Source: an optimization exercise on an open RTL-to-GDS flow (aim: small area and a short achievable clock period). Production flows keep margins and buffers that such runs may drop. Where RTL was checked, it was by simulation tests only, not by an equivalence proof against the original. Some runs may be left out. An edit can pass the tests and still lose a function that they never use. No functional check of the RTL was part of runs 10 to 13. Power and IR drop assume default switching activity.

### Clock tree branches, run 1

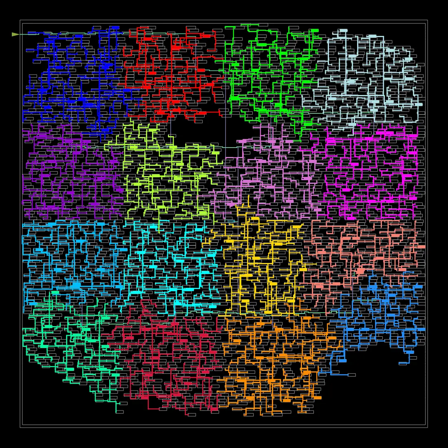
### Track usage over the die, run 1

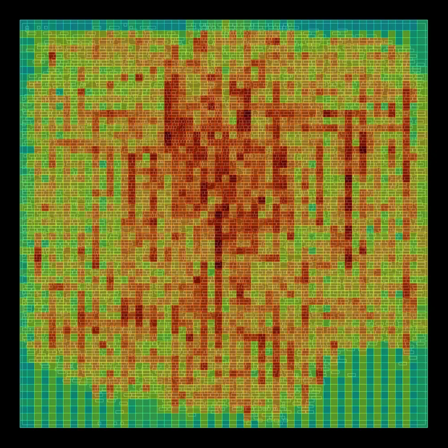
### Signal wires on met2, run 1

(1 px per um)
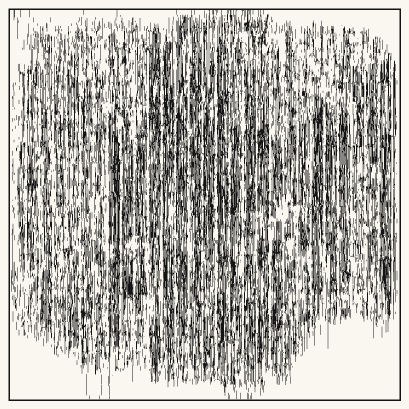
### Local utilization, run 1

(1 px per um) The die is cut into 39 by 39 equal tiles; white is low, dark blue is high, 0 to 100% covered.
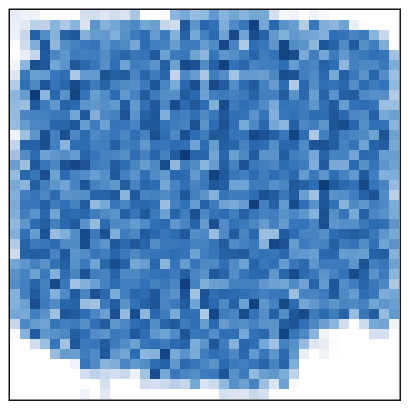
===== flow/standard.sh =====
#!/bin/bash
# synth_recipe.tcl (not shown) runs the flow's synth.tcl, then flattens the netlist and writes it again
# the make line also repeats each setting of config.mk as NAME=value (left out here)
make -C /OpenROAD-flow-scripts/flow DESIGN_CONFIG=/design/flow/config.mk WORK_HOME=/design/flow/orfs CLKGATE_MAP_FILE= SYNTH_SCRIPT=/design/flow/synth_recipe.tcl "${@:-finish}"

===== flow/flow/run.sh =====
#!/bin/bash
# Standard ORFS layout with three changes: ports buffered with buf_4 (not the
# delay buffer buffer_ports picks by default), timing repair free to change a
# cell's footprint, and clock tree synthesis without dummy loads.
set -euo pipefail
bash standard.sh \
  "BUFFER_PORTS_ARGS=-buffer_cell sky130_fd_sc_hd__buf_4" \
  "MATCH_CELL_FOOTPRINT=0" \
  "CTS_ARGS=-sink_clustering_enable -repair_clock_nets -dont_use_dummy_load -sink_clustering_size 24 -sink_clustering_max_diameter 50 -buf_list sky130_fd_sc_hd__clkbuf_16" \
  finish > standard_flow.log 2>&1

===== flow/config.mk =====
export PLATFORM = sky130hd
export DESIGN_NAME = FlexiPacketEngine
export DESIGN_NICKNAME = FlexiPacketEngine
export VERILOG_FILES = /design/flow/design.v
export SDC_FILE = /design/flow/constraint.sdc
export NUM_CORES = 4
export LEC_CHECK = 0
export CAP_MARGIN = 20
export CORE_MARGIN = 2
export CORE_UTILIZATION = 55
export PLACE_DENSITY = 0.65
export SETUP_SLACK_MARGIN = 4.3
export SLEW_MARGIN = 20
export SYNTH_HIERARCHICAL = 1
export SYNTH_MINIMUM_KEEP_SIZE = 0

===== flow/design.v =====
module FlexiPacketEngine(
input clk,
input resetn,
input validIn,
input [31:0] dataIn,
input lastIn,
output reg validOut,
output reg [31:0] dataOut,
output reg lastOut
);
localparam DEPTH = 99;                 
reg [32*DEPTH-1:0] line;               
reg [6:0]  cnt;                        
reg [6:0]  rem;                        
reg [15:0] seq;
reg        st_hdr, st_pay, st_rep1, st_rep2, st_ftr;
reg [31:0] part0, part1, part2;        
wire rx       = ~(st_hdr | st_pay | st_rep1 | st_rep2 | st_ftr);
always @(posedge clk)
	line <= {line[32*DEPTH-33:0], dataIn};
reg [99:1] sel;
integer j;
always @(*) begin
	for (j = 1; j <= 99; j = j + 1)
		sel[j] = (cnt == j);
end
wire [32*33-1:0] grp_n;                
genvar g, b;
generate
	for (g = 0; g < 33; g = g + 1) begin : grp
		for (b = 0; b < 32; b = b + 1) begin : bt
			FlexiPacketEngine_aoi222 u (
				.a1(sel[3*g+1]), .a2(line[32*(3*g)+b]),
				.b1(sel[3*g+2]), .b2(line[32*(3*g+1)+b]),
				.c1(sel[3*g+3]), .c2(line[32*(3*g+2)+b]),
				.y(grp_n[32*g+b]));
		end
	end
endgenerate
reg [31:0] or0, or1, or2;
integer k;
always @(*) begin
	or0 = 32'h0;
	or1 = 32'h0;
	or2 = 32'h0;
	for (k = 0; k < 11; k = k + 1) begin
		or0 = or0 | ~grp_n[32*k +: 32];
		or1 = or1 | ~grp_n[32*(k+11) +: 32];
		or2 = or2 | ~grp_n[32*(k+22) +: 32];
	end
end
always @(posedge clk) begin
	part0 <= or0;
	part1 <= or1;
	part2 <= or2;
end
wire [31:0] tap = part0 | part1 | part2;
always @(posedge clk or negedge resetn) begin
	if (!resetn) begin
		cnt      <= 7'd0;
		rem      <= 7'd0;
		seq      <= 16'h0001;
		st_hdr   <= 1'b0;
		st_pay   <= 1'b0;
		st_rep1  <= 1'b0;
		st_rep2  <= 1'b0;
		st_ftr   <= 1'b0;
		validOut <= 1'b0;
		lastOut  <= 1'b0;
		dataOut  <= 32'h0;
	end else begin
		if (rx)
			cnt <= validIn ? cnt + 7'd1 : 7'd0;
		if (st_hdr)
			rem <= cnt;
		else if (st_pay)
			rem <= rem - 7'd1;
		if (st_ftr)
			seq <= seq + 16'h0001;
		st_hdr   <= rx & validIn & lastIn;
		st_pay   <= st_hdr | (st_pay & (rem != 7'd1));
		st_rep1  <= st_pay & (rem == 7'd1);
		st_rep2  <= st_rep1;
		st_ftr   <= st_rep2;
		validOut <= ~rx;
		lastOut  <= st_ftr;
		dataOut  <= ({32{st_hdr}} & {seq, 9'b0, cnt})
		          | ({32{st_pay}} & tap)
		          | ({32{st_rep1 | st_rep2}} & dataOut)
		          | {32{st_ftr}};
	end
end
endmodule
module FlexiPacketEngine_aoi222(
input a1, input a2, input b1, input b2, input c1, input c2,
output y
);
assign y = ~((a1 & a2) | (b1 & b2) | (c1 & c2));
endmodule

===== flow/constraint.sdc =====
create_clock -name core_clock -period 7.0 [get_ports {clk}]
set_input_delay 1.4000 -clock core_clock [delete_from_list [all_inputs] [get_ports {clk}]]
set_output_delay 1.4000 -clock core_clock [all_outputs]
set_load 0.01 [all_outputs]

==> flow_summary.yaml, run 1 <==
power:
  p_clk_share_pct: 32.7
  p_comb_share_pct: 4.5
  switching_power_mw: 6.99
  intPower_mw: 25.1
  power.density_nw_per_um2: 351
  switching_share_pct: 21.8
  ir_drop_v: 0.000260
  p_leak_nw: 34.6
synth:
  yosys-top-cells-area: "dfxtp_1, a222oi_1, nand4_1"
  ys_types: 38
  synthesis.nets: 5181
  yosysTopAreaCell: "dfxtp_1"
  synth_edf_count: 0
  netlist_area_sq_um: 81700
  synthCells: 5138
  ys_async_sr_fraction_pct: 2.07
  synth-simple-area-share_pct: 3.79
  synth-seq-area-share_pct: 82.1
  synthXorXnorAreaFrac_pct: 0.225
  yosys.area_share.adder_pct: 0.107
  ys_seq_elements: 3333
  synthMuxAreaShare_pct: 0.0276
  syn_avg_cell_area_sq_um: 15.9
  synth_top_family_by_area: "compound AO/OA/AOI/OAI gates"
  synth_ff_type: "dfxtp_1"
  synth_compound_area_share_pct: 13.6
  ys.warnings.count: 7
hold_path:
  min_to: "line[2951]"
  hp-start: "line[2919]"
  hold_depth: 0
place:
  hpwlAfterDp_um: 124000
  port_buffers: 69
  finalWeightedCongestion: 0.827
floorplanning:
  std_cell_rows: 141
  io_pins: 70
  initial_core_util_pct: 55.3
  die_y_um: 389
  die_w_um: 389
  core_area_sq_um: 148000
  die_area_sq_um: 152000
sta:
  fmax_ghz: 0.355
  period_share_pct: 40.3
  fin_tns_setup_ns: 0
  slew_viol_final: 0
  worst_pin_slew_ns: 1.22
  hold_viol_final: 0
  setup_viol: 0
  fin_crit_ns: 2.82
  rsz0062_at_grt: "true"
  slew_headroom_pct: 18.2
  fin_worst_skew_ns: 0.0881
setup_path:
  r2r_setup_slack_ns: 4.29
  worstPathMaxFanout: 2
  cpLargestDelayFamily: "flip-flops"
  slowest_stage: "dfrtp_2"
  end_kind: "output pin"
  start_kind: "flop"
  worstSetupPathType: "reg2out"
  crit_required_ns: 5.60
  slowest_delay_ns: 0.47
  rr_worst_depth: 8
  timing.rr.end: "part2[13]"
  path_cells: "buf_6"
  worstPathArrival_ns: 1.42
  reg2reg_from: "cnt[5]"
  cp_num_buf_inv: 1
detailed_routing:
  wirelength_um: 222000
  ant_nets: 0
  drcViolationCount: 0
  routedWlPerCell_um: 29.9
  vias: 49200
  avgViaCountPerCell: 6.61
  dr.pass1.iters: 11
  dr.first_iter.drc_count: 9082
cts:
  worstSkewPairLatency_ns: 0.84
  cts_hold_buf: 0
  cts_tree: "built"
  clkTransAtPathRegs_ns: 0.09
  cts.path.max_buffers: 3
layout:
  mostFrequentLayoutCells: "dfxtp_1, a222oi_1, nand4_1"
  multi_input_area_sq_um: 15100
  fin_nets: 5564
  fillers: 11000
  area_delta_synth_final_pct: 11.8
  drive_above_1_share_pct: 9.91
  mostFrequentLayoutCell: "dfxtp_1"
  diodes: 0
  regArea_sq_um: 67100
global_routing:
  grt_max_degree: 50
  grt_pass1_wl_um: 323000
  antenna_found_initial: 4
  grt_remaining_overflow: 0
  grt_pass1_vias: 48100
flow_run:
  drv_cap: 0
outcome:
  run_status: "timing/DRC/antenna clean"
Notes on 'Clock tree branches' above:
H-Tree Depth: 4
FFs & Latches: 3333
Num Clock Sinks: 3333
Root Buffer Master: clkbuf_16
CTS Buf Count: 192

Notes on 'Track usage over the die' above:
GRT Total Usage: 28.7%
GRT busiest layer: met2
post-layout util: 61.9%
met3 global-route usage: 5.50%

Notes on 'Signal wires on met2' above:
main direction = vertical
share of all routed wire = 45%
nets with wire on the layer = 5161

Notes on 'Local utilization' above:
emptiest ninth of the die = lower right
fullest tile = 96%
tiles over 75% full = 25%
mean over tiles = 59%
nearly empty tiles = 8.9%

run 1: cells in the mapped netlist (2+ instances only):
cell type and instances:
inv_1 8, nand2_1 31, a221oi_1 23, a21oi_1 9, nand4_1 291, clkbuf_1 20, nor2_1 204, nor3_1 35
nor4_1 3, nand3b_1 4, o21ai_1 2, and3_1 5, buf_1 2, ha_1 7, nand3_1 13, mux2_2 2
xor2_1 9, dfrtp_1 68, o31ai_1 3, o21ai_0 46, dfxtp_1 3264, a222oi_1 1056, buf_2 6, xnor2_1 12
nor2b_1 2
run 1: logic make-up (layout without fill, tap and decap cells):
logic type / after synthesis / count (layout)
AO/OA/AOI/OAI: 1142 / 1142
AND/OR/NAND/NOR: 595 / 595
buffers and inverters: 38 / 419
multiplexers: 2 / 2
XOR/XNOR: 21 / 21
flip-flops: 3333 / 3333
adder cells (fa/ha/maj): 7 / 7
run 1: per-module statistics from Yosys, one instance, submodules excluded:
module	flops+latches	cell area, sq um	cells inside
FlexiPacketEngine	3333	71200	4082
FlexiPacketEngine_aoi222	0	10.0	1
run 1: per-stage QoR:
step / instance area [sq um] / hold slack (ns) / total power, mW / instances / setup slack, ns
final: 91400 / 0.271 / 32.1 / 7449 / 4.18
after global routing: 91400 / 0.269 / 33.1 / 7449 / 4.13
after CTS: 91000 / 0.269 / 32.2 / 7428 / 4.14
after detailed placement: 85700 / 0.335 / 21.8 / 7218 / 3.77
after global placement: 85700 / 0.331 / 21.8 / 7218 / 3.79
after floorplan: 81800 / 0.330 / 21.0 / 5138 / 4.31
run 1: area by class of cell:
| cell class | count | share of cell area (%) |
|---|---|---|
| inverters | 9 | 0.0370 |
| clock buffers | 192 | 5.26 |
| flip-flops and latches | 3333 | 73.4 |
| well taps | 1930 | 2.64 |
| multi-input cells | 1767 | 16.5 |
| repair buffers | 218 | 2.12 |
run 1: power groups by stage:
stage / Clock, mW / Sequential [mW] / Combinational, mW
global route: 11.3 / 20.2 / 1.53
detailed placement: 0 / 20.6 / 1.25
finish: 10.5 / 20.2 / 1.44
floorplan: 0 / 20.4 / 0.614
global placement: 0 / 20.5 / 1.24
CTS: 10.6 / 20.1 / 1.40
run 1: how the worst max path moves through the flow:
stage	from	endpoint	slack, ns	cells past startpoint
global route	dataOut[14]	dataOut[14]	4.13	1
finish	dataOut[14]	dataOut[14]	4.18	1
floorplan	cnt[6]	part0[0]	4.31	7
detailed placement	cnt[4]	part2[31]	3.77	8
CTS	dataOut[14]	dataOut[14]	4.14	1
global placement	cnt[4]	part2[28]	3.79	8
run 1: flip-flops by register name, indices dropped and copies added (netlist names):
| signal | flops |
|---|---|
| dataOut | 32 |
| cnt | 7 |
| st_rep2 | 1 |
| rem | 7 |
| st_hdr | 1 |
| st_ftr | 1 |
| lastOut | 1 |
| seq | 16 |
| st_pay | 1 |
| part2 | 32 |
| st_rep1 | 1 |
| part0 | 32 |
| part1 | 32 |
| validOut | 1 |
| line | 3168 |
run 1: metal layers:
layer  GRT usage, %  wire length (um)
met1           39.7             92300
met3           5.50             21200
met2           45.3            101000
met5              0                13
met4           9.90              8230
run 1: timing repair:
action	4_1_cts	5_1_grt
endpoints found under the setup margin	130	130
buffers inserted	18	20
gates cloned	0	0
hold endpoints to repair	0	0
pin swaps	4	21
resized for setup	90	43
### Placement by cell class, run 1

(1.5 px per um)
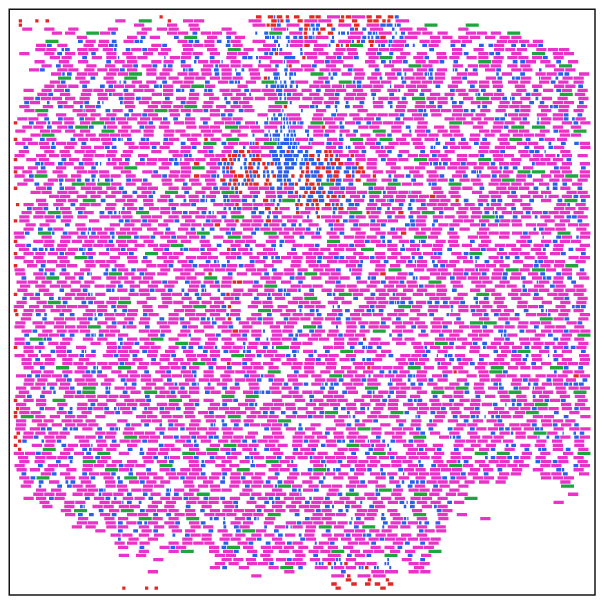

==> run 1 -> run 2 <==
--- a/flow/config.mk
+++ b/flow/config.mk
@@ -9,7 +9,7 @@
 export CORE_MARGIN = 2
 export CORE_UTILIZATION = 55
 export PLACE_DENSITY = 0.65
-export SETUP_SLACK_MARGIN = 4.3
+export SETUP_SLACK_MARGIN = 4.7
 export SLEW_MARGIN = 20
 export SYNTH_HIERARCHICAL = 1
 export SYNTH_MINIMUM_KEEP_SIZE = 0
### Placement by cell class, run 2

(1.5 px per um)
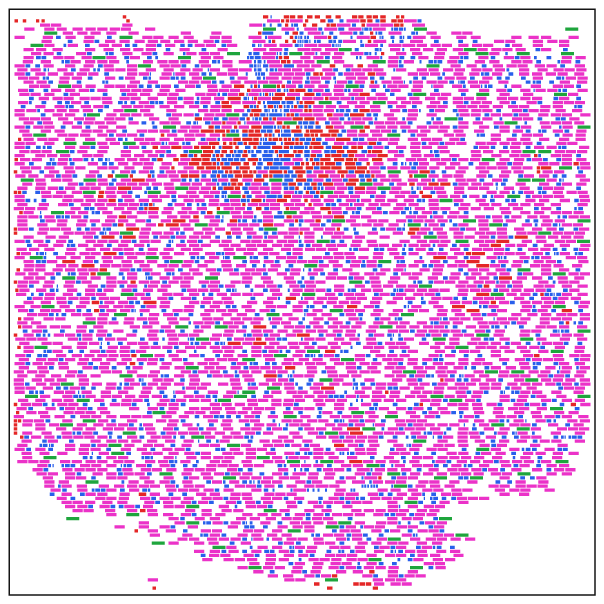
magenta -> flops  # cells 3333
blue -> all other logic  # cells 1778
red -> other buffers and delay cells  # cells 422
green -> cells driving clock nets  # cells 188

### Local utilization, run 2

(1 px per um) The die is cut into 39 by 39 equal tiles; white is low, dark blue is high, 0 to 100% covered.
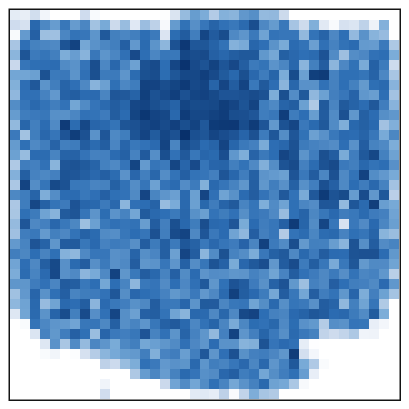
core area: 148000 sq um
post-layout util: 64.5%
initial core utilization: 55.3%

### Port wiring, run 2

(1.5 px per um)
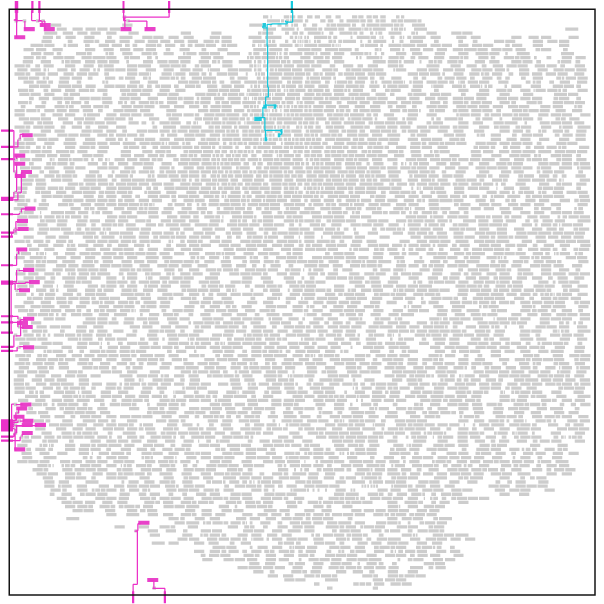
cyan -> `validIn`  # direction input, edge top, end cells 8, wire 146 um
magenta -> `dataIn`  # direction input, edge 24 left, 6 top, 2 bottom, end cells 32, wire 608 um

==> run 2 against run 1 <==
Final cell count is 2.8% higher; maximum frequency is 0.85% lower; power is 1.2% higher; largest power group unchanged; register-to-register slack better by 0.11 ns; die area stayed put; area after synthesis stayed put.
==> flow_summary.yaml, run 2 <==
layout:
  area_delta_synth_final_pct: 16.6
  fillers: 10400
  fin_nets: 5766
  largest_reg_flops: 3168
  regMostFlops: "line"
  mostFrequentLayoutCells: "dfxtp_1, a222oi_1, nand4_1"
sta:
  final.setup.worst_slack_ns: 4.16
  period_share_pct: 40.6
  slew_viol_final: 0
  fin_worst_skew_ns: 0.0882
  worst_pin_slew_ns: 1.08
  fmax_ghz: 0.352
  slew_headroom_pct: 27.3
  rsz0062_at_grt: "true"
  fin_tns_setup_ns: 0
  setup_viol: 0
power:
  p_leak_nw: 36.1
  p_comb_share_pct: 5.6
  switching_share_pct: 22.3
  intPower_mw: 25.2
  p_clk_share_pct: 32.2
  ir_drop_v: 0.000286
  power.density_nw_per_um2: 341
detailed_routing:
  wirelength_um: 248000
  wl_met1_um: 97400
  drcViolationCount: 0
  dr_wl_met3_um: 27300
  routedWlPerCell_um: 32.4
  vias: 51600
  ant_nets: 0
  dr.first_iter.drc_count: 9887
synth:
  synth_top_family_by_area: "compound AO/OA/AOI/OAI gates"
  ys_types: 38
  synth-seq-area-share_pct: 82.1
  netlist_area_sq_um: 81700
  ys_async_sr_fraction_pct: 2.07
  ys_seq_elements: 3333
  synthMuxAreaShare_pct: 0.0276
  yosysTopAreaCell: "dfxtp_1"
  ys.warnings.count: 7
  synth_ff_type: "dfxtp_1"
  synthesis.nets: 5181
  yosys-top-cells-area: "dfxtp_1, a222oi_1, nand4_1"
  synth-simple-area-share_pct: 3.79
  synth_compound_area_share_pct: 13.6
  synthXorXnorAreaFrac_pct: 0.225
  synth_most_common_cell: "dfxtp_1"
  yosys.area_share.adder_pct: 0.107
  synthCells: 5138
cts:
  cts_buffers: 188
  cts_tree: "built"
  cts_hold_buf: 0
  cts_sinks: 3333
  cts-root-buf: "clkbuf_16"
  clkTransAtPathRegs_ns: 0.08
  worstSkewPairLatency_ns: 0.82
  htreeDepth: 4
setup_path:
  path_cells: "buf_6"
  worstPathArrival_ns: 1.44
  worstSetupPathType: "reg2out"
  slowest_delay_ns: 0.45
  slowest_stage: "dfrtp_2"
  cp_num_buf_inv: 1
  crit_required_ns: 5.60
  worstPathMaxFanout: 2
  start_kind: "flop"
place:
  finalWeightedCongestion: 0.832
  hpwlAfterDp_um: 124000
  dp_slack_ns: 3.81
floorplanning:
  die_w_um: 389
  die_y_um: 389
  std_cell_rows: 141
  die_area_sq_um: 152000
global_routing:
  grt_max_degree: 53
  grtUsageTotal_pct: 29.6
  grt_remaining_overflow: 0
  grt_pass1_vias: 49200
  antenna_found_initial: 5
  grt_pass1_wl_um: 332000
outcome:
  run_status: "timing/DRC/antenna clean"
run 2: cell counts after synthesis:
No cell type changed its count.
run 2: layout make-up:
cell class	instances	area, sq um	area share (%)
timing repair buffer	422	5470	5.74
sequential	3333	67100	70.4
antenna	4	10.0	0.0105
clock buffer	188	4700	4.94
inverter	9	38.8	0.0407
multi-input combinational	1769	15500	16.3
tap	1930	2410	2.53
run 2: timing repair:
item | CTS | global route
gates resized for setup | 301 | 185
cloned | 7 | 40
setup endpoints to repair | 130 | 130
pin swaps | 125 | 342
setup buffers | 106 | 92
run 2: Yosys stat by module, one instance, submodules excluded:
module                    area (sq um)  copies in the design  cells  flip-flops and latches
FlexiPacketEngine                71200                     1   4082                    3333
FlexiPacketEngine_aoi222          10.0                  1056      1                       0
run 2: power by group through the flow:
stage	Clock (mW)	Combinational, mW	Sequential (mW)
finish	10.4	1.83	20.2
global route	11.2	1.91	20.3
CTS	10.5	1.55	20.2
detailed placement	0	1.21	20.6
global placement	0	1.20	20.6
floorplan	0	0.652	20.4
run 2: cells by family after synthesis:
kind of cell | after synthesis
AO/OA/AOI/OAI | 1142
adder cells (fa/ha/maj) | 7
XOR/XNOR | 21
multiplexers | 2
AND/OR/NAND/NOR | 595
buffers and inverters | 38
flip-flops | 3333
run 2: layer usage:
layer | vias to the layer above | global-route usage [%]
met5 | - | 0.893
met4 | 6 | 11.7
li1 | 21900 | -
met2 | 3054 | 47.1
met3 | 599 | 5.08
met1 | 26100 | 40.5
run 2: worst paths after layout:
path	cells after the start	slack (ns)	end	startpoint
setup / recovery	1	4.16	dataOut[13]	dataOut[13]
hold / removal	0	0.27	line[1095]	line[1063]
setup reg to reg	9	4.40	part2[7]	cnt[1]
hold reg to reg	0	0.27	line[1095]	line[1063]
max in group asynchronous	2	5.42	cnt[3]	resetn
min in group asynchronous	1	0.48	dataOut[13]	resetn
run 2: through the flow:
step | instances | utilization (%) | cell area, sq um | hold slack [ns] | power, mW
floorplan | 5138 | - | 82300 | 0.330 | 21.0
global placement | 7216 | 58.2 | 85900 | 0.331 | 21.8
detailed placement | 7218 | 58.2 | 86000 | 0.335 | 21.8
CTS | 7519 | 62.9 | 92900 | 0.281 | 32.2
global route | 7651 | 64.5 | 95300 | 0.279 | 33.4
finish | 7655 | 64.5 | 95300 | 0.269 | 32.5
==> run 2 -> run 3 <==
--- a/flow/config.mk
+++ b/flow/config.mk
@@ -7,9 +7,9 @@
 export LEC_CHECK = 0
 export CAP_MARGIN = 20
 export CORE_MARGIN = 2
-export CORE_UTILIZATION = 55
-export PLACE_DENSITY = 0.65
-export SETUP_SLACK_MARGIN = 4.7
+export CORE_UTILIZATION = 65
+export PLACE_DENSITY = 0.75
+export SETUP_SLACK_MARGIN = 4.3
 export SLEW_MARGIN = 20
 export SYNTH_HIERARCHICAL = 1
 export SYNTH_MINIMUM_KEEP_SIZE = 0
### Placement by cell class, run 3

(1.5 px per um)
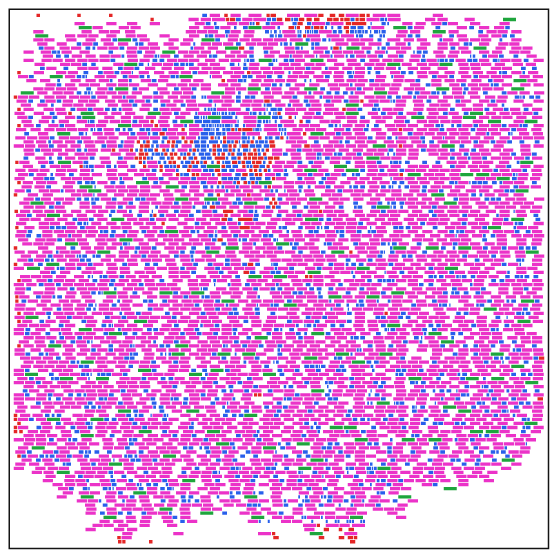
post-layout util: 72.5%
Final Cell Area: 90900 sq um
FP Rows: 130

### Clock tree branches, run 3

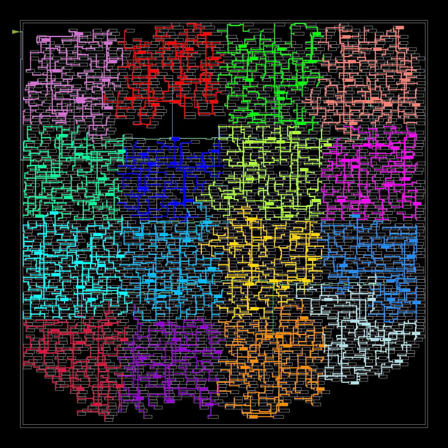
CTS Buf Count: 182

==> run 3 against run 2 <==
Sequential share of layout area is 3.4 points higher; sequential cell count stayed put; area after synthesis stayed put; count of clock-buffer cells in the layout is 6 lower; final cell count is 6.3% lower; power is 2.2% lower; clock skew is 0.032 ns lower; non-clock buffer count is 195 lower; setup slack better by 0.0086 ns; largest cell class unchanged; largest power group unchanged.
==> flow_summary.yaml, run 3 <==
detailed_routing:
  vias: 49800
  routedWlPerCell_um: 29.7
  ant_nets: 0
  avgViaCountPerCell: 6.95
  wirelength_um: 213000
  dr.first_iter.drc_count: 10000
  dr.pass1.iters: 13
  drcViolationCount: 0
floorplanning:
  die_w_um: 359
  die_y_um: 359
  io_pins: 70
  die_area_sq_um: 129000
hold_path:
  hold_path.class: "reg2reg"
setup_path:
  worstSetupPathType: "reg2out"
  start_kind: "flop"
  path_cells: "buf_6"
  crit_required_ns: 5.60
  worstPathArrival_ns: 1.43
  slowest_stage: "dfrtp_2"
  slowest_delay_ns: 0.47
  cp_num_buf_inv: 1
  cpLargestDelayFamily: "flip-flops"
  end_kind: "output pin"
  worstPathMaxFanout: 2
global_routing:
  grt_max_degree: 70
  grt_remaining_overflow: 0
  grt_pass1_wl_um: 309000
  grt_pass1_vias: 48600
  antenna_found_initial: 2
  grtUsageTotal_pct: 32.2
synth:
  ys_async_sr_fraction_pct: 2.07
  yosys-top-cells-area: "dfxtp_1, a222oi_1, nand4_1"
  synth_edf_count: 0
  ys_types: 38
  synthCells: 5138
  synth_most_common_cell: "dfxtp_1"
  synth.top_cell.area_share_pct: 80.0
  netlist_area_sq_um: 81700
  yosysTopAreaCell: "dfxtp_1"
  syn_avg_cell_area_sq_um: 15.9
  synthTopCellsByCount: "dfxtp_1, a222oi_1, nand4_1"
  synth_ff_type: "dfxtp_1"
  synth-seq-area-share_pct: 82.1
  ys_seq_elements: 3333
  ys.warnings.count: 7
  synthesis.nets: 5181
layout:
  mostFrequentLayoutCells: "dfxtp_1, a222oi_1, nand4_1"
  area_delta_synth_final_pct: 11.2
  mostFrequentLayoutCell: "dfxtp_1"
  fillers: 7942
  drive_above_1_share_pct: 10.1
  regMostFlops: "line"
  fin_nets: 5565
  largest_reg_flops: 3168
sta:
  fin_crit_ns: 2.83
  fin_worst_skew_ns: 0.0567
  slew_viol_final: 0
  worst_pin_slew_ns: 0.995
  fin_tns_setup_ns: 0
  fmax_ghz: 0.353
  slew_headroom_pct: 33.1
  setup_viol: 0
  rsz0062_at_grt: "true"
  holdWs_ns: 0.303
  period_share_pct: 40.5
  hold_viol_final: 0
place:
  finalWeightedCongestion: 0.852
  dpl_cell_area_sq_um: 85400
  hpwlAfterDp_um: 121000
  port_buffers: 69
power:
  power.density_nw_per_um2: 350
  ir_drop_v: 0.000298
  p_leak_nw: 34.5
cts:
  htreeDepth: 4
  cts_sinks: 3333
  worstSkewPairLatency_ns: 0.82
  cts_tree: "built"
  clkTransAtPathRegs_ns: 0.09
  cts-root-buf: "clkbuf_16"
  cts.path.max_buffers: 3
flow_run:
  drv_cap: 0
outcome:
  run_status: "timing/DRC/antenna clean"
### Local utilization, run 3

(1 px per um) The die is cut into 36 by 36 equal tiles; white is low, dark blue is high, 0 to 100% covered.
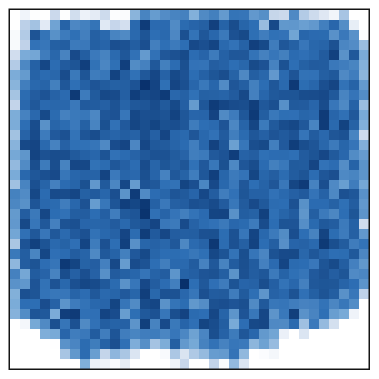
core area: 125000 sq um
initial core utilization: 65.2%

## run 3: cell counts after synthesis
No cell type changed its count.
## run 3: worst reg2reg max path, cell delays in order, from the launching register on
cell and delay (ns):
dfrtp_2 0.46, ha_2 0.30, nand2_4 0.23, nor2_2 0.07, buf_4 0.30, a222oi_1 0.58, nand4_1 0.22, nor2_1 0.17
nand4_1 0.22
## run 3: modules after synthesis (local to each module, per instance)
module | flip-flops and latches | cells | area (sq um)
FlexiPacketEngine | 3333 | 4082 | 71200
FlexiPacketEngine_aoi222 | 0 | 1 | 10.0
## run 3: layer usage
layer	wire, um	GRT usage, %	up-vias
met5	26	0	-
met3	25000	7.06	555
li1	-	-	21400
met1	82900	43.7	24800
met4	9760	14.0	4
met2	95000	50.2	2996
## run 3: final timing paths
kind                       depth (start not counted)        start  slack (ns)     endpoint
max                                                1  dataOut[15]        4.17  dataOut[15]
min                                                0   line[2008]        0.30   line[2040]
max reg2reg                                        8       cnt[0]        4.24    part2[14]
min reg2reg                                        0   line[2008]        0.30   line[2040]
max in group asynchronous                          2       resetn        5.80       cnt[6]
min in group asynchronous                          1       resetn        0.54  dataOut[16]
## run 3: cell type report
cell class / instances / area [sq um] / share of cell area (%)
timing repair buffer: 227 / 2000 / 2.20
antenna: 1 / 2.50 / 0.00275
multi-input combinational: 1769 / 15100 / 16.6
sequential: 3333 / 67100 / 73.8
clock buffer: 182 / 4550 / 5.01
tap: 1650 / 2060 / 2.27
inverter: 9 / 33.8 / 0.0372
## run 3: through the flow
| step | total power [mW] | utilization, % | cells | setup WS, ns |
|---|---|---|---|---|
| finish | 31.8 | 72.5 | 7171 | 4.17 |
| global route | 32.6 | 72.5 | 7170 | 4.13 |
| CTS | 31.7 | 72.3 | 7143 | 4.13 |
| detailed placement | 21.8 | 68.2 | 6934 | 3.66 |
| global placement | 21.7 | 68.2 | 6933 | 3.79 |
| floorplan | 21.0 | - | 5138 | 4.31 |
## run 3: repair_timing
action | in CTS | in global routing
buffers inserted | 26 | 25
resized for setup | 105 | 19
cloned | 1 | 1
hold buffers | 0 | 0
endpoints found under the setup margin | 130 | 110
pin swaps | 10 | 15
## run 3: where the power goes
group          internal, mW  leakage, nW  total [mW]  switching, mW
Combinational         0.594         4.49        1.43          0.833
Clock                  4.61         2.24        10.1           5.52
Sequential             19.7         27.8        20.2          0.546
## run 3: cell families after synthesis
| family | synth area share (%) |
|---|---|
| AND/OR/NAND/NOR | 3.79 |
| XOR/XNOR | 0.225 |
| adder cells (fa/ha/maj) | 0.107 |
| multiplexers | 0.0276 |
| flip-flops | 82.1 |
| buffers and inverters | 0.193 |
| AO/OA/AOI/OAI | 13.6 |
### Port wiring, run 3

(1.5 px per um)
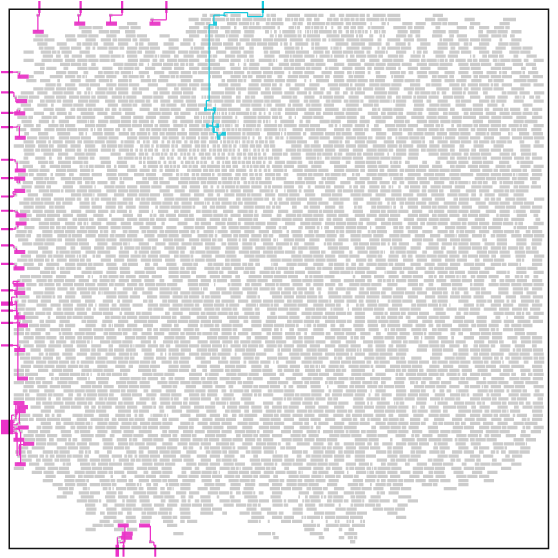

==> run 3 -> run 4 <==
--- a/flow/flow/run.sh
+++ b/flow/flow/run.sh
@@ -6,5 +6,5 @@
 bash standard.sh \
   "BUFFER_PORTS_ARGS=-buffer_cell sky130_fd_sc_hd__buf_4" \
   "MATCH_CELL_FOOTPRINT=0" \
-  "CTS_ARGS=-sink_clustering_enable -repair_clock_nets -dont_use_dummy_load -sink_clustering_size 24 -sink_clustering_max_diameter 50 -buf_list sky130_fd_sc_hd__clkbuf_16" \
+  "CTS_ARGS=-sink_clustering_enable -repair_clock_nets -dont_use_dummy_load -sink_clustering_size 32 -sink_clustering_max_diameter 60 -buf_list sky130_fd_sc_hd__clkbuf_16" \
   finish > standard_flow.log 2>&1
--- a/flow/config.mk
+++ b/flow/config.mk
@@ -7,8 +7,8 @@
 export LEC_CHECK = 0
 export CAP_MARGIN = 20
 export CORE_MARGIN = 2
-export CORE_UTILIZATION = 65
-export PLACE_DENSITY = 0.75
+export CORE_UTILIZATION = 55
+export PLACE_DENSITY = 0.65
 export SETUP_SLACK_MARGIN = 4.3
 export SLEW_MARGIN = 20
 export SYNTH_HIERARCHICAL = 1
### Port wiring, run 4

(1.5 px per um)
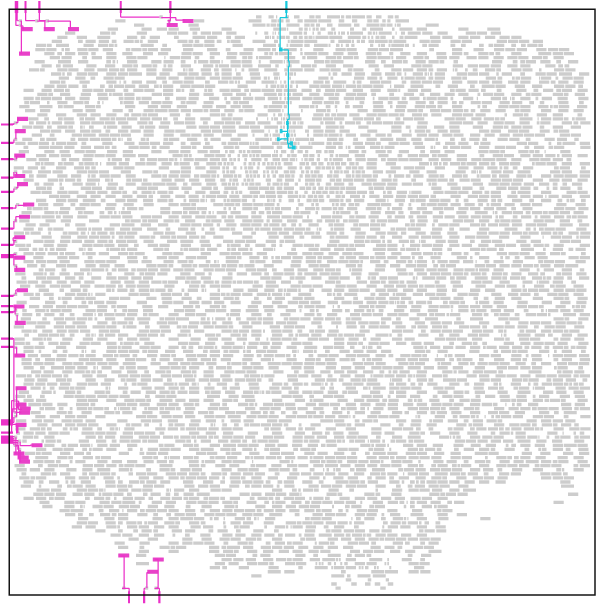
IO Pins: 70
Port-buffer cells: 69

### Clock tree branches, run 4

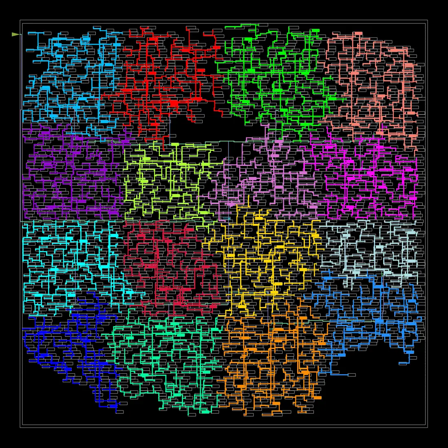
CTS Buf Count: 144

==> run 4 against run 3 <==
Synthesized cell count stayed put; register-to-register slack better by 0.11 ns; maximum frequency is 0.19% lower; setup slack worse by 0.0055 ns; combinational power is 5% higher; clock skew is 0.024 ns higher; sequential power hardly changed; power is 3.3% lower; area after synthesis stayed put; cell area is 0.68% lower; count of clock-buffer cells in the layout is 38 lower; critical path depth stayed put.
==> flow_summary.yaml, run 4 <==
sta:
  slew_headroom_pct: 16.0
  period_share_pct: 40.6
  fin_crit_ns: 2.84
  rsz0062_at_grt: "true"
  hold_viol_final: 0
  setup_viol: 0
detailed_routing:
  avgViaCountPerCell: 6.61
  routedWlPerCell_um: 29.9
  vias: 49000
  dr.first_iter.drc_count: 9046
  drcViolationCount: 0
  ant_nets: 0
  dr.pass1.iters: 10
  wirelength_um: 221000
floorplanning:
  die_y_um: 389
  initial_core_util_pct: 55.3
  die_w_um: 389
  std_cell_rows: 141
  die_area_sq_um: 152000
layout:
  largest_reg_flops: 3168
  multi_input_area_sq_um: 15100
  area_delta_synth_final_pct: 10.4
  fin_area_sq_um: 90200
  regArea_sq_um: 67100
  fin_nets: 5518
  mostFrequentLayoutCells: "dfxtp_1, a222oi_1, nand4_1"
  mostFrequentLayoutCell: "dfxtp_1"
cts:
  worstSkewPairLatency_ns: 0.82
  cts_hold_buf: 0
  clkTransAtPathRegs_ns: 0.11
  cts.path.max_buffers: 3
  cts-root-buf: "clkbuf_16"
  htreeDepth: 4
  cts_tree: "built"
hold_path:
  hold_depth: 0
  hp-start: "line[2350]"
  hold_path.class: "reg2reg"
  min_to: "line[2382]"
setup_path:
  worstPathMaxFanout: 2
  path_cells: "buf_6"
  worstSetupPathType: "reg2out"
  critical_path_cell_count: 1
  cp_num_buf_inv: 1
  rr_worst_depth: 9
  worstPathArrival_ns: 1.44
  r2r_setup_slack_ns: 4.35
  crit_required_ns: 5.60
  cpLargestDelayFamily: "flip-flops"
outcome:
  run_status: "timing/DRC/antenna clean"
global_routing:
  grtUsageTotal_pct: 28.4
  grt_pass1_vias: 47400
  antenna_found_initial: 3
  grt_remaining_overflow: 0
synth:
  syn_avg_cell_area_sq_um: 15.9
  ys.warnings.count: 7
  synth-seq-area-share_pct: 82.1
  synth.top_cell.area_share_pct: 80.0
  synth_most_common_cell: "dfxtp_1"
  synthTopCellsByCount: "dfxtp_1, a222oi_1, nand4_1"
  ys_types: 38
  synth_ff_type: "dfxtp_1"
power:
  power_mw: 30.7
  power.density_nw_per_um2: 340
place:
  dpl_cell_area_sq_um: 85700
  hpwlAfterDp_um: 124000
  finalWeightedCongestion: 0.827
  dp_slack_ns: 3.77
### Local utilization, run 4

(1 px per um) The die is cut into 39 by 39 equal tiles; white is low, dark blue is high, 0 to 100% covered.
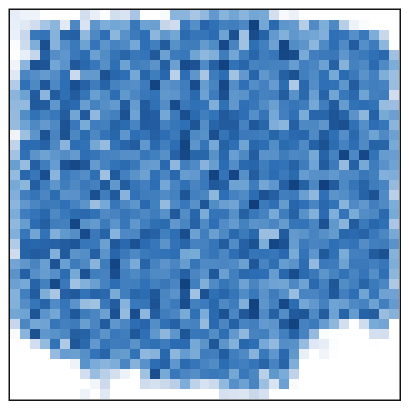
mean over tiles = 58%
fullest tile = 94%
tiles over 75% full = 23%

==> run 4: kinds of logic after synthesis <==
| kind of cell | count (synthesis) | synth area share [%] |
|---|---|---|
| DFF | 3333 | 82.1 |
| AOI/OAI and AO/OA | 1142 | 13.6 |
| and+or+nand+nor | 595 | 3.79 |
| buffers and inverters | 38 | 0.193 |
| xor gates and xnor gates | 21 | 0.225 |
| adders and majority gates | 7 | 0.107 |
| muxes | 2 | 0.0276 |
==> run 4: power breakdown <==
group	leakage, nW	total [mW]	switching (mW)	internal (mW)
Combinational	4.44	1.50	0.860	0.637
Sequential	27.8	20.2	0.504	19.7
Clock	1.77	9.07	5.37	3.70
Total	34.0	30.7	6.73	24.0
==> run 4: worst max path at each step <==
stage,endpoint,slack (ns),startpoint
6_report,dataOut[14],4.16,dataOut[14]
3_5_place_dp,part2[31],3.77,cnt[4]
3_3_place_gp,part2[28],3.79,cnt[4]
4_1_cts,dataOut[14],4.13,dataOut[14]
2_1_floorplan,part0[0],4.31,cnt[6]
5_1_grt,dataOut[14],4.10,dataOut[14]
==> run 4: repair_timing <==
item / CTS / global route
resized for setup: 90 / 57
setup endpoints to repair: 130 / 129
setup buffers: 20 / 21
pin swaps: 4 / 19
hold endpoints to repair: 0 / 0
==> run 4: area by class of cell <==
class / instances / area share, %
clock buffer: 144 / 3.99
antenna: 1 / 0.00277
tap: 1930 / 2.68
timing repair buffer: 220 / 2.21
multi-input combinational: 1767 / 16.7
sequential: 3333 / 74.3
inverter: 9 / 0.0374
==> run 4: through the flow <==
stage          instances  hold WS, ns
6_report            7404        0.292
3_3_place_gp        7218        0.331
4_1_cts             7382        0.279
3_5_place_dp        7218        0.335
5_1_grt             7403        0.280
2_1_floorplan       5138        0.330
==> run 4: Yosys stat by module, one instance, submodules excluded <==
module / copies in the design / flip-flops and latches / area, sq um
FlexiPacketEngine: 1 / 3333 / 71200
FlexiPacketEngine_aoi222: 1056 / 0 / 10.0
==> run 4: per-layer routing <==
layer | global-route usage [%] | vias to the layer above | routed length (um)
li1 | - | 21300 | -
met2 | 45.1 | 2336 | 101000
met5 | 0 | - | 15
met3 | 5.53 | 378 | 21400
met1 | 39.3 | 24900 | 91700
met4 | 9.42 | 2 | 7390
==> run 4: worst reg2reg max path: cells and delay by family, from the launching register on <==
family	cells	cell delay, ns
simple gates	5	0.84
compound gates	1	0.53
flops	1	0.43
buf+inv	2	0.37
fa+ha+maj	1	0.35
==> run 4 -> run 5 <==
--- a/flow/config.mk
+++ b/flow/config.mk
@@ -9,7 +9,7 @@
 export CORE_MARGIN = 2
 export CORE_UTILIZATION = 55
 export PLACE_DENSITY = 0.65
-export SETUP_SLACK_MARGIN = 4.3
+export SETUP_SLACK_MARGIN = 3.8
 export SLEW_MARGIN = 20
 export SYNTH_HIERARCHICAL = 1
 export SYNTH_MINIMUM_KEEP_SIZE = 0
==> run 5 against run 4 <==
Non-clock buffer count decreased by 44; area after synthesis unchanged; sequential share of layout area increased by 0.65 points; clock skew increased by 0.015 ns; final cell count decreased by 0.54%; critical path type is now reg2reg; largest cell class unchanged; highest routed layer unchanged.
==> flow_summary.yaml, run 5 <==
detailed_routing:
  avgViaCountPerCell: 6.65
  wirelength_um: 221000
  drcViolationCount: 0
  routedWlPerCell_um: 30.0
  vias: 48900
  dr.first_iter.drc_count: 9261
  dr.pass1.iters: 13
  ant_nets: 0
sta:
  hold_viol_final: 0
  fmax_ghz: 0.326
  slew_headroom_pct: 24.0
  fin_crit_ns: 3.07
  holdWs_ns: 0.279
  worst_pin_slew_ns: 1.14
  period_share_pct: 43.8
  fin_worst_skew_ns: 0.0948
  rsz0062_at_grt: "false"
synth:
  yosysTopAreaCell: "dfxtp_1"
  synth_most_common_cell: "dfxtp_1"
  yosys.area_share.adder_pct: 0.107
  synth.top_cell.area_share_pct: 80.0
  ys_types: 38
  synth_top_family_by_area: "compound AO/OA/AOI/OAI gates"
  synth-seq-area-share_pct: 82.1
  synth-simple-area-share_pct: 3.79
  synthTopCellsByCount: "dfxtp_1, a222oi_1, nand4_1"
  synth_edf_count: 0
  synth_compound_area_share_pct: 13.6
  synthXorXnorAreaFrac_pct: 0.225
  synthMuxAreaShare_pct: 0.0276
  synth_ff_type: "dfxtp_1"
  ys.warnings.count: 7
power:
  switching_power_mw: 6.70
  seqPwrFrac_pct: 66.0
  power.density_nw_per_um2: 342
  intPower_mw: 23.9
  switching_share_pct: 21.9
  p_clk_share_pct: 30.0
  p_comb_share_pct: 4.0
setup_path:
  worstPathArrival_ns: 3.78
  worstSetupPathType: "reg2reg"
  worstPathMaxFanout: 20
  crit_required_ns: 7.71
  path_cells: "inv_1 -> ha_1 -> nand3_1 -> nor2_2 -> buf_4 -> a222oi_1 -> nand4_1"
place:
  hpwlAfterDp_um: 125000
  port_buffers: 69
  dpl_cell_area_sq_um: 85700
  dp_slack_ns: 3.83
  finalWeightedCongestion: 0.857
global_routing:
  grt_pass1_wl_um: 320000
  grt_pass1_vias: 47600
  grt_remaining_overflow: 0
  grtUsageTotal_pct: 28.4
  antenna_found_initial: 7
floorplanning:
  io_pins: 70
  die_y_um: 389
  std_cell_rows: 141
  die_w_um: 389
  die_area_sq_um: 152000
  initial_core_util_pct: 55.3
cts:
  cts.path.max_buffers: 3
  cts_hold_buf: 0
  cts-root-buf: "clkbuf_16"
  post-cts-setup-buffer-count: 0
  worstSkewPairLatency_ns: 0.83
  htreeDepth: 4
  cts_tree: "built"
  post_cts_resized: 0
  clkTransAtPathRegs_ns: 0.11
layout:
  mostFrequentLayoutCell: "dfxtp_1"
  fin_nets: 5477
  area_delta_synth_final_pct: 9.45
  fin_area_sq_um: 89400
  mostFrequentLayoutCells: "dfxtp_1, a222oi_1, nand4_1"
  largest_reg_flops: 3168
  fillers: 11100
hold_path:
  hold_path.class: "reg2reg"
outcome:
  run_status: "timing/DRC/antenna clean"
flow_run:
  drv_cap: 0
-- run 5: layout make-up --
cell class	count	area, sq um	area share [%]
multi-input combinational	1767	14900	16.7
sequential	3333	67100	75.0
timing repair buffer	176	1340	1.50
tap	1930	2410	2.70
inverter	9	33.8	0.0378
clock buffer	147	3680	4.11
antenna	2	5.00	0.00560
-- run 5: worst max-delay path, delay by kind of cell, from the launching register on --
kind | cells | cell delay (ns)
adder cells (fa/ha/maj) | 1 | 0.23
AND/OR/NAND/NOR | 3 | 1.55
buffers and inverters | 2 | 0.62
AO/OA/AOI/OAI | 1 | 0.16
flip-flops | 1 | 0.44
-- run 5: Yosys stat by module (local to each module, per instance) --
module / flops+latches / copies in the design
FlexiPacketEngine_aoi222: 0 / 1056
FlexiPacketEngine: 3333 / 1
-- run 5: through the flow --
step	utilization, %	std cells	power [mW]
finish	60.6	7364	30.6
global route	60.6	7362	31.5
CTS	60.5	7361	30.7
detailed placement	58.1	7214	21.8
global placement	58.1	7214	21.8
floorplan	-	5138	21.0
-- run 5: path summary, 6_finish.rpt --
check,startpoint,to,slack (ns),depth (start not counted)
min in group asynchronous,resetn,dataOut[17],0.48,1
hold / removal,line[875],line[907],0.28,0
setup reg to reg,cnt[1],part2[3],3.93,7
max in group asynchronous,resetn,dataOut[9],5.88,2
hold reg to reg,line[875],line[907],0.28,0
setup / recovery,cnt[1],part2[3],3.93,7
-- run 5: metal layers --
layer,GRT usage (%),up-vias,share of wire [%]
li1,-,21300,-
met1,40.4,25000,42
met2,44.6,2373,45
met3,4.53,335,9.9
met4,9.24,4,3.3
met5,0,-,0.012
-- run 5: kinds of logic after synthesis --
logic type | after synthesis
mux | 2
flops | 3333
simple gates | 595
fa+ha+maj | 7
buf+inv | 38
compound gates | 1142
xor+xnor | 21
-- run 5: power by group through the flow --
| stage | sequential, mW | combinational (mW) | clock [mW] |
|---|---|---|---|
| 2_1_floorplan | 20.4 | 0.610 | 0 |
| 3_3_place_gp | 20.6 | 1.21 | 0 |
| 3_5_place_dp | 20.6 | 1.23 | 0 |
| 4_1_cts | 20.2 | 1.23 | 9.30 |
| 5_1_grt | 20.2 | 1.32 | 9.98 |
| 6_report | 20.2 | 1.24 | 9.18 |
### Track usage over the die, run 5

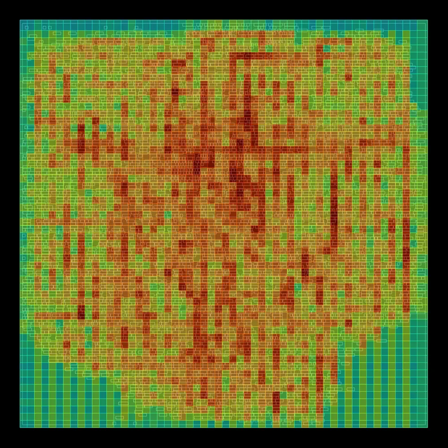
met3 global-route usage: 4.53%
grt met2 use: 44.6%

### Clock tree branches, run 5

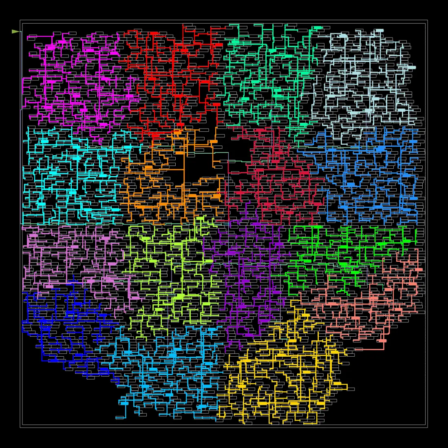
CTS Buf Count: 147

### Local utilization, run 5

(1 px per um) The die is cut into 39 by 39 equal tiles; white is low, dark blue is high, 0 to 100% covered.
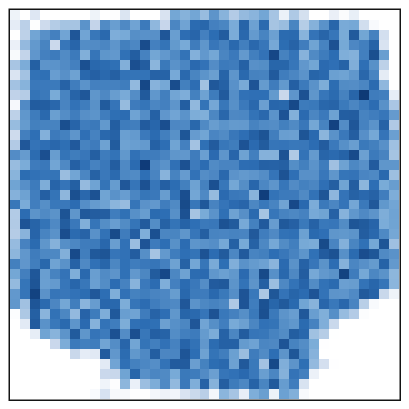
fullest tile = 96%
nearly empty tiles = 9.7%
mean over tiles = 57%

==> run 5 -> run 6 <==
--- a/flow/flow/run.sh
+++ b/flow/flow/run.sh
@@ -6,5 +6,5 @@
 bash standard.sh \
   "BUFFER_PORTS_ARGS=-buffer_cell sky130_fd_sc_hd__buf_4" \
   "MATCH_CELL_FOOTPRINT=0" \
-  "CTS_ARGS=-sink_clustering_enable -repair_clock_nets -dont_use_dummy_load -sink_clustering_size 32 -sink_clustering_max_diameter 60 -buf_list sky130_fd_sc_hd__clkbuf_16" \
+  "CTS_ARGS=-sink_clustering_enable -repair_clock_nets -dont_use_dummy_load -sink_clustering_size 20 -sink_clustering_max_diameter 45 -buf_list sky130_fd_sc_hd__clkbuf_16 -sink_clustering_buffer sky130_fd_sc_hd__clkbuf_8" \
   finish > standard_flow.log 2>&1
--- a/flow/config.mk
+++ b/flow/config.mk
@@ -9,7 +9,7 @@
 export CORE_MARGIN = 2
 export CORE_UTILIZATION = 55
 export PLACE_DENSITY = 0.65
-export SETUP_SLACK_MARGIN = 3.8
+export SETUP_SLACK_MARGIN = 4.3
 export SLEW_MARGIN = 20
 export SYNTH_HIERARCHICAL = 1
 export SYNTH_MINIMUM_KEEP_SIZE = 0
### Placement by cell class, run 6

(1.5 px per um)
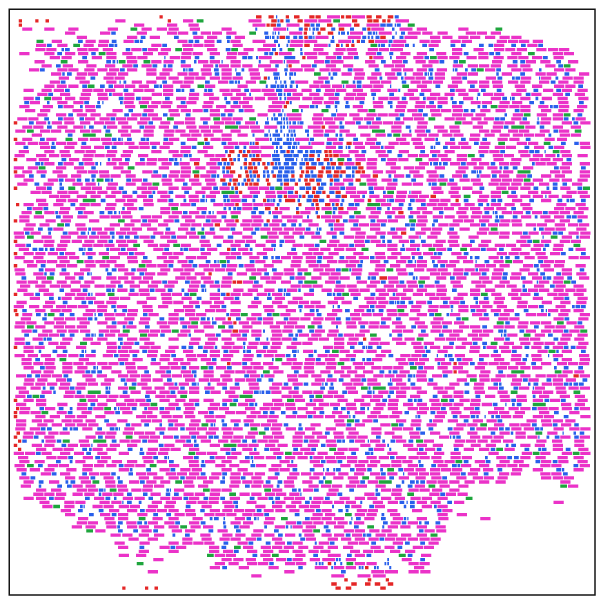
blue -> all other logic  # cells 1776
red -> other buffers and delay cells  # cells 220
green -> cells driving clock nets  # cells 212
magenta -> flops  # cells 3333

### Signal wires on met2, run 6

(1 px per um)
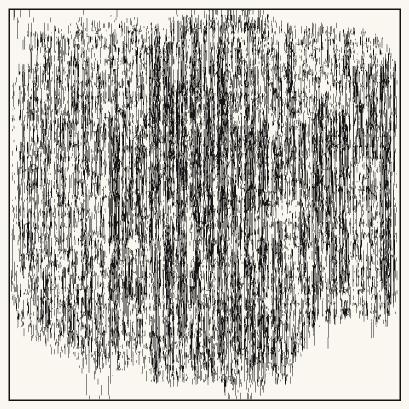
longest straight run = 143 um
share of all routed wire = 45%
wire length on this layer = 99.8 mm
main direction = vertical

==> run 6 against run 5 <==
Critical path depth decreased by 6; sequential power is essentially flat; utilization grew 0.19 points; still clean; power fell by 2.1%; combinational power is 17% higher; area after synthesis did not move; maximum frequency up 9.1%; register-to-register slack better by 0.34 ns; hold slack got worse by 0.0010 ns.
==> flow_summary.yaml, run 6 <==
outcome:
  run_status: "timing/DRC/antenna clean"
place:
  dp_cells: 7218
  hpwlAfterDp_um: 124000
  port_buffers: 69
  finalWeightedCongestion: 0.827
layout:
  instances_no_fill: 7473
  fin_nets: 5586
  mostFrequentLayoutCells: "dfxtp_1, a222oi_1, nand4_1"
  fillers: 11200
  mostFrequentLayoutCell: "dfxtp_1"
  largest_reg_flops: 3168
sta:
  fin_crit_ns: 2.81
  slew_headroom_pct: 17.5
  fmax_ghz: 0.356
  fin_worst_skew_ns: 0.0854
  rsz0062_at_grt: "true"
  hold_viol_final: 0
  worst_pin_slew_ns: 1.23
power:
  intPower_mw: 23.2
  seqPwrFrac_pct: 67.3
  switching_share_pct: 22.5
  p_comb_share_pct: 4.8
  switching_power_mw: 6.75
  p_clk_share_pct: 27.9
cts:
  cts_buffers: 212
  worstSkewPairLatency_ns: 0.81
  clkTransAtPathRegs_ns: 0.11
  cts-root-buf: "clkbuf_16"
detailed_routing:
  dr.first_iter.drc_count: 8913
  ant_nets: 0
  wirelength_um: 221000
  vias: 49200
  drcViolationCount: 0
  dr.pass1.iters: 8
  routedWlPerCell_um: 29.6
floorplanning:
  die_w_um: 389
  std_cell_rows: 141
  die_y_um: 389
  io_pins: 70
setup_path:
  reg2reg_from: "cnt[2]"
  path_cells: "buf_6"
  r2r_setup_slack_ns: 4.27
  worstSetupPathType: "reg2out"
  critical_path_cell_count: 1
  rr_worst_depth: 9
  worstPathArrival_ns: 1.41
  cpLargestDelayFamily: "flip-flops"
  timing.rr.end: "part1[20]"
  cp_num_buf_inv: 1
  crit_required_ns: 5.60
synth:
  synth_most_common_cell: "dfxtp_1"
  ys.warnings.count: 7
  synthTopCellsByCount: "dfxtp_1, a222oi_1, nand4_1"
  yosysTopAreaCell: "dfxtp_1"
  ys_types: 38
  synth.top_cell.area_share_pct: 80.0
  synth_edf_count: 0
global_routing:
  antenna_found_initial: 3
  grt_pass1_vias: 48000
  grt_pass1_wl_um: 321000
  grt_remaining_overflow: 0
  grtUsageTotal_pct: 28.5
hold_path:
  hold_depth: 0
  hp-start: "line[1903]"
  hold_path.class: "reg2reg"
### Local utilization, run 6

(1 px per um) The die is cut into 39 by 39 equal tiles; white is low, dark blue is high, 0 to 100% covered.
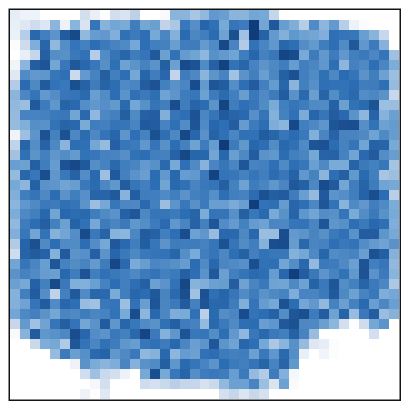
nearly empty tiles = 9.4%
fullest tile = 95%
mean over tiles = 58%
tiles over 75% full = 22%

[run 6: power by group through the flow]
stage,combinational [mW],sequential [mW],clock (mW)
after detailed placement,1.25,20.6,0
after floorplan,0.614,20.4,0
final,1.45,20.2,8.34
after CTS,1.40,20.1,8.49
after global placement,1.24,20.5,0
after global routing,1.54,20.2,9.17
[run 6: repair_timing]
item	in CTS	in global routing
pin swaps	6	22
resized for setup	85	58
hold buffers	0	0
setup buffers	19	22
setup endpoints to repair	130	129
[run 6: modules after synthesis, one instance, submodules excluded]
| module | times used | area [sq um] |
|---|---|---|
| FlexiPacketEngine | 1 | 71200 |
| FlexiPacketEngine_aoi222 | 1056 | 10.0 |
[run 6: cell families (layout without fill, tap and decap cells)]
| logic type | after synthesis | count (layout) | synth area share, % |
|---|---|---|---|
| simple gates | 595 | 595 | 3.79 |
| buf+inv | 38 | 441 | 0.193 |
| mux | 2 | 2 | 0.0276 |
| flops | 3333 | 3333 | 82.1 |
| fa+ha+maj | 7 | 7 | 0.107 |
| other cells | 0 | 2 | 0 |
| compound gates | 1142 | 1142 | 13.6 |
| xor+xnor | 21 | 21 | 0.225 |
[run 6: final cells by class]
| type | count | area (sq um) | share of cell area (%) |
|---|---|---|---|
| Clock buffer | 212 | 3110 | 3.47 |
| Multi-Input combinational cell | 1767 | 15100 | 16.8 |
| Inverter | 9 | 33.8 | 0.0376 |
| Tap cell | 1930 | 2410 | 2.69 |
| Timing Repair Buffer | 220 | 1990 | 2.22 |
| Antenna cell | 2 | 5.00 | 0.00558 |
| Sequential cell | 3333 | 67100 | 74.8 |
[run 6: worst max path at each step]
stage	from	to	slack, ns
after CTS	dataOut[2]	dataOut[2]	4.14
after floorplan	cnt[6]	part0[0]	4.31
final	dataOut[14]	dataOut[14]	4.19
after detailed placement	cnt[4]	part2[31]	3.77
after global placement	cnt[4]	part2[28]	3.79
after global routing	dataOut[2]	dataOut[2]	4.14
[run 6: per-layer routing]
layer | wire length, um | share of wire (%) | GRT usage [%]
met4 | 7630 | 3.4 | 9.31
met3 | 21400 | 9.7 | 5.52
met1 | 92500 | 42 | 39.6
met2 | 99800 | 45 | 45.0
met5 | 27 | 0.012 | 0
[run 6: stage by stage]
stage / setup slack, ns / hold slack (ns) / area, sq um / power [mW] / utilization (%)
4_1_cts: 4.14 / 0.274 / 89300 / 30.0 / 60.5
3_5_place_dp: 3.77 / 0.335 / 85700 / 21.8 / 58.1
2_1_floorplan: 4.31 / 0.330 / 81800 / 21.0 / -
6_report: 4.19 / 0.278 / 89700 / 30.0 / 60.8
3_3_place_gp: 3.79 / 0.331 / 85700 / 21.8 / 58.1
5_1_grt: 4.14 / 0.282 / 89700 / 30.9 / 60.8
==> run 6 -> run 7 <==
--- a/flow/flow/run.sh
+++ b/flow/flow/run.sh
@@ -1,7 +1,8 @@
 #!/bin/bash
 # Standard ORFS layout with three changes: ports buffered with buf_4 (not the
 # delay buffer buffer_ports picks by default), timing repair free to change a
-# cell's footprint, and clock tree synthesis without dummy loads.
+# cell's footprint, and clock tree synthesis without dummy loads, with clkbuf_8
+# sink buffers over small clusters.
 set -euo pipefail
 bash standard.sh \
   "BUFFER_PORTS_ARGS=-buffer_cell sky130_fd_sc_hd__buf_4" \
==> run 7 against run 6 <==
Setup slack unchanged; register-to-register slack about the same; utilization unchanged; count of clock-buffer cells in the layout unchanged; highest routed layer unchanged.
==> flow_summary.yaml, run 7 <==
global_routing:
  grt_remaining_overflow: 0
  grt_pass1_wl_um: 321000
  antenna_found_initial: 3
  grt_pass1_vias: 48000
  grt-busiest-layer: "met2"
setup_path:
  rr_worst_depth: 9
  cp_num_buf_inv: 1
  worstPathArrival_ns: 1.41
  crit_required_ns: 5.60
  worstSetupPathType: "reg2out"
  reg2reg_from: "cnt[2]"
  critical_path_cell_count: 1
  cpLargestDelayFamily: "flip-flops"
  r2r_setup_slack_ns: 4.27
  timing.rr.end: "part1[20]"
  path_cells: "buf_6"
  crit_end: "dataOut[14]"
  worstPathMaxFanout: 2
  critPathLaunch: "dataOut[14]"
sta:
  slew_headroom_pct: 17.5
  final.setup.worst_slack_ns: 4.19
  slew_viol_final: 0
  setup_viol: 0
  worst_pin_slew_ns: 1.23
  rsz0062_at_grt: "true"
  fin_crit_ns: 2.81
  fmax_ghz: 0.356
  fin_worst_skew_ns: 0.0854
  hold_viol_final: 0
detailed_routing:
  dr.pass1.iters: 8
  drcViolationCount: 0
  routedWlPerCell_um: 29.6
  vias: 49200
  wirelength_um: 221000
  ant_nets: 0
  dr.first_iter.drc_count: 8913
outcome:
  run_status: "timing/DRC/antenna clean"
floorplanning:
  core_area_sq_um: 148000
  die_y_um: 389
  io_pins: 70
  die_w_um: 389
  std_cell_rows: 141
synth:
  yosys.area_share.adder_pct: 0.107
  yosysTopAreaCell: "dfxtp_1"
  synthesis.nets: 5181
  synth_edf_count: 0
  synthTopCellsByCount: "dfxtp_1, a222oi_1, nand4_1"
  synth.top_cell.area_share_pct: 80.0
  synth_compound_area_share_pct: 13.6
  synthXorXnorAreaFrac_pct: 0.225
  ys.warnings.count: 7
  synth-simple-area-share_pct: 3.79
  ys_types: 38
  syn_avg_cell_area_sq_um: 15.9
  synth_top_family_by_area: "compound AO/OA/AOI/OAI gates"
  synth_most_common_cell: "dfxtp_1"
  synthMuxAreaShare_pct: 0.0276
  yosys-top-cells-area: "dfxtp_1, a222oi_1, nand4_1"
place:
  finalWeightedCongestion: 0.827
  dp_slack_ns: 3.77
  hpwlAfterDp_um: 124000
  port_buffers: 69
cts:
  cts-root-buf: "clkbuf_16"
  worstSkewPairLatency_ns: 0.81
  clkTransAtPathRegs_ns: 0.11
layout:
  largest_reg_flops: 3168
  mostFrequentLayoutCell: "dfxtp_1"
  fillers: 11200
  fin_nets: 5586
  mostFrequentLayoutCells: "dfxtp_1, a222oi_1, nand4_1"
  regMostFlops: "line"
hold_path:
  hold_depth: 0
  hold_path.class: "reg2reg"
power:
  power_mw: 30.0
  p_leak_nw: 33.9
==> run 7: cell counts after synthesis <==
Identical to the previous run, type by type.
==> run 7: how the worst min path moves through the flow <==
| stage | start | to | slack [ns] |
|---|---|---|---|
| final | line[1903] | line[1935] | 0.28 |
| after global routing | line[2919] | line[2951] | 0.28 |
| after CTS | line[1903] | line[1935] | 0.27 |
| after detailed placement | line[484] | line[516] | 0.33 |
| after global placement | line[1256] | line[1288] | 0.33 |
| after floorplan | line[968] | line[1000] | 0.33 |
==> run 7: final cells by class <==
class	count	area (sq um)	area share, %
multi-input combinational	1767	15100	16.8
timing repair buffer	220	1990	2.22
sequential	3333	67100	74.8
clock buffer	212	3110	3.47
tap	1930	2410	2.69
inverter	9	33.8	0.0376
antenna	2	5.00	0.00558
==> run 7: cell families (layout without fill, tap and decap cells) <==
family | Yosys count | count (layout)
other cells | 0 | 2
simple gates | 595 | 595
compound gates | 1142 | 1142
mux | 2 | 2
buf+inv | 38 | 441
flops | 3333 | 3333
fa+ha+maj | 7 | 7
xor+xnor | 21 | 21
==> run 7: what timing repair did <==
item | CTS | global route
endpoints found under the hold margin | 0 | 0
setup endpoints to repair | 130 | 129
buffers inserted | 19 | 22
pin swaps | 6 | 22
resized for setup | 85 | 58
hold buffers | 0 | 0
==> run 7: where the power goes <==
part	total (mW)	internal (mW)	switching, mW
clock	8.34	2.95	5.39
sequential	20.2	19.7	0.501
combinational	1.45	0.600	0.851
total	30.0	23.2	6.75
==> run 7: through the flow <==
stage | hold WS, ns | utilization [%] | instances | instance area [sq um]
floorplan | 0.330 | - | 5138 | 81800
global route | 0.282 | 60.8 | 7471 | 89700
CTS | 0.274 | 60.5 | 7449 | 89300
detailed placement | 0.335 | 58.1 | 7218 | 85700
global placement | 0.331 | 58.1 | 7218 | 85700
finish | 0.278 | 60.8 | 7473 | 89700
==> run 7: modules after synthesis, one instance, submodules excluded <==
| module | cells inside | times used | cell area [sq um] |
|---|---|---|---|
| FlexiPacketEngine | 4082 | 1 | 71200 |
| FlexiPacketEngine_aoi222 | 1 | 1056 | 10.0 |
==> run 7: layer usage <==
layer,wire length [um],vias up
met4,7630,4
met1,92500,24900
met5,27,-
li1,-,21400
met3,21400,404
met2,99800,2366
### Clock tree branches, run 7

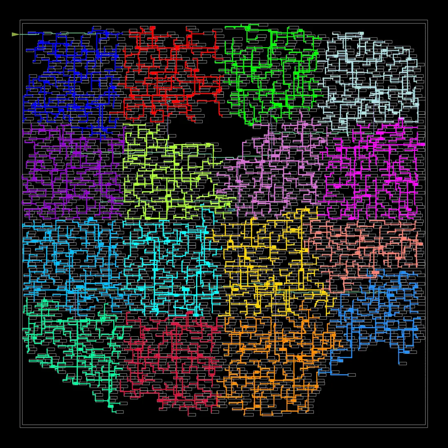
CTS Buf Count: 212

### Track usage over the die, run 7

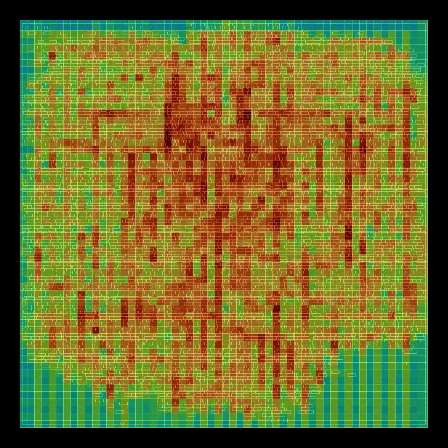
grt met2 use: 45.0%
GRT Total Usage: 28.5%
post-layout util: 60.8%
met1 Usage GRT: 39.6%
met3 global-route usage: 5.52%

### Port wiring, run 7

(1.5 px per um)
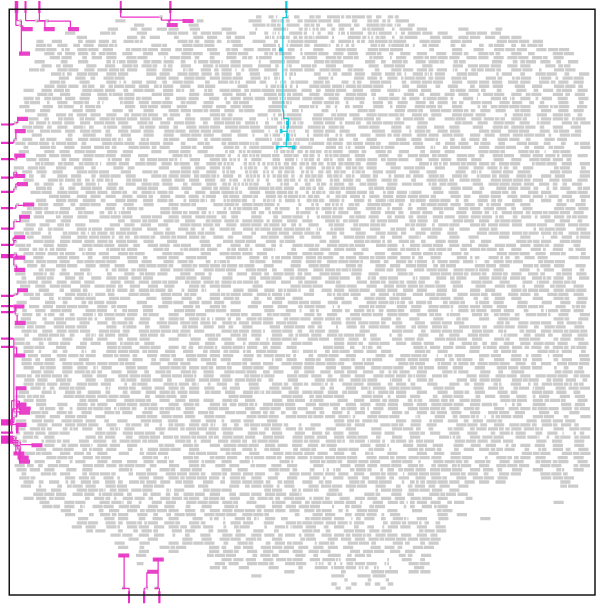
cyan -> `validIn`  # direction input, edge top, end cells 8, wire 118 um
magenta -> `dataIn`  # direction input, edge 23 left, 6 top, 3 bottom, end cells 32, wire 569 um

==> run 7 -> run 8 <==
--- a/flow/flow/run.sh
+++ b/flow/flow/run.sh
@@ -7,5 +7,5 @@
 bash standard.sh \
   "BUFFER_PORTS_ARGS=-buffer_cell sky130_fd_sc_hd__buf_4" \
   "MATCH_CELL_FOOTPRINT=0" \
-  "CTS_ARGS=-sink_clustering_enable -repair_clock_nets -dont_use_dummy_load -sink_clustering_size 20 -sink_clustering_max_diameter 45 -buf_list sky130_fd_sc_hd__clkbuf_16 -sink_clustering_buffer sky130_fd_sc_hd__clkbuf_8" \
+  "CTS_ARGS=-sink_clustering_enable -repair_clock_nets -dont_use_dummy_load -sink_clustering_size 18 -sink_clustering_max_diameter 40 -buf_list sky130_fd_sc_hd__clkbuf_16 -sink_clustering_buffer sky130_fd_sc_hd__clkbuf_8" \
   finish > standard_flow.log 2>&1
==> run 8 against run 7 <==
Still clean; cell area is 1.7% higher; hold slack worse by 0.0080 ns; sequential share of layout area down 1.3 points; critical path depth did not move; sequential cell count unchanged; clock power increased by 22%; register-to-register slack gained 0.05 ns; utilization grew 1.0 points; wire length is 1.3% higher; global-route usage is 0.37 points higher; critical path type unchanged; largest cell class unchanged; largest power group unchanged; highest routed layer unchanged.
==> flow_summary.yaml, run 8 <==
outcome:
  run_status: "timing/DRC/antenna clean"
synth:
  ys.warnings.count: 7
  synthesis.nets: 5181
  yosys-top-cells-area: "dfxtp_1, a222oi_1, nand4_1"
  synth_ff_type: "dfxtp_1"
  synth_edf_count: 0
  ys_types: 38
  synth.top_cell.area_share_pct: 80.0
  syn_avg_cell_area_sq_um: 15.9
  yosysTopAreaCell: "dfxtp_1"
  synthTopCellsByCount: "dfxtp_1, a222oi_1, nand4_1"
  synth_most_common_cell: "dfxtp_1"
cts:
  worstSkewPairLatency_ns: 0.91
  cts_buffers: 300
  clkTransAtPathRegs_ns: 0.10
  cts-root-buf: "clkbuf_16"
sta:
  final.setup.worst_slack_ns: 4.08
  holdWs_ns: 0.270
  hold_viol_final: 0
  setup_viol: 0
  rsz0062_at_grt: "true"
  fmax_ghz: 0.343
  slew_viol_final: 0
  fin_crit_ns: 2.92
  fin_worst_skew_ns: 0.0938
  slew_headroom_pct: 21.0
  worst_pin_slew_ns: 1.18
global_routing:
  grt_pass1_wl_um: 325000
  grt_pass1_vias: 48900
  grt_remaining_overflow: 0
  grtUsageTotal_pct: 28.9
  antenna_found_initial: 3
floorplanning:
  die_y_um: 389
  io_pins: 70
  core_area_sq_um: 148000
  std_cell_rows: 141
  die_w_um: 389
setup_path:
  cp_num_buf_inv: 1
  path_cells: "buf_6"
  cpLargestDelayFamily: "flip-flops"
  worstSetupPathType: "reg2out"
  worstPathMaxFanout: 2
  slowest_stage: "dfrtp_2"
  crit_required_ns: 5.60
  worstPathArrival_ns: 1.52
layout:
  fillers: 11100
  largest_reg_flops: 3168
  regArea_sq_um: 67100
  instances_no_fill: 7558
  fin_area_sq_um: 91300
  final_core_util_pct: 61.8
  mostFrequentLayoutCells: "dfxtp_1, a222oi_1, nand4_1"
  regMostFlops: "line"
  drive_above_1_share_pct: 11.6
  mostFrequentLayoutCell: "dfxtp_1"
  fin_nets: 5672
detailed_routing:
  dr.pass1.iters: 11
  drcViolationCount: 0
  routedWlPerCell_um: 29.7
  avgViaCountPerCell: 6.59
  dr.first_iter.drc_count: 8601
  ant_nets: 0
place:
  dpl_cell_area_sq_um: 85700
  port_buffers: 69
  dp_slack_ns: 3.77
  hpwlAfterDp_um: 124000
  dp_cells: 7218
  finalWeightedCongestion: 0.827
power:
  p_leak_nw: 34.7
  power_mw: 31.8
hold_path:
  hold_path.class: "reg2reg"
==> run 8: changes by cell type in the layout (fill, tap and decap cells not counted), sizes merged <==
| cell | change |
|---|---|
| clkbuf | +88 |
| diode | -1 |
| buf | -2 |
==> run 8: routing by layer <==
metal  vias up  global-route usage, %  wire length [um]
li1      21600                      -                 -
met1     25200                   39.7             92600
met2      2519                   45.2            101000
met3       484                   5.54             21400
met4         2                   11.6              8810
met5         -                      0                13
==> run 8: logic make-up after synthesis <==
logic type / Yosys count / synth area share, %
AND/OR/NAND/NOR: 595 / 3.79
buffers and inverters: 38 / 0.193
multiplexers: 2 / 0.0276
adder cells (fa/ha/maj): 7 / 0.107
flip-flops: 3333 / 82.1
XOR/XNOR: 21 / 0.225
AO/OA/AOI/OAI: 1142 / 13.6
==> run 8: timing repair <==
action,4_1_cts,5_1_grt
hold buffers,0,0
endpoints found under the setup margin,130,130
resized for setup,82,62
endpoints found under the hold margin,0,0
pin swaps,4,17
setup buffers,19,20
cloned,0,0
==> run 8: Yosys stat by module (local to each module, per instance) <==
module | cells inside | flops+latches | cell area, sq um
FlexiPacketEngine | 4082 | 3333 | 71200
FlexiPacketEngine_aoi222 | 1 | 0 | 10.0
==> run 8: worst paths after layout <==
check | startpoint | to | slack (ns) | depth (start not counted)
setup reg to reg | cnt[2] | part1[9] | 4.32 | 8
setup / recovery | dataOut[14] | dataOut[14] | 4.08 | 1
hold reg to reg | line[1839] | line[1871] | 0.27 | 0
hold / removal | line[1839] | line[1871] | 0.27 | 0
max in group asynchronous | resetn | cnt[2] | 5.51 | 2
min in group asynchronous | resetn | seq[5] | 0.44 | 1
==> run 8: power by group <==
part           internal, mW  switching (mW)
registers              19.7           0.502
clock network          4.46            5.74
logic                 0.612           0.853
total                  24.7            7.10
==> run 8: final cells by class <==
class / count / area share [%]
diodes: 1 / 0.00274
inverters: 9 / 0.0370
repair buffers: 218 / 2.16
clock buffers: 300 / 5.13
well taps: 1930 / 2.65
flip-flops and latches: 3333 / 73.5
multi-input cells: 1767 / 16.5
==> run 8: worst reg2reg max path, cell delays in order, from the launching register on <==
cell	delay, ns
dfrtp_2	0.58
nor2b_2	0.49
nand2_2	0.27
nor2_2	0.16
buf_4	0.55
a222oi_1	0.27
nand4_1	0.17
nor2_1	0.07
nand4_1	0.09
### Signal wires on met2, run 8

(1 px per um)
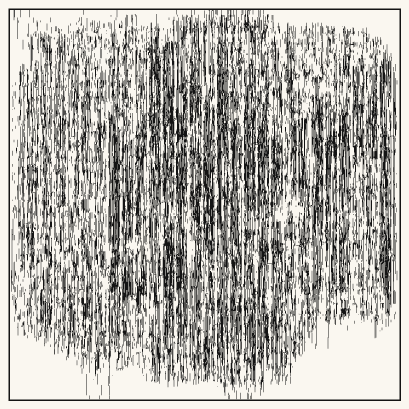
WL final: 224000 um
Vias: 49.8k

### Local utilization, run 8

(1 px per um) The die is cut into 39 by 39 equal tiles; white is low, dark blue is high, 0 to 100% covered.
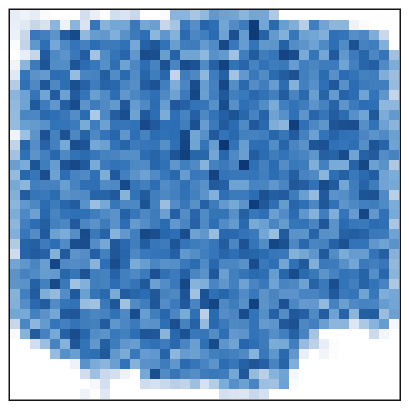
mean over tiles = 59%
nearly empty tiles = 9.1%
emptiest ninth of the die = lower right
fullest tile = 97%
tiles over 75% full = 24%

### Port wiring, run 8

(1.5 px per um)
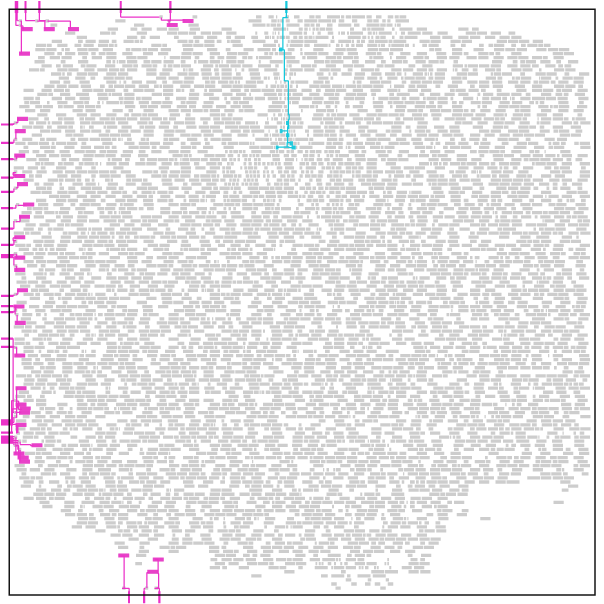

==> run 8 -> run 9 <==
==> flow/run.sh (new file) <==
#!/bin/bash
# synth_recipe.tcl (not shown) runs the flow's synth.tcl, then flattens the netlist and writes it again
# the make line also repeats each setting of config.mk as NAME=value (left out here)
make -C /OpenROAD-flow-scripts/flow DESIGN_CONFIG=/design/flow/config.mk WORK_HOME=/design/flow/orfs CLKGATE_MAP_FILE= SYNTH_SCRIPT=/design/flow/synth_recipe.tcl finish
--- a/flow/config.mk
+++ b/flow/config.mk
@@ -8,6 +8,9 @@
 export CAP_MARGIN = 20
 export CORE_MARGIN = 2
 export CORE_UTILIZATION = 55
+export CTS_BUF_LIST = sky130_fd_sc_hd__clkbuf_16
+export CTS_CLUSTER_DIAMETER = 50
+export CTS_CLUSTER_SIZE = 24
 export PLACE_DENSITY = 0.65
 export SETUP_SLACK_MARGIN = 4.3
 export SLEW_MARGIN = 20
removed: flow/flow/run.sh
removed: flow/standard.sh
==> run 9 against run 8 <==
Still clean; clock power is 21% higher; maximum frequency is 1.4% higher; sequential share of layout area down 1.3 points; sequential cell count unchanged; hold slack improved by 0.053 ns; combinational power shrank 11%; setup slack gained 0.042 ns; power increased by 6.2%; register-to-register slack got worse by 0.02 ns; highest routed layer unchanged.
==> flow_summary.yaml, run 9 <==
detailed_routing:
  vias: 49400
  avgViaCountPerCell: 6.52
  routedWlPerCell_um: 29.4
  highest_layer: "met5"
  wirelength_um: 223000
  wl_met2_um: 101000
  dr.pass1.iters: 12
  ant_nets: 0
  drcViolationCount: 0
  dr_wl_met3_um: 21600
synth:
  ys_types: 38
  synth.top_cell.area_share_pct: 80.0
  synth_most_common_cell: "dfxtp_1"
  synthesis.nets: 5181
  syn_avg_cell_area_sq_um: 15.9
  ys.warnings.count: 7
  yosys-top-cells-area: "dfxtp_1, a222oi_1, nand4_1"
  yosysTopAreaCell: "dfxtp_1"
  synth_ff_type: "dfxtp_1"
  synth_edf_count: 0
  synthTopCellsByCount: "dfxtp_1, a222oi_1, nand4_1"
setup_path:
  worstPathMaxFanout: 2
  start_kind: "flop"
  r2r_setup_slack_ns: 4.30
  worstPathArrival_ns: 1.48
  worstSetupPathType: "reg2out"
  reg2reg_from: "cnt[0]"
  critPathLaunch: "dataOut[9]"
  path_cells: "buf_2"
  cp_num_buf_inv: 1
  crit_required_ns: 5.60
  slowest_stage: "dfrtp_1"
  cpLargestDelayFamily: "flip-flops"
global_routing:
  grt_remaining_overflow: 0
  grt_pass1_wl_um: 323000
  grt_pass1_vias: 48300
  antenna_found_initial: 6
outcome:
  run_status: "timing/DRC/antenna clean"
power:
  p_comb_share_pct: 3.9
  ir_drop_v: 0.000246
  seqPwrFrac_pct: 59.7
  p_clk_share_pct: 36.4
  power_mw: 33.8
  p_leak_nw: 35.3
cts:
  cts_hold_buf: 0
  clkTransAtPathRegs_ns: 0.09
  cts-root-buf: "clkbuf_16"
  cts_buffers: 190
layout:
  mostFrequentLayoutCells: "dfxtp_1, a222oi_1, nand4_1"
  regMostFlops: "line"
  instances_no_fill: 7577
  drive_above_1_share_pct: 11.0
  largest_reg_flops: 3168
  fin_nets: 5546
  fillers: 10900
  mostFrequentLayoutCell: "dfxtp_1"
floorplanning:
  io_pins: 70
  die_w_um: 389
  std_cell_rows: 141
  die_y_um: 389
sta:
  slew_viol_final: 0
  slew_headroom_pct: 27.5
  setup_viol: 0
  fin_worst_skew_ns: 0.0459
  fmax_ghz: 0.348
  fin_crit_ns: 2.88
  worst_pin_slew_ns: 1.08
  hold_viol_final: 0
  rsz0062_at_grt: "true"
hold_path:
  hp-start: "line[1386]"
  hold_path.class: "reg2reg"
place:
  dp_cells: 7212
  finalWeightedCongestion: 0.831
  port_buffers: 69
  hpwlAfterDp_um: 122000
## run 9: path summary, 6_finish.rpt
path	endpoint	cells past startpoint
min in group asynchronous	seq[1]	1
max in group asynchronous	cnt[3]	1
max reg2reg	part1[15]	9
min reg2reg	line[1418]	0
min	line[1418]	0
max	dataOut[9]	1
## run 9: final cells by class
| class | count | area [sq um] | share of cell area [%] |
|---|---|---|---|
| Sequential cell | 3333 | 67100 | 72.2 |
| Multi-Input combinational cell | 1767 | 15100 | 16.2 |
| Clock buffer | 190 | 4750 | 5.12 |
| Tap cell | 1930 | 2410 | 2.60 |
| Timing Repair Buffer | 202 | 1780 | 1.92 |
| Clock inverter | 142 | 1730 | 1.86 |
| Inverter | 9 | 33.8 | 0.0364 |
| Antenna cell | 4 | 10.0 | 0.0108 |
## run 9: cell families after synthesis
| family | Yosys count | synth area share (%) |
|---|---|---|
| compound gates | 1142 | 13.6 |
| fa+ha+maj | 7 | 0.107 |
| xor+xnor | 21 | 0.225 |
| flops | 3333 | 82.1 |
| buf+inv | 38 | 0.193 |
| simple gates | 595 | 3.79 |
| mux | 2 | 0.0276 |
## run 9: what timing repair did
item,in CTS,in global routing
setup buffers,18,11
endpoints found under the setup margin,129,130
endpoints found under the hold margin,0,0
cloned,0,0
resized for setup,188,61
pin swaps,9,15
## run 9: modules after synthesis, one instance, submodules excluded
module                    cells inside  copies in the design
FlexiPacketEngine                 4082                     1
FlexiPacketEngine_aoi222             1                  1056
## run 9: metal layers
layer	vias to the layer above	global-route usage (%)
met5	-	0.191
met4	2	10.3
met3	419	5.19
met2	2409	45.3
met1	25000	39.6
li1	21600	-
## run 9: per-stage QoR
step	hold slack [ns]	worst slack, ns	instance area (sq um)	util, %
6_report	0.324	4.12	92900	62.9
5_1_grt	0.332	4.08	92900	62.9
4_1_cts	0.321	4.07	92500	62.7
3_5_place_dp	0.335	3.91	85900	58.1
3_3_place_gp	0.331	3.92	85900	58.1
2_1_floorplan	0.330	4.31	81800	-
## run 9: power by group through the flow
stage	registers, mW	logic, mW	clock network [mW]
3_3_place_gp	20.6	1.24	0
2_1_floorplan	20.4	0.614	0
3_5_place_dp	20.6	1.24	0
6_report	20.2	1.31	12.3
4_1_cts	20.2	1.25	12.5
5_1_grt	20.2	1.40	13.2
### Signal wires on met2, run 9

(1 px per um)
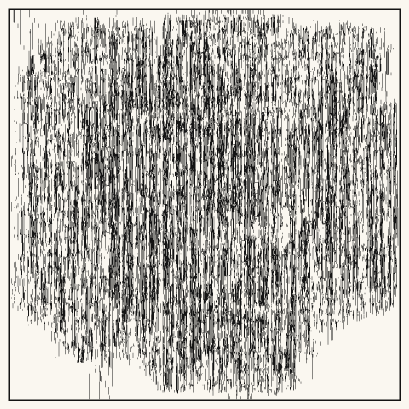
main direction = vertical
longest straight run = 128 um

### Track usage over the die, run 9

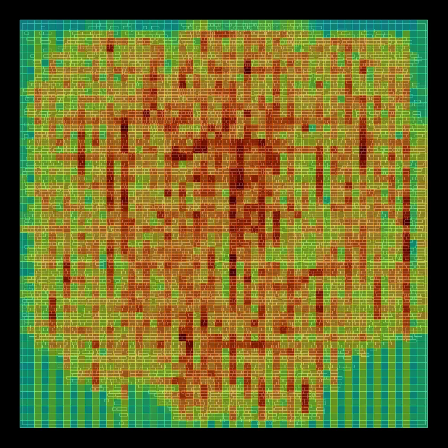
GRT Total Usage: 28.7%
met1 Usage GRT: 39.6%
met3 global-route usage: 5.19%
post-layout util: 62.9%

### Local utilization, run 9

(1 px per um) The die is cut into 39 by 39 equal tiles; white is low, dark blue is high, 0 to 100% covered.
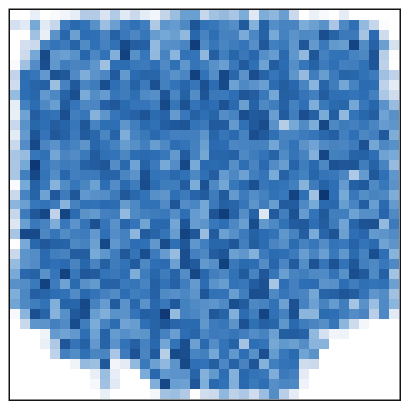
core area: 148000 sq um
initial core utilization: 55.3%

### Placement by cell class, run 9

(1.5 px per um)
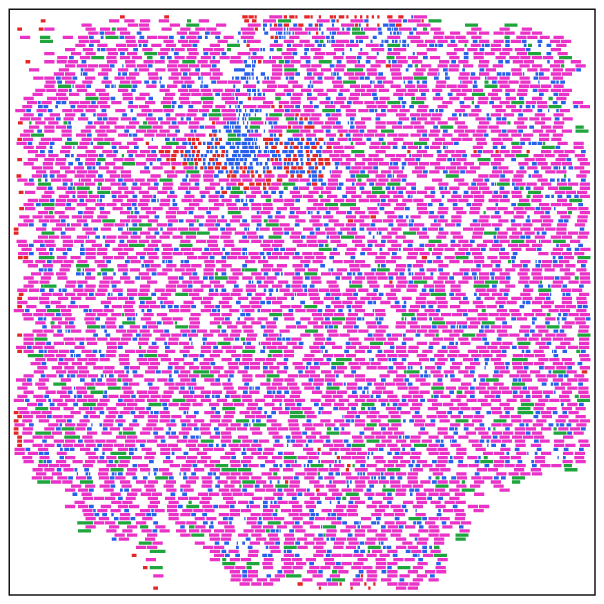

==> run 9 -> run 10 <==
--- a/flow/design.v
+++ b/flow/design.v
@@ -8,21 +8,21 @@
 output reg [31:0] dataOut,
 output reg lastOut
 );
-localparam DEPTH = 99;                 
+localparam DEPTH = 100;                
 reg [32*DEPTH-1:0] line;               
 reg [6:0]  cnt;                        
 reg [6:0]  rem;                        
 reg [15:0] seq;
 reg        st_hdr, st_pay, st_rep1, st_rep2, st_ftr;
-reg [31:0] part0, part1, part2;        
+reg [99:1] sel;                        
 wire rx       = ~(st_hdr | st_pay | st_rep1 | st_rep2 | st_ftr);
+wire pay_next = st_hdr | (st_pay & (rem != 7'd1));
 always @(posedge clk)
 	line <= {line[32*DEPTH-33:0], dataIn};
-reg [99:1] sel;
 integer j;
 always @(*) begin
 	for (j = 1; j <= 99; j = j + 1)
-		sel[j] = (cnt == j);
+		sel[j] = (cnt == j) & st_pay;
 end
 wire [32*33-1:0] grp_n;                
 genvar g, b;
@@ -30,31 +30,20 @@
 	for (g = 0; g < 33; g = g + 1) begin : grp
 		for (b = 0; b < 32; b = b + 1) begin : bt
 			FlexiPacketEngine_aoi222 u (
-				.a1(sel[3*g+1]), .a2(line[32*(3*g)+b]),
-				.b1(sel[3*g+2]), .b2(line[32*(3*g+1)+b]),
-				.c1(sel[3*g+3]), .c2(line[32*(3*g+2)+b]),
+				.a1(sel[3*g+1]), .a2(line[32*(3*g+1)+b]),
+				.b1(sel[3*g+2]), .b2(line[32*(3*g+2)+b]),
+				.c1(sel[3*g+3]), .c2(line[32*(3*g+3)+b]),
 				.y(grp_n[32*g+b]));
 		end
 	end
 endgenerate
-reg [31:0] or0, or1, or2;
+reg [31:0] tap;
 integer k;
 always @(*) begin
-	or0 = 32'h0;
-	or1 = 32'h0;
-	or2 = 32'h0;
-	for (k = 0; k < 11; k = k + 1) begin
-		or0 = or0 | ~grp_n[32*k +: 32];
-		or1 = or1 | ~grp_n[32*(k+11) +: 32];
-		or2 = or2 | ~grp_n[32*(k+22) +: 32];
-	end
+	tap = 32'h0;
+	for (k = 0; k < 33; k = k + 1)
+		tap = tap | ~grp_n[32*k +: 32];
 end
-always @(posedge clk) begin
-	part0 <= or0;
-	part1 <= or1;
-	part2 <= or2;
-end
-wire [31:0] tap = part0 | part1 | part2;
 always @(posedge clk or negedge resetn) begin
 	if (!resetn) begin
 		cnt      <= 7'd0;
@@ -78,7 +67,7 @@
 		if (st_ftr)
 			seq <= seq + 16'h0001;
 		st_hdr   <= rx & validIn & lastIn;
-		st_pay   <= st_hdr | (st_pay & (rem != 7'd1));
+		st_pay   <= pay_next;
 		st_rep1  <= st_pay & (rem == 7'd1);
 		st_rep2  <= st_rep1;
 		st_ftr   <= st_rep2;
--- a/flow/config.mk
+++ b/flow/config.mk
@@ -12,7 +12,6 @@
 export CTS_CLUSTER_DIAMETER = 50
 export CTS_CLUSTER_SIZE = 24
 export PLACE_DENSITY = 0.65
-export SETUP_SLACK_MARGIN = 4.3
 export SLEW_MARGIN = 20
 export SYNTH_HIERARCHICAL = 1
 export SYNTH_MINIMUM_KEEP_SIZE = 0
### Placement by cell class, run 10

(1.5 px per um)
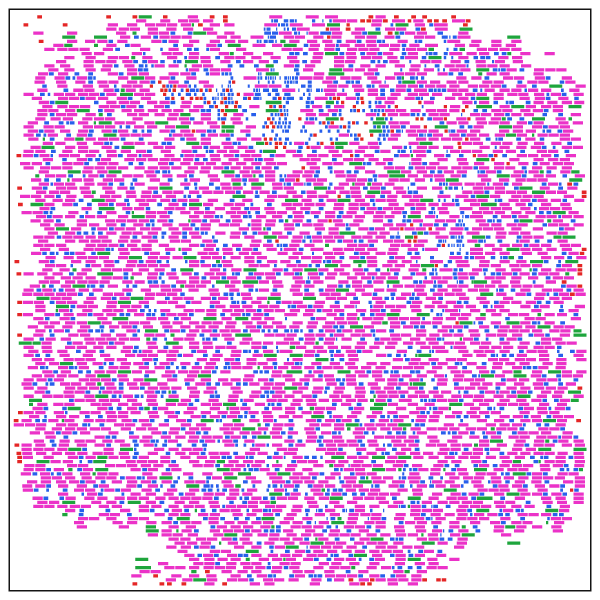
magenta -> flops  # cells 3269
blue -> all other logic  # cells 1745
green -> clock drivers and dummy loads  # cells 340
red -> other buffers and delay cells  # cells 175

### Local utilization, run 10

(1 px per um) The die is cut into 39 by 39 equal tiles; white is low, dark blue is high, 0 to 100% covered.
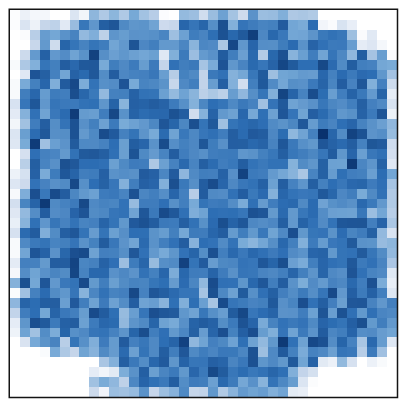
mean over tiles = 59%
tiles over 75% full = 25%
fullest tile = 99%

==> run 10 against run 9 <==
Still clean on timing, DRC and antenna; die area shrank 1.4%; wire length rose by 3.3%; combinational power shrank 6%; setup slack worse by 1.7 ns; power is 2.6% lower; maximum frequency fell by 37%; synthesized cell count fell by 1.8%; cell area decreased by 2.0%; sequential cell count is 64 lower; sequential share of layout area grew 0.079 points; highest routed layer unchanged.
==> flow_summary.yaml, run 10 <==
synth:
  yosysTopAreaCell: "dfxtp_1"
  synth_edf_count: 0
  ys_async_sr_fraction_pct: 2.11
  synthTopCellsByCount: "dfxtp_1, a222oi_1, nand4_1"
  synthCells: 5048
  synth.top_cell.area_share_pct: 79.5
  synth-seq-area-share_pct: 81.7
  ys_seq_elements: 3269
  ys_types: 40
  synth_ff_type: "dfxtp_1"
  synth_most_common_cell: "dfxtp_1"
  synthesis.nets: 5091
  ys.warnings.count: 7
  syn_avg_cell_area_sq_um: 16.0
  yosys-top-cells-area: "dfxtp_1, a222oi_1, dfrtp_1"
  netlist_area_sq_um: 80600
layout:
  area_delta_synth_final_pct: 12.9
  mostFrequentLayoutCells: "dfxtp_1, a222oi_1, nand4_1"
  regMostFlops: "line"
  fin_nets: 5422
  reg.largest.list: "line: 3200 flops, dataOut: 32 flops, seq: 16 flops"
  drive_above_1_share_pct: 9.66
  fillers: 10800
  mostFrequentLayoutCell: "dfxtp_1"
  largest_reg_flops: 3200
setup_path:
  worstPathArrival_ns: 5.32
  end_kind: "flop"
  crit_required_ns: 7.73
  start_kind: "flop"
  worstPathMaxFanout: 22
  worstSetupPathType: "reg2reg"
floorplanning:
  io_pins: 70
  die_w_um: 387
  std_cell_rows: 140
  die_y_um: 387
  initial_core_util_pct: 55.3
  die_area_sq_um: 150000
  core_area_sq_um: 146000
power:
  p_clk_share_pct: 36.8
  switching_share_pct: 23.3
  switching_power_mw: 7.67
  ir_drop_v: 0.000292
  p_leak_nw: 34.8
  p_comb_share_pct: 3.7
  power.density_nw_per_um2: 362
  seqPwrFrac_pct: 59.5
  intPower_mw: 25.3
  power_mw: 32.9
cts:
  worstSkewPairLatency_ns: 0.86
  post-cts-setup-buffer-count: 0
  cts-root-buf: "clkbuf_16"
  cts_buffers: 188
  htreeDepth: 4
  post_cts_resized: 0
  cts.path.max_buffers: 3
  clkTransAtPathRegs_ns: 0.09
  cts_tree: "built"
  cts_hold_buf: 0
  cts_sinks: 3269
detailed_routing:
  routedWlPerCell_um: 30.9
  dr.pass1.iters: 13
  avgViaCountPerCell: 6.62
  ant_nets: 0
  dr.first_iter.drc_count: 10500
  wirelength_um: 230000
  drcViolationCount: 0
  vias: 49300
sta:
  fin_worst_skew_ns: 0.0383
  slew_headroom_pct: 19.5
  hold_viol_final: 0
  worst_pin_slew_ns: 1.21
  fin_tns_setup_ns: 0
  fmax_ghz: 0.218
  setup_viol: 0
  rsz0062_at_grt: "false"
  fin_crit_ns: 4.58
  final.setup.worst_slack_ns: 2.42
  period_share_pct: 65.5
  slew_viol_final: 0
global_routing:
  grt_max_degree: 57
  grt_pass1_wl_um: 329000
  grt_remaining_overflow: 0
  grt_pass1_vias: 45400
  grtUsageTotal_pct: 29.8
  antenna_found_initial: 16
outcome:
  run_status: "timing/DRC/antenna clean"
place:
  hpwlAfterDp_um: 151000
  finalWeightedCongestion: 0.904
  port_buffers: 69
  dp_slack_ns: 2.68
hold_path:
  hold_path.class: "reg2reg"
flow_run:
  drv_cap: 0
### Track usage over the die, run 10

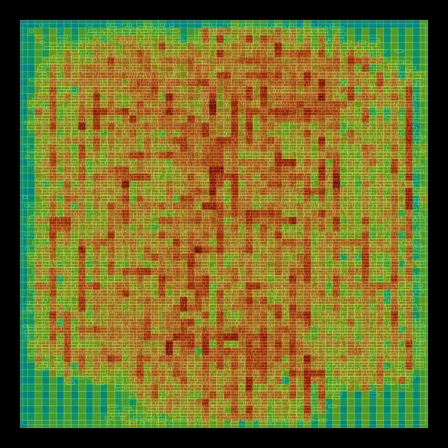
met1 Usage GRT: 46.8%
post-layout util: 62.5%

-- run 10: cell types whose count changed after synthesis, sizes merged, moves of 9 or more --
cell,change
nand3,+42
nor4,+19
or4,+46
nand2,+27
nor2,-99
nand4,-61
a221o,+9
dfxtp,-64
a21oi,-9
o21ai,-10
-- run 10: metal layers --
| metal | wire length [um] | vias to the layer above | GRT usage [%] | share of wire, % |
|---|---|---|---|---|
| met3 | 28700 | 263 | 7.84 | 12 |
| met4 | 4600 | 4 | 6.82 | 2.0 |
| li1 | - | 21300 | - | - |
| met2 | 93800 | 2924 | 40.8 | 41 |
| met1 | 103000 | 24900 | 46.8 | 45 |
| met5 | 27 | - | 0 | 0.012 |
-- run 10: path summary, 6_finish.rpt --
check	cells after the start	slack [ns]	end	start
min	0	0.31	line[63]	line[31]
min in group asynchronous	1	0.44	dataOut[8]	resetn
max in group asynchronous	2	5.23	st_ftr	resetn
max reg2reg	8	2.42	dataOut[13]	cnt[4]
min reg2reg	0	0.31	line[63]	line[31]
max	8	2.42	dataOut[13]	cnt[4]
-- run 10: power groups by stage --
stage	clock network (mW)	logic [mW]	registers, mW
4_1_cts	12.3	1.18	19.6
6_report	12.1	1.23	19.6
3_3_place_gp	0	1.17	20.0
2_1_floorplan	0	0.572	19.8
3_5_place_dp	0	1.18	20.0
5_1_grt	13.0	1.28	19.6
-- run 10: layout make-up --
| class | instances | area, sq um | area share, % |
|---|---|---|---|
| Antenna cell | 5 | 12.5 | 0.0138 |
| Clock buffer | 191 | 4780 | 5.25 |
| Clock inverter | 149 | 1620 | 1.79 |
| Inverter | 8 | 30.0 | 0.0330 |
| Multi-Input combinational cell | 1737 | 14900 | 16.3 |
| Sequential cell | 3269 | 65800 | 72.3 |
| Tap cell | 1917 | 2400 | 2.64 |
| Timing Repair Buffer | 175 | 1480 | 1.63 |
-- run 10: through the flow --
step	area [sq um]	hold slack (ns)	utilization, %	std cells
global placement	84600	0.311	58.1	7106
global route	91000	0.306	62.5	7446
finish	91000	0.308	62.5	7451
CTS	91000	0.314	62.5	7446
floorplan	80600	0.310	-	5048
detailed placement	84600	0.312	58.1	7106
-- run 10: cells by family after synthesis --
group | after synthesis | share of synthesized area, %
flip-flops | 3269 | 81.7
AO/OA/AOI/OAI | 1133 | 13.8
AND/OR/NAND/NOR | 574 | 3.97
buffers and inverters | 42 | 0.213
XOR/XNOR | 21 | 0.228
adder cells (fa/ha/maj) | 7 | 0.109
multiplexers | 2 | 0.0280
-- run 10: critical path, cell delays in order (launching register included) --
cell and delay (ns):
dfrtp_1 0.53, nand3b_1 0.87, nor2_2 0.31, buf_4 0.34, a222oi_1 0.65, nand4_1 0.24
nor4_1 0.94, nand3_1 0.22, a221o_1 0.35
-- run 10: Yosys stat by module, one instance, submodules excluded --
module                    cells inside  cell area (sq um)
FlexiPacketEngine                 3992              70000
FlexiPacketEngine_aoi222             1               10.0
==> run 10 -> run 11 <==
--- a/flow/config.mk
+++ b/flow/config.mk
@@ -12,6 +12,7 @@
 export CTS_CLUSTER_DIAMETER = 50
 export CTS_CLUSTER_SIZE = 24
 export PLACE_DENSITY = 0.65
+export SETUP_SLACK_MARGIN = 4.3
 export SLEW_MARGIN = 20
 export SYNTH_HIERARCHICAL = 1
 export SYNTH_MINIMUM_KEEP_SIZE = 0
### Signal wires on met2, run 11

(1 px per um)
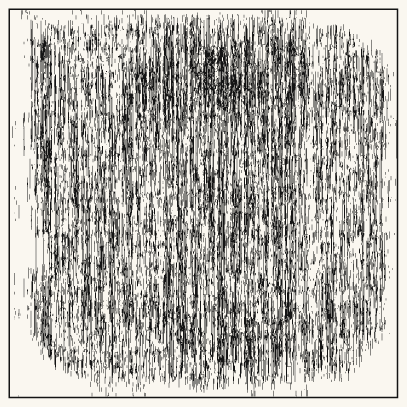
share of all routed wire = 41%
longest straight run = 112 um
main direction = vertical

### Local utilization, run 11

(1 px per um) The die is cut into 39 by 39 equal tiles; white is low, dark blue is high, 0 to 100% covered.
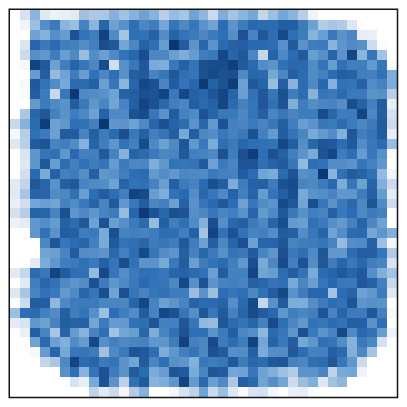
nearly empty tiles = 6.8%
tiles over 75% full = 29%
fullest tile = 98%

==> run 11 against run 10 <==
Maximum frequency is 23% higher; wire length grew 0.98%; first-iteration DRC count up 3.8%; combinational power rose by 42%; sequential power hardly changed; global-route usage barely moved; highest routed layer unchanged; cell area is 2.6% higher; clock skew down 0.0079 ns; critical path depth rose by 1; sequential share of layout area fell by 1.8 points; count of clock-buffer cells in the layout increased by 4; sequential cell count stayed put.
==> flow_summary.yaml, run 11 <==
cts:
  htreeDepth: 4
  clkTransAtPathRegs_ns: 0.09
  cts_tree: "built"
  cts.path.max_buffers: 3
  cts-root-buf: "clkbuf_16"
layout:
  drive_above_1_share_pct: 14.4
  reg.largest.list: "line: 3200 flops, dataOut: 32 flops, seq: 16 flops"
  fin_area_sq_um: 93300
  mostFrequentLayoutCells: "dfxtp_1, a222oi_1, nand4_1"
  fin_nets: 5550
  final_core_util_pct: 64.1
  area_delta_synth_final_pct: 15.8
detailed_routing:
  avgViaCountPerCell: 6.60
  ant_nets: 0
  dr.pass1.iters: 11
  routedWlPerCell_um: 30.7
  drcViolationCount: 0
  dr.first_iter.drc_count: 10900
synth:
  synth_ff_type: "dfxtp_1"
  yosys-top-cells-area: "dfxtp_1, a222oi_1, dfrtp_1"
  syn_avg_cell_area_sq_um: 16.0
  synth_edf_count: 0
  synth_most_common_cell: "dfxtp_1"
  ys_async_sr_fraction_pct: 2.11
setup_path:
  path_cells: "nand3b_1 -> buf_12 -> nor2_2 -> buf_12 -> a222oi_1 -> nand4_1 -> nor4_4 -> nand3_1 -> a221o_1"
  start_kind: "flop"
  end_kind: "flop"
  slowest_delay_ns: 0.99
  worstPathMaxFanout: 32
  slowest_stage: "a222oi_1"
global_routing:
  grt_max_degree: 61
  grt_pass1_vias: 46400
  grt_pass1_wl_um: 329000
sta:
  period_share_pct: 53.4
  rsz0062_at_grt: "true"
  setup_viol: 0
  fin_worst_skew_ns: 0.0304
  fin_tns_setup_ns: 0
  worst_pin_slew_ns: 1.33
  hold_viol_final: 0
floorplanning:
  die_area_sq_um: 150000
  die_w_um: 387
place:
  hpwlAfterDp_um: 153000
  dp_cells: 7113
  dpl_cell_area_sq_um: 84700
  dp_slack_ns: 2.55
power:
  p_leak_nw: 35.8
outcome:
  run_status: "timing/DRC/antenna clean"
hold_path:
  hold_path.class: "reg2reg"
### Placement by cell class, run 11

(1.5 px per um)
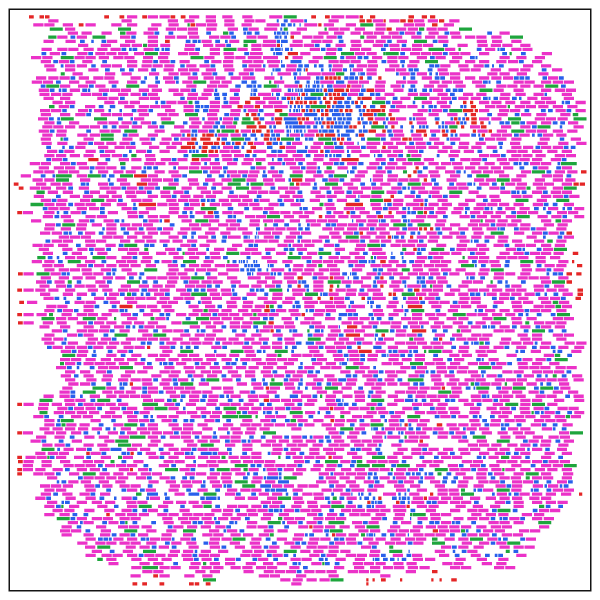
blue -> all other logic  # cells 1745
red -> other buffers and delay cells  # cells 303
magenta -> flops  # cells 3269
green -> clock drivers and dummy loads  # cells 332

run 11: cell counts after synthesis:
Identical to the previous run, type by type.
run 11: metal layers:
layer	track usage [%]	vias to the layer above	routed length (um)	part of all wire, %
met5	0	-	61	0.026
met4	7.44	12	6040	2.6
met3	8.24	367	29900	13
met2	42.1	2981	96100	41
met1	45.3	25100	100000	43
li1	-	21600	-	-
run 11: critical path: cells and delay by family (launching register included):
| family | cells | cell delay, ns |
|---|---|---|
| buf+inv | 2 | 0.38 |
| simple gates | 5 | 1.44 |
| compound gates | 2 | 1.31 |
| flops | 1 | 0.45 |
run 11: Yosys stat by module (local to each module, per instance):
module | area [sq um] | copies in the design
FlexiPacketEngine | 70000 | 1
FlexiPacketEngine_aoi222 | 10.0 | 1056
run 11: layout make-up:
cell class | instances | area (sq um)
Sequential cell | 3269 | 65800
Fill cell | 10500 | 52300
Multi-Input combinational cell | 1737 | 15600
Clock buffer | 195 | 4880
Timing Repair Buffer | 303 | 3080
Tap cell | 1917 | 2400
Clock inverter | 137 | 1490
Inverter | 8 | 35.0
Antenna cell | 4 | 10.0
run 11: cell families after synthesis:
family	share of synthesized area, %
adders and majority gates	0.109
xor gates and xnor gates	0.228
DFF	81.7
AOI/OAI and AO/OA	13.8
muxes	0.0280
buffers and inverters	0.213
and+or+nand+nor	3.97
run 11: worst paths after layout:
kind                       cells after the start  slack (ns)          end  startpoint
min                                            0        0.33     line[46]    line[14]
min in group asynchronous                      1        0.42   dataOut[9]      resetn
max in group asynchronous                      2        5.20       st_ftr      resetn
max reg2reg                                    9        3.26  dataOut[14]      cnt[5]
max                                            9        3.26  dataOut[14]      cnt[5]
min reg2reg                                    0        0.33     line[46]    line[14]
run 11: what timing repair did:
| action | 4_1_cts | 5_1_grt |
|---|---|---|
| setup buffers | 83 | 26 |
| pin swaps | 143 | 149 |
| resized for setup | 388 | 66 |
| hold endpoints to repair | 0 | 0 |
| setup endpoints to repair | 67 | 66 |
| hold buffers | 0 | 0 |
| gates cloned | 6 | 3 |
run 11: where the power goes:
group	switching (mW)	total, mW	leakage [nW]	internal, mW
logic	1.02	1.75	5.35	0.728
clock network	6.38	12.2	3.15	5.79
registers	0.402	19.6	27.3	19.2
==> run 11 -> run 12 <==
--- a/flow/design.v
+++ b/flow/design.v
@@ -20,9 +20,9 @@
 always @(posedge clk)
 	line <= {line[32*DEPTH-33:0], dataIn};
 integer j;
-always @(*) begin
+always @(posedge clk) begin
 	for (j = 1; j <= 99; j = j + 1)
-		sel[j] = (cnt == j) & st_pay;
+		sel[j] <= (cnt == j) & pay_next;
 end
 wire [32*33-1:0] grp_n;                
 genvar g, b;
--- a/flow/config.mk
+++ b/flow/config.mk
@@ -12,7 +12,7 @@
 export CTS_CLUSTER_DIAMETER = 50
 export CTS_CLUSTER_SIZE = 24
 export PLACE_DENSITY = 0.65
-export SETUP_SLACK_MARGIN = 4.3
+export SETUP_SLACK_MARGIN = 3.0
 export SLEW_MARGIN = 20
 export SYNTH_HIERARCHICAL = 1
 export SYNTH_MINIMUM_KEEP_SIZE = 0
==> run 12 against run 11 <==
Critical path type unchanged; non-clock buffer count decreased by 116; largest power group unchanged; synthesized cell count increased by 2.2%; power increased by 1.6%; critical path depth decreased by 3; highest routed layer unchanged.
==> flow_summary.yaml, run 12 <==
global_routing:
  grt_max_degree: 54
  grt_remaining_overflow: 0
  grt_pass1_wl_um: 328000
  grt_pass1_vias: 46800
  antenna_found_initial: 27
setup_path:
  worstPathArrival_ns: 4.35
  reg2reg_from: "sel[46]"
  crit_required_ns: 7.68
  end_kind: "flop"
  start_kind: "flop"
  worstSetupPathType: "reg2reg"
  rr_worst_depth: 6
  worstPathMaxFanout: 26
  critPathLaunch: "sel[46]"
  r2r_setup_slack_ns: 3.34
synth:
  synth_ff_type: "dfxtp_1"
  ys_types: 46
  netlist_area_sq_um: 82700
  synth_most_common_cell: "dfxtp_1"
  synth-seq-area-share_pct: 81.9
  ys_seq_elements: 3368
  synthesis.nets: 5204
  ys_async_sr_fraction_pct: 2.05
  syn_avg_cell_area_sq_um: 16.0
  synth.top_cell.area_share_pct: 79.9
  synthCells: 5161
  yosys-top-cells-area: "dfxtp_1, a222oi_1, dfrtp_1"
  synth_edf_count: 0
  synthTopCellsByCount: "dfxtp_1, a222oi_1, nand4_1"
  ys.warnings.count: 7
  yosysTopAreaCell: "dfxtp_1"
floorplanning:
  die_area_sq_um: 153000
  die_w_um: 392
  initial_core_util_pct: 55.3
  core_area_sq_um: 150000
  io_pins: 70
place:
  dp_cells: 7326
  port_buffers: 69
  dpl_cell_area_sq_um: 86600
  finalWeightedCongestion: 0.922
  hpwlAfterDp_um: 153000
sta:
  fin_crit_ns: 3.66
  slew_headroom_pct: 19.5
  slew_viol_final: 0
  fmax_ghz: 0.273
  rsz0062_at_grt: "false"
  fin_worst_skew_ns: 0.0303
  worst_pin_slew_ns: 1.20
  fin_tns_setup_ns: 0
  period_share_pct: 52.3
  hold_viol_final: 0
  setup_viol: 0
power:
  ir_drop_v: 0.000272
  p_leak_nw: 35.7
layout:
  area_delta_synth_final_pct: 12.6
  regArea_sq_um: 67800
  fin_nets: 5552
  fin_area_sq_um: 93100
  instances_no_fill: 7682
  largest_reg_flops: 3200
  multi_input_area_sq_um: 14700
  regMostFlops: "line"
  mostFrequentLayoutCell: "dfxtp_1"
  reg.largest.list: "line: 3200 flops, sel: 99 flops, dataOut: 32 flops"
  drive_above_1_share_pct: 8.08
  mostFrequentLayoutCells: "dfxtp_1, a222oi_1, nand4_1"
  fillers: 11200
cts:
  cts-root-buf: "clkbuf_16"
  post_cts_resized: 0
  worstSkewPairLatency_ns: 0.84
  cts_tree: "built"
  post-cts-setup-buffer-count: 0
  cts_hold_buf: 0
  clkTransAtPathRegs_ns: 0.08
  cts.path.max_buffers: 3
  htreeDepth: 4
detailed_routing:
  drcViolationCount: 0
  dr.pass1.iters: 13
  vias: 50100
  dr.first_iter.drc_count: 10600
  wirelength_um: 229000
  routedWlPerCell_um: 29.9
  ant_nets: 0
  avgViaCountPerCell: 6.52
outcome:
  run_status: "timing/DRC/antenna clean"
flow_run:
  drv_cap: 0
hold_path:
  hold_path.class: "reg2reg"
  hold_depth: 0
  hp-start: "line[10]"
-- run 12: worst max-delay path: stages, from the launching register on --
cell      delay [ns]
dfxtp_1         0.39
buf_4           0.27
a222oi_1        0.77
nand4_1         0.27
or4_1           0.75
nor3_1          0.89
o21ai_0         0.16
-- run 12: worst paths after layout --
path | endpoint
max | dataOut[20]
min | line[42]
max reg2reg | dataOut[20]
min reg2reg | line[42]
max in group asynchronous | cnt[3]
min in group asynchronous | dataOut[13]
-- run 12: per-module statistics from Yosys, one instance, submodules excluded --
module                    area, sq um  flip-flops and latches  times used  cells
FlexiPacketEngine               72100                    3368           1   4105
FlexiPacketEngine_aoi222         10.0                       0        1056      1
-- run 12: final cells by class --
class	count	share of cell area (%)
Antenna cell	9	0.0242
Clock buffer	196	5.27
Clock inverter	147	1.70
Inverter	10	0.0403
Multi-Input combinational cell	1749	15.8
Sequential cell	3368	72.8
Tap cell	2016	2.71
Timing Repair Buffer	187	1.68
-- run 12: logic make-up after synthesis --
group	Yosys count	synth area share [%]
flip-flops	3368	81.9
AO/OA/AOI/OAI	1135	13.5
XOR/XNOR	21	0.222
multiplexers	3	0.0393
AND/OR/NAND/NOR	583	3.92
adder cells (fa/ha/maj)	7	0.106
buffers and inverters	44	0.286
-- run 12: power breakdown --
| part | total, mW | internal [mW] | switching (mW) |
|---|---|---|---|
| clock network | 12.4 | 5.80 | 6.57 |
| logic | 1.51 | 0.477 | 1.03 |
| registers | 20.2 | 19.7 | 0.410 |
| total | 34.0 | 26.0 | 8.01 |
-- run 12: stage by stage --
stage / hold WS, ns / util [%] / power [mW] / worst slack, ns
6_report: 0.330 / 62.3 / 34.0 / 3.34
4_1_cts: 0.331 / 62.2 / 34.1 / 3.61
3_3_place_gp: 0.312 / 57.9 / 22.0 / 3.44
2_1_floorplan: 0.310 / - / 21.1 / 5.10
3_5_place_dp: 0.312 / 57.9 / 22.0 / 3.66
5_1_grt: 0.331 / 62.2 / 35.0 / 3.53
-- run 12: layer usage --
layer	wire length, um	GRT usage [%]	vias to the layer above
met3	29600	8.55	286
met4	5470	7.03	8
met1	100000	44.5	25200
met2	94000	40.8	2930
li1	-	-	21700
met5	55	0	-
### Signal wires on met2, run 12

(1 px per um)
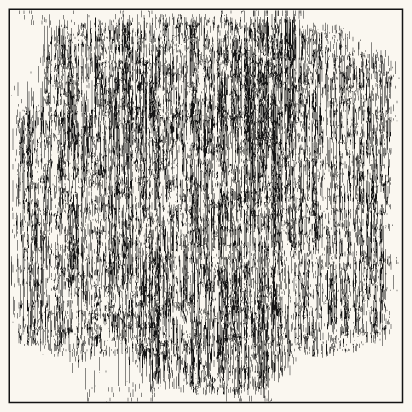
main direction = vertical
wire length on this layer = 94.0 mm
share of all routed wire = 41%

### Track usage over the die, run 12

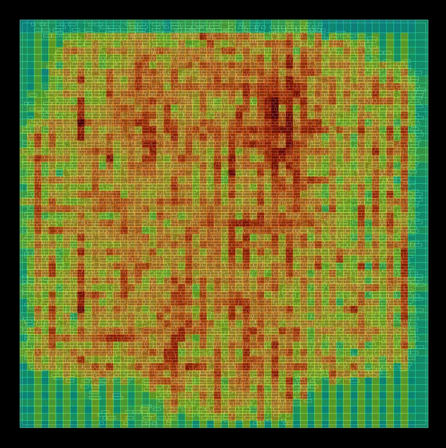
GRT busiest layer: met1
GRT Total Usage: 29.2%

### Clock tree branches, run 12

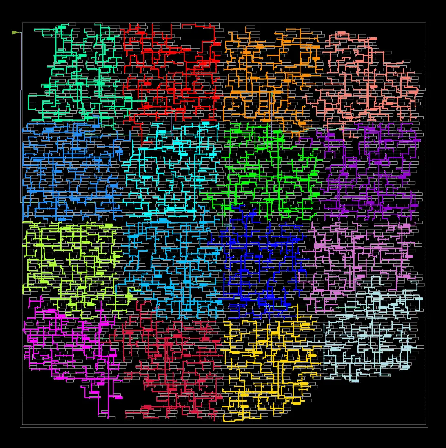
CTS Buf Count: 193
FFs & Latches: 3368
Num Clock Sinks: 3368

==> run 12 -> run 13 <==
--- a/flow/config.mk
+++ b/flow/config.mk
@@ -12,7 +12,7 @@
 export CTS_CLUSTER_DIAMETER = 50
 export CTS_CLUSTER_SIZE = 24
 export PLACE_DENSITY = 0.65
-export SETUP_SLACK_MARGIN = 3.0
+export SETUP_SLACK_MARGIN = 4.0
 export SLEW_MARGIN = 20
 export SYNTH_HIERARCHICAL = 1
 export SYNTH_MINIMUM_KEEP_SIZE = 0
==> run 13 against run 12 <==
Cell area is 0.19% higher; critical path type unchanged; synthesized cell count stayed put; clock skew is 0.00054 ns lower; power is 0.16% higher; highest routed layer unchanged; critical endpoint is now dataOut[12]; count of clock-buffer cells in the layout stayed put.
==> flow_summary.yaml, run 13 <==
floorplanning:
  die_area_sq_um: 153000
  io_pins: 70
  die_w_um: 392
layout:
  fin_nets: 5559
  multi_input_area_sq_um: 14900
  instances_no_fill: 7692
  mostFrequentLayoutCell: "dfxtp_1"
  drive_above_1_share_pct: 8.85
  fillers: 11200
  regArea_sq_um: 67800
  regMostFlops: "line"
  area_delta_synth_final_pct: 12.8
place:
  hpwlAfterDp_um: 153000
  port_buffers: 69
  dp_slack_ns: 3.66
  dp_cells: 7326
  finalWeightedCongestion: 0.922
global_routing:
  grt_remaining_overflow: 0
  grt_max_degree: 54
  grtUsageTotal_pct: 29.3
  antenna_found_initial: 26
  grt_pass1_vias: 46800
  grt_pass1_wl_um: 328000
flow_run:
  drv_cap: 0
outcome:
  run_status: "timing/DRC/antenna clean"
sta:
  period_share_pct: 44.7
  fmax_ghz: 0.320
  slew_viol_final: 0
  final.setup.worst_slack_ns: 3.87
  fin_worst_skew_ns: 0.0297
  hold_viol_final: 0
  fin_tns_setup_ns: 0
  holdWs_ns: 0.330
  slew_headroom_pct: 25.9
  setup_viol: 0
  fin_crit_ns: 3.13
  rsz0062_at_grt: "false"
detailed_routing:
  avgViaCountPerCell: 6.50
  dr.first_iter.drc_count: 10400
  ant_nets: 0
  vias: 50000
  dr.pass1.iters: 13
  wirelength_um: 229000
setup_path:
  crit_required_ns: 7.73
  start_kind: "flop"
  r2r_setup_slack_ns: 3.87
  end_kind: "flop"
  worstPathMaxFanout: 23
  reg2reg_from: "sel[74]"
  rr_worst_depth: 6
  worstSetupPathType: "reg2reg"
  worstPathArrival_ns: 3.86
cts:
  clkTransAtPathRegs_ns: 0.09
  cts.path.max_buffers: 3
  cts_sinks: 3368
  cts_buffers: 193
  cts_tree: "built"
  cts-root-buf: "clkbuf_16"
  htreeDepth: 4
  worstSkewPairLatency_ns: 0.84
synth:
  synth_edf_count: 0
  yosys-top-cells-area: "dfxtp_1, a222oi_1, dfrtp_1"
  synth-seq-area-share_pct: 81.9
  ys_async_sr_fraction_pct: 2.05
  synthTopCellsByCount: "dfxtp_1, a222oi_1, nand4_1"
  ys_seq_elements: 3368
  syn_avg_cell_area_sq_um: 16.0
  ys_types: 46
  synthCells: 5161
  netlist_area_sq_um: 82700
  synthesis.nets: 5204
  ys.warnings.count: 7
  yosysTopAreaCell: "dfxtp_1"
  synth.top_cell.area_share_pct: 79.9
power:
  p_comb_share_pct: 4.6
  intPower_mw: 26.0
  switching_share_pct: 23.6
  switching_power_mw: 8.04
  p_clk_share_pct: 36.3
  seqPwrFrac_pct: 59.1
  ir_drop_v: 0.000270
hold_path:
  min_to: "line[42]"
  hold_path.class: "reg2reg"
  hold_depth: 0
  hp-start: "line[10]"
-- run 13: cell types whose count changed in the layout (fill, tap and decap cells not counted), moves of 7 or more --
cell / change
nor3_1: -8
buf_4: +7
dfrtp_2: +9
dlygate4sd2_1: +20
clkdlybuf4s50_1: -34
dfrtp_1: -9
-- run 13: per-layer routing --
metal	global-route usage (%)	share of wire [%]	vias to the layer above
li1	-	-	21700
met5	0	0.025	-
met4	7.13	2.2	8
met2	40.8	41	2789
met3	8.57	13	274
met1	44.5	44	25200
-- run 13: final cells by class --
class	instances	area share, %
timing repair buffer	194	1.70
tap	2016	2.70
clock inverter	147	1.70
sequential	3368	72.6
clock buffer	196	5.26
inverter	10	0.0402
multi-input combinational	1749	15.9
antenna	12	0.0322
-- run 13: worst max-delay path: stages, from the launching register on --
cell and delay [ns]:
dfxtp_1 0.42, buf_4 0.28, a222oi_1 0.70, nand4_1 0.28, nor4_1 0.84, nand3_1 0.14, a221o_1 0.32
-- run 13: stage by stage --
step	area (sq um)	power, mW
finish	93300	34.1
CTS	93200	34.1
detailed placement	86600	22.0
global route	93300	35.1
floorplan	82700	21.1
global placement	86600	22.0
-- run 13: worst max-delay path by stage --
stage	from	end	depth (start not counted)
floorplan	sel[97]	dataOut[0]	5
global placement	sel[46]	dataOut[6]	6
detailed placement	sel[46]	dataOut[20]	6
CTS	dataOut[17]	dataOut[17]	1
global route	dataOut[14]	dataOut[14]	1
finish	sel[74]	dataOut[12]	6
-- run 13: what timing repair did --
| action | CTS | global route |
|---|---|---|
| hold buffers | 0 | 0 |
| cloned | 0 | 0 |
| setup buffers | 7 | 1 |
| gates resized for setup | 80 | 16 |
| pin swaps | 3 | 11 |
| endpoints found under the setup margin | 45 | 15 |
-- run 13: power groups by stage --
stage	clock, mW	combinational, mW	sequential, mW
finish	12.4	1.56	20.2
global route	13.3	1.60	20.2
CTS	12.5	1.47	20.1
detailed placement	0	1.45	20.6
global placement	0	1.43	20.6
floorplan	0	0.687	20.5
-- run 13: Yosys stat by module (local to each module, per instance) --
| module | area [sq um] | flip-flops and latches |
|---|---|---|
| FlexiPacketEngine | 72100 | 3368 |
| FlexiPacketEngine_aoi222 | 10.0 | 0 |
-- run 13: kinds of logic (layout without fill, tap and decap cells) --
logic type	after synthesis	count (layout)	synth area share, %
xor+xnor	21	21	0.222
fa+ha+maj	7	7	0.106
buf+inv	44	547	0.286
mux	3	3	0.0393
flops	3368	3368	81.9
simple gates	583	583	3.92
other cells	0	12	0
compound gates	1135	1135	13.5
### Track usage over the die, run 13

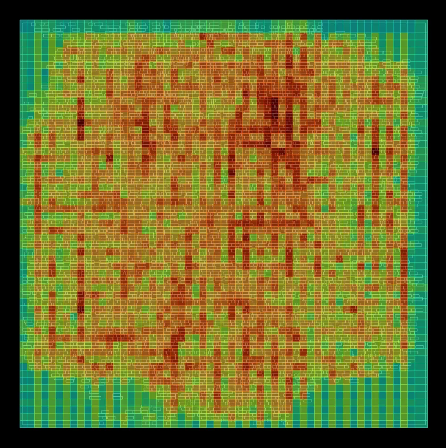
post-layout util: 62.4%
met1 Usage GRT: 44.5%
grt met2 use: 40.8%
WL/cell: 29.8 um

### Local utilization, run 13

(1 px per um) The die is cut into 39 by 39 equal tiles; white is low, dark blue is high, 0 to 100% covered.
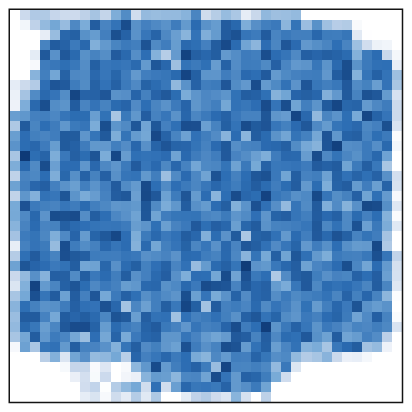
core area: 150000 sq um
initial core utilization: 55.3%

### Port wiring, run 13

(1.5 px per um)
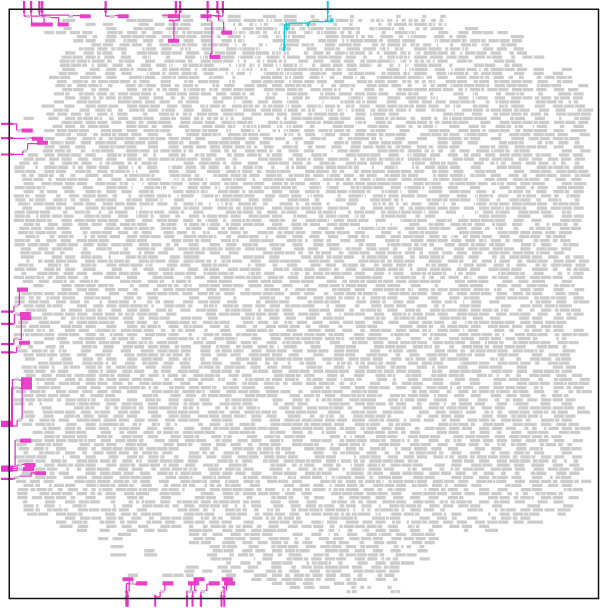
cyan -> `validIn`  # direction input, edge top, end cells 6, wire 62.9 um
magenta -> `dataIn`  # direction input, edge 14 left, 10 top, 8 bottom, end cells 32, wire 542 um

==> what the ideal ports hide <==
How much do the figures lean on ideal ports? The routed layouts below were timed once more, with nothing changed but the port constraints. Step 1, drivers: a clkbuf_16 drives clk and a buf_2 each remaining input, both assumed. Step 2 moves the port delays by t, midway between the first and last clock arrival at a register: inputs arrive t later, outputs are due t later. That takes back most of the time a late clock gives input paths. a / b / c = ideal ports / drivers / drivers and shift; a / b = the first two.
run	t (ns)	setup slack, ns	clock arrival spread, ns
run 1	0.879	4.181 / 4.094 / 4.286	0.105 / 0.105
run 2	0.885	4.157 / 4.071 / 4.400	0.136 / 0.135
run 3	0.863	4.165 / 4.089 / 4.242	0.073 / 0.073
run 4	0.860	4.160 / 4.085 / 4.351	0.098 / 0.098
run 5	0.864	3.935 / 3.935 / 3.935	0.112 / 0.111
run 6	0.860	4.190 / 4.106 / 4.273	0.100 / 0.101
run 7	0.860	4.190 / 4.106 / 4.273	0.100 / 0.101
run 8	0.955	4.083 / 3.993 / 4.318	0.096 / 0.096
run 9	0.911	4.125 / 4.047 / 4.225	0.053 / 0.053
run 10	0.917	2.415 / 2.415 / 2.415	0.042 / 0.042
run 11	0.892	3.263 / 3.263 / 3.263	0.040 / 0.040
run 12	0.905	3.336 / 3.336 / 3.336	0.038 / 0.039
run 13	0.905	3.871 / 3.871 / 3.871	0.035 / 0.035
After both steps every run listed still meets setup and hold.
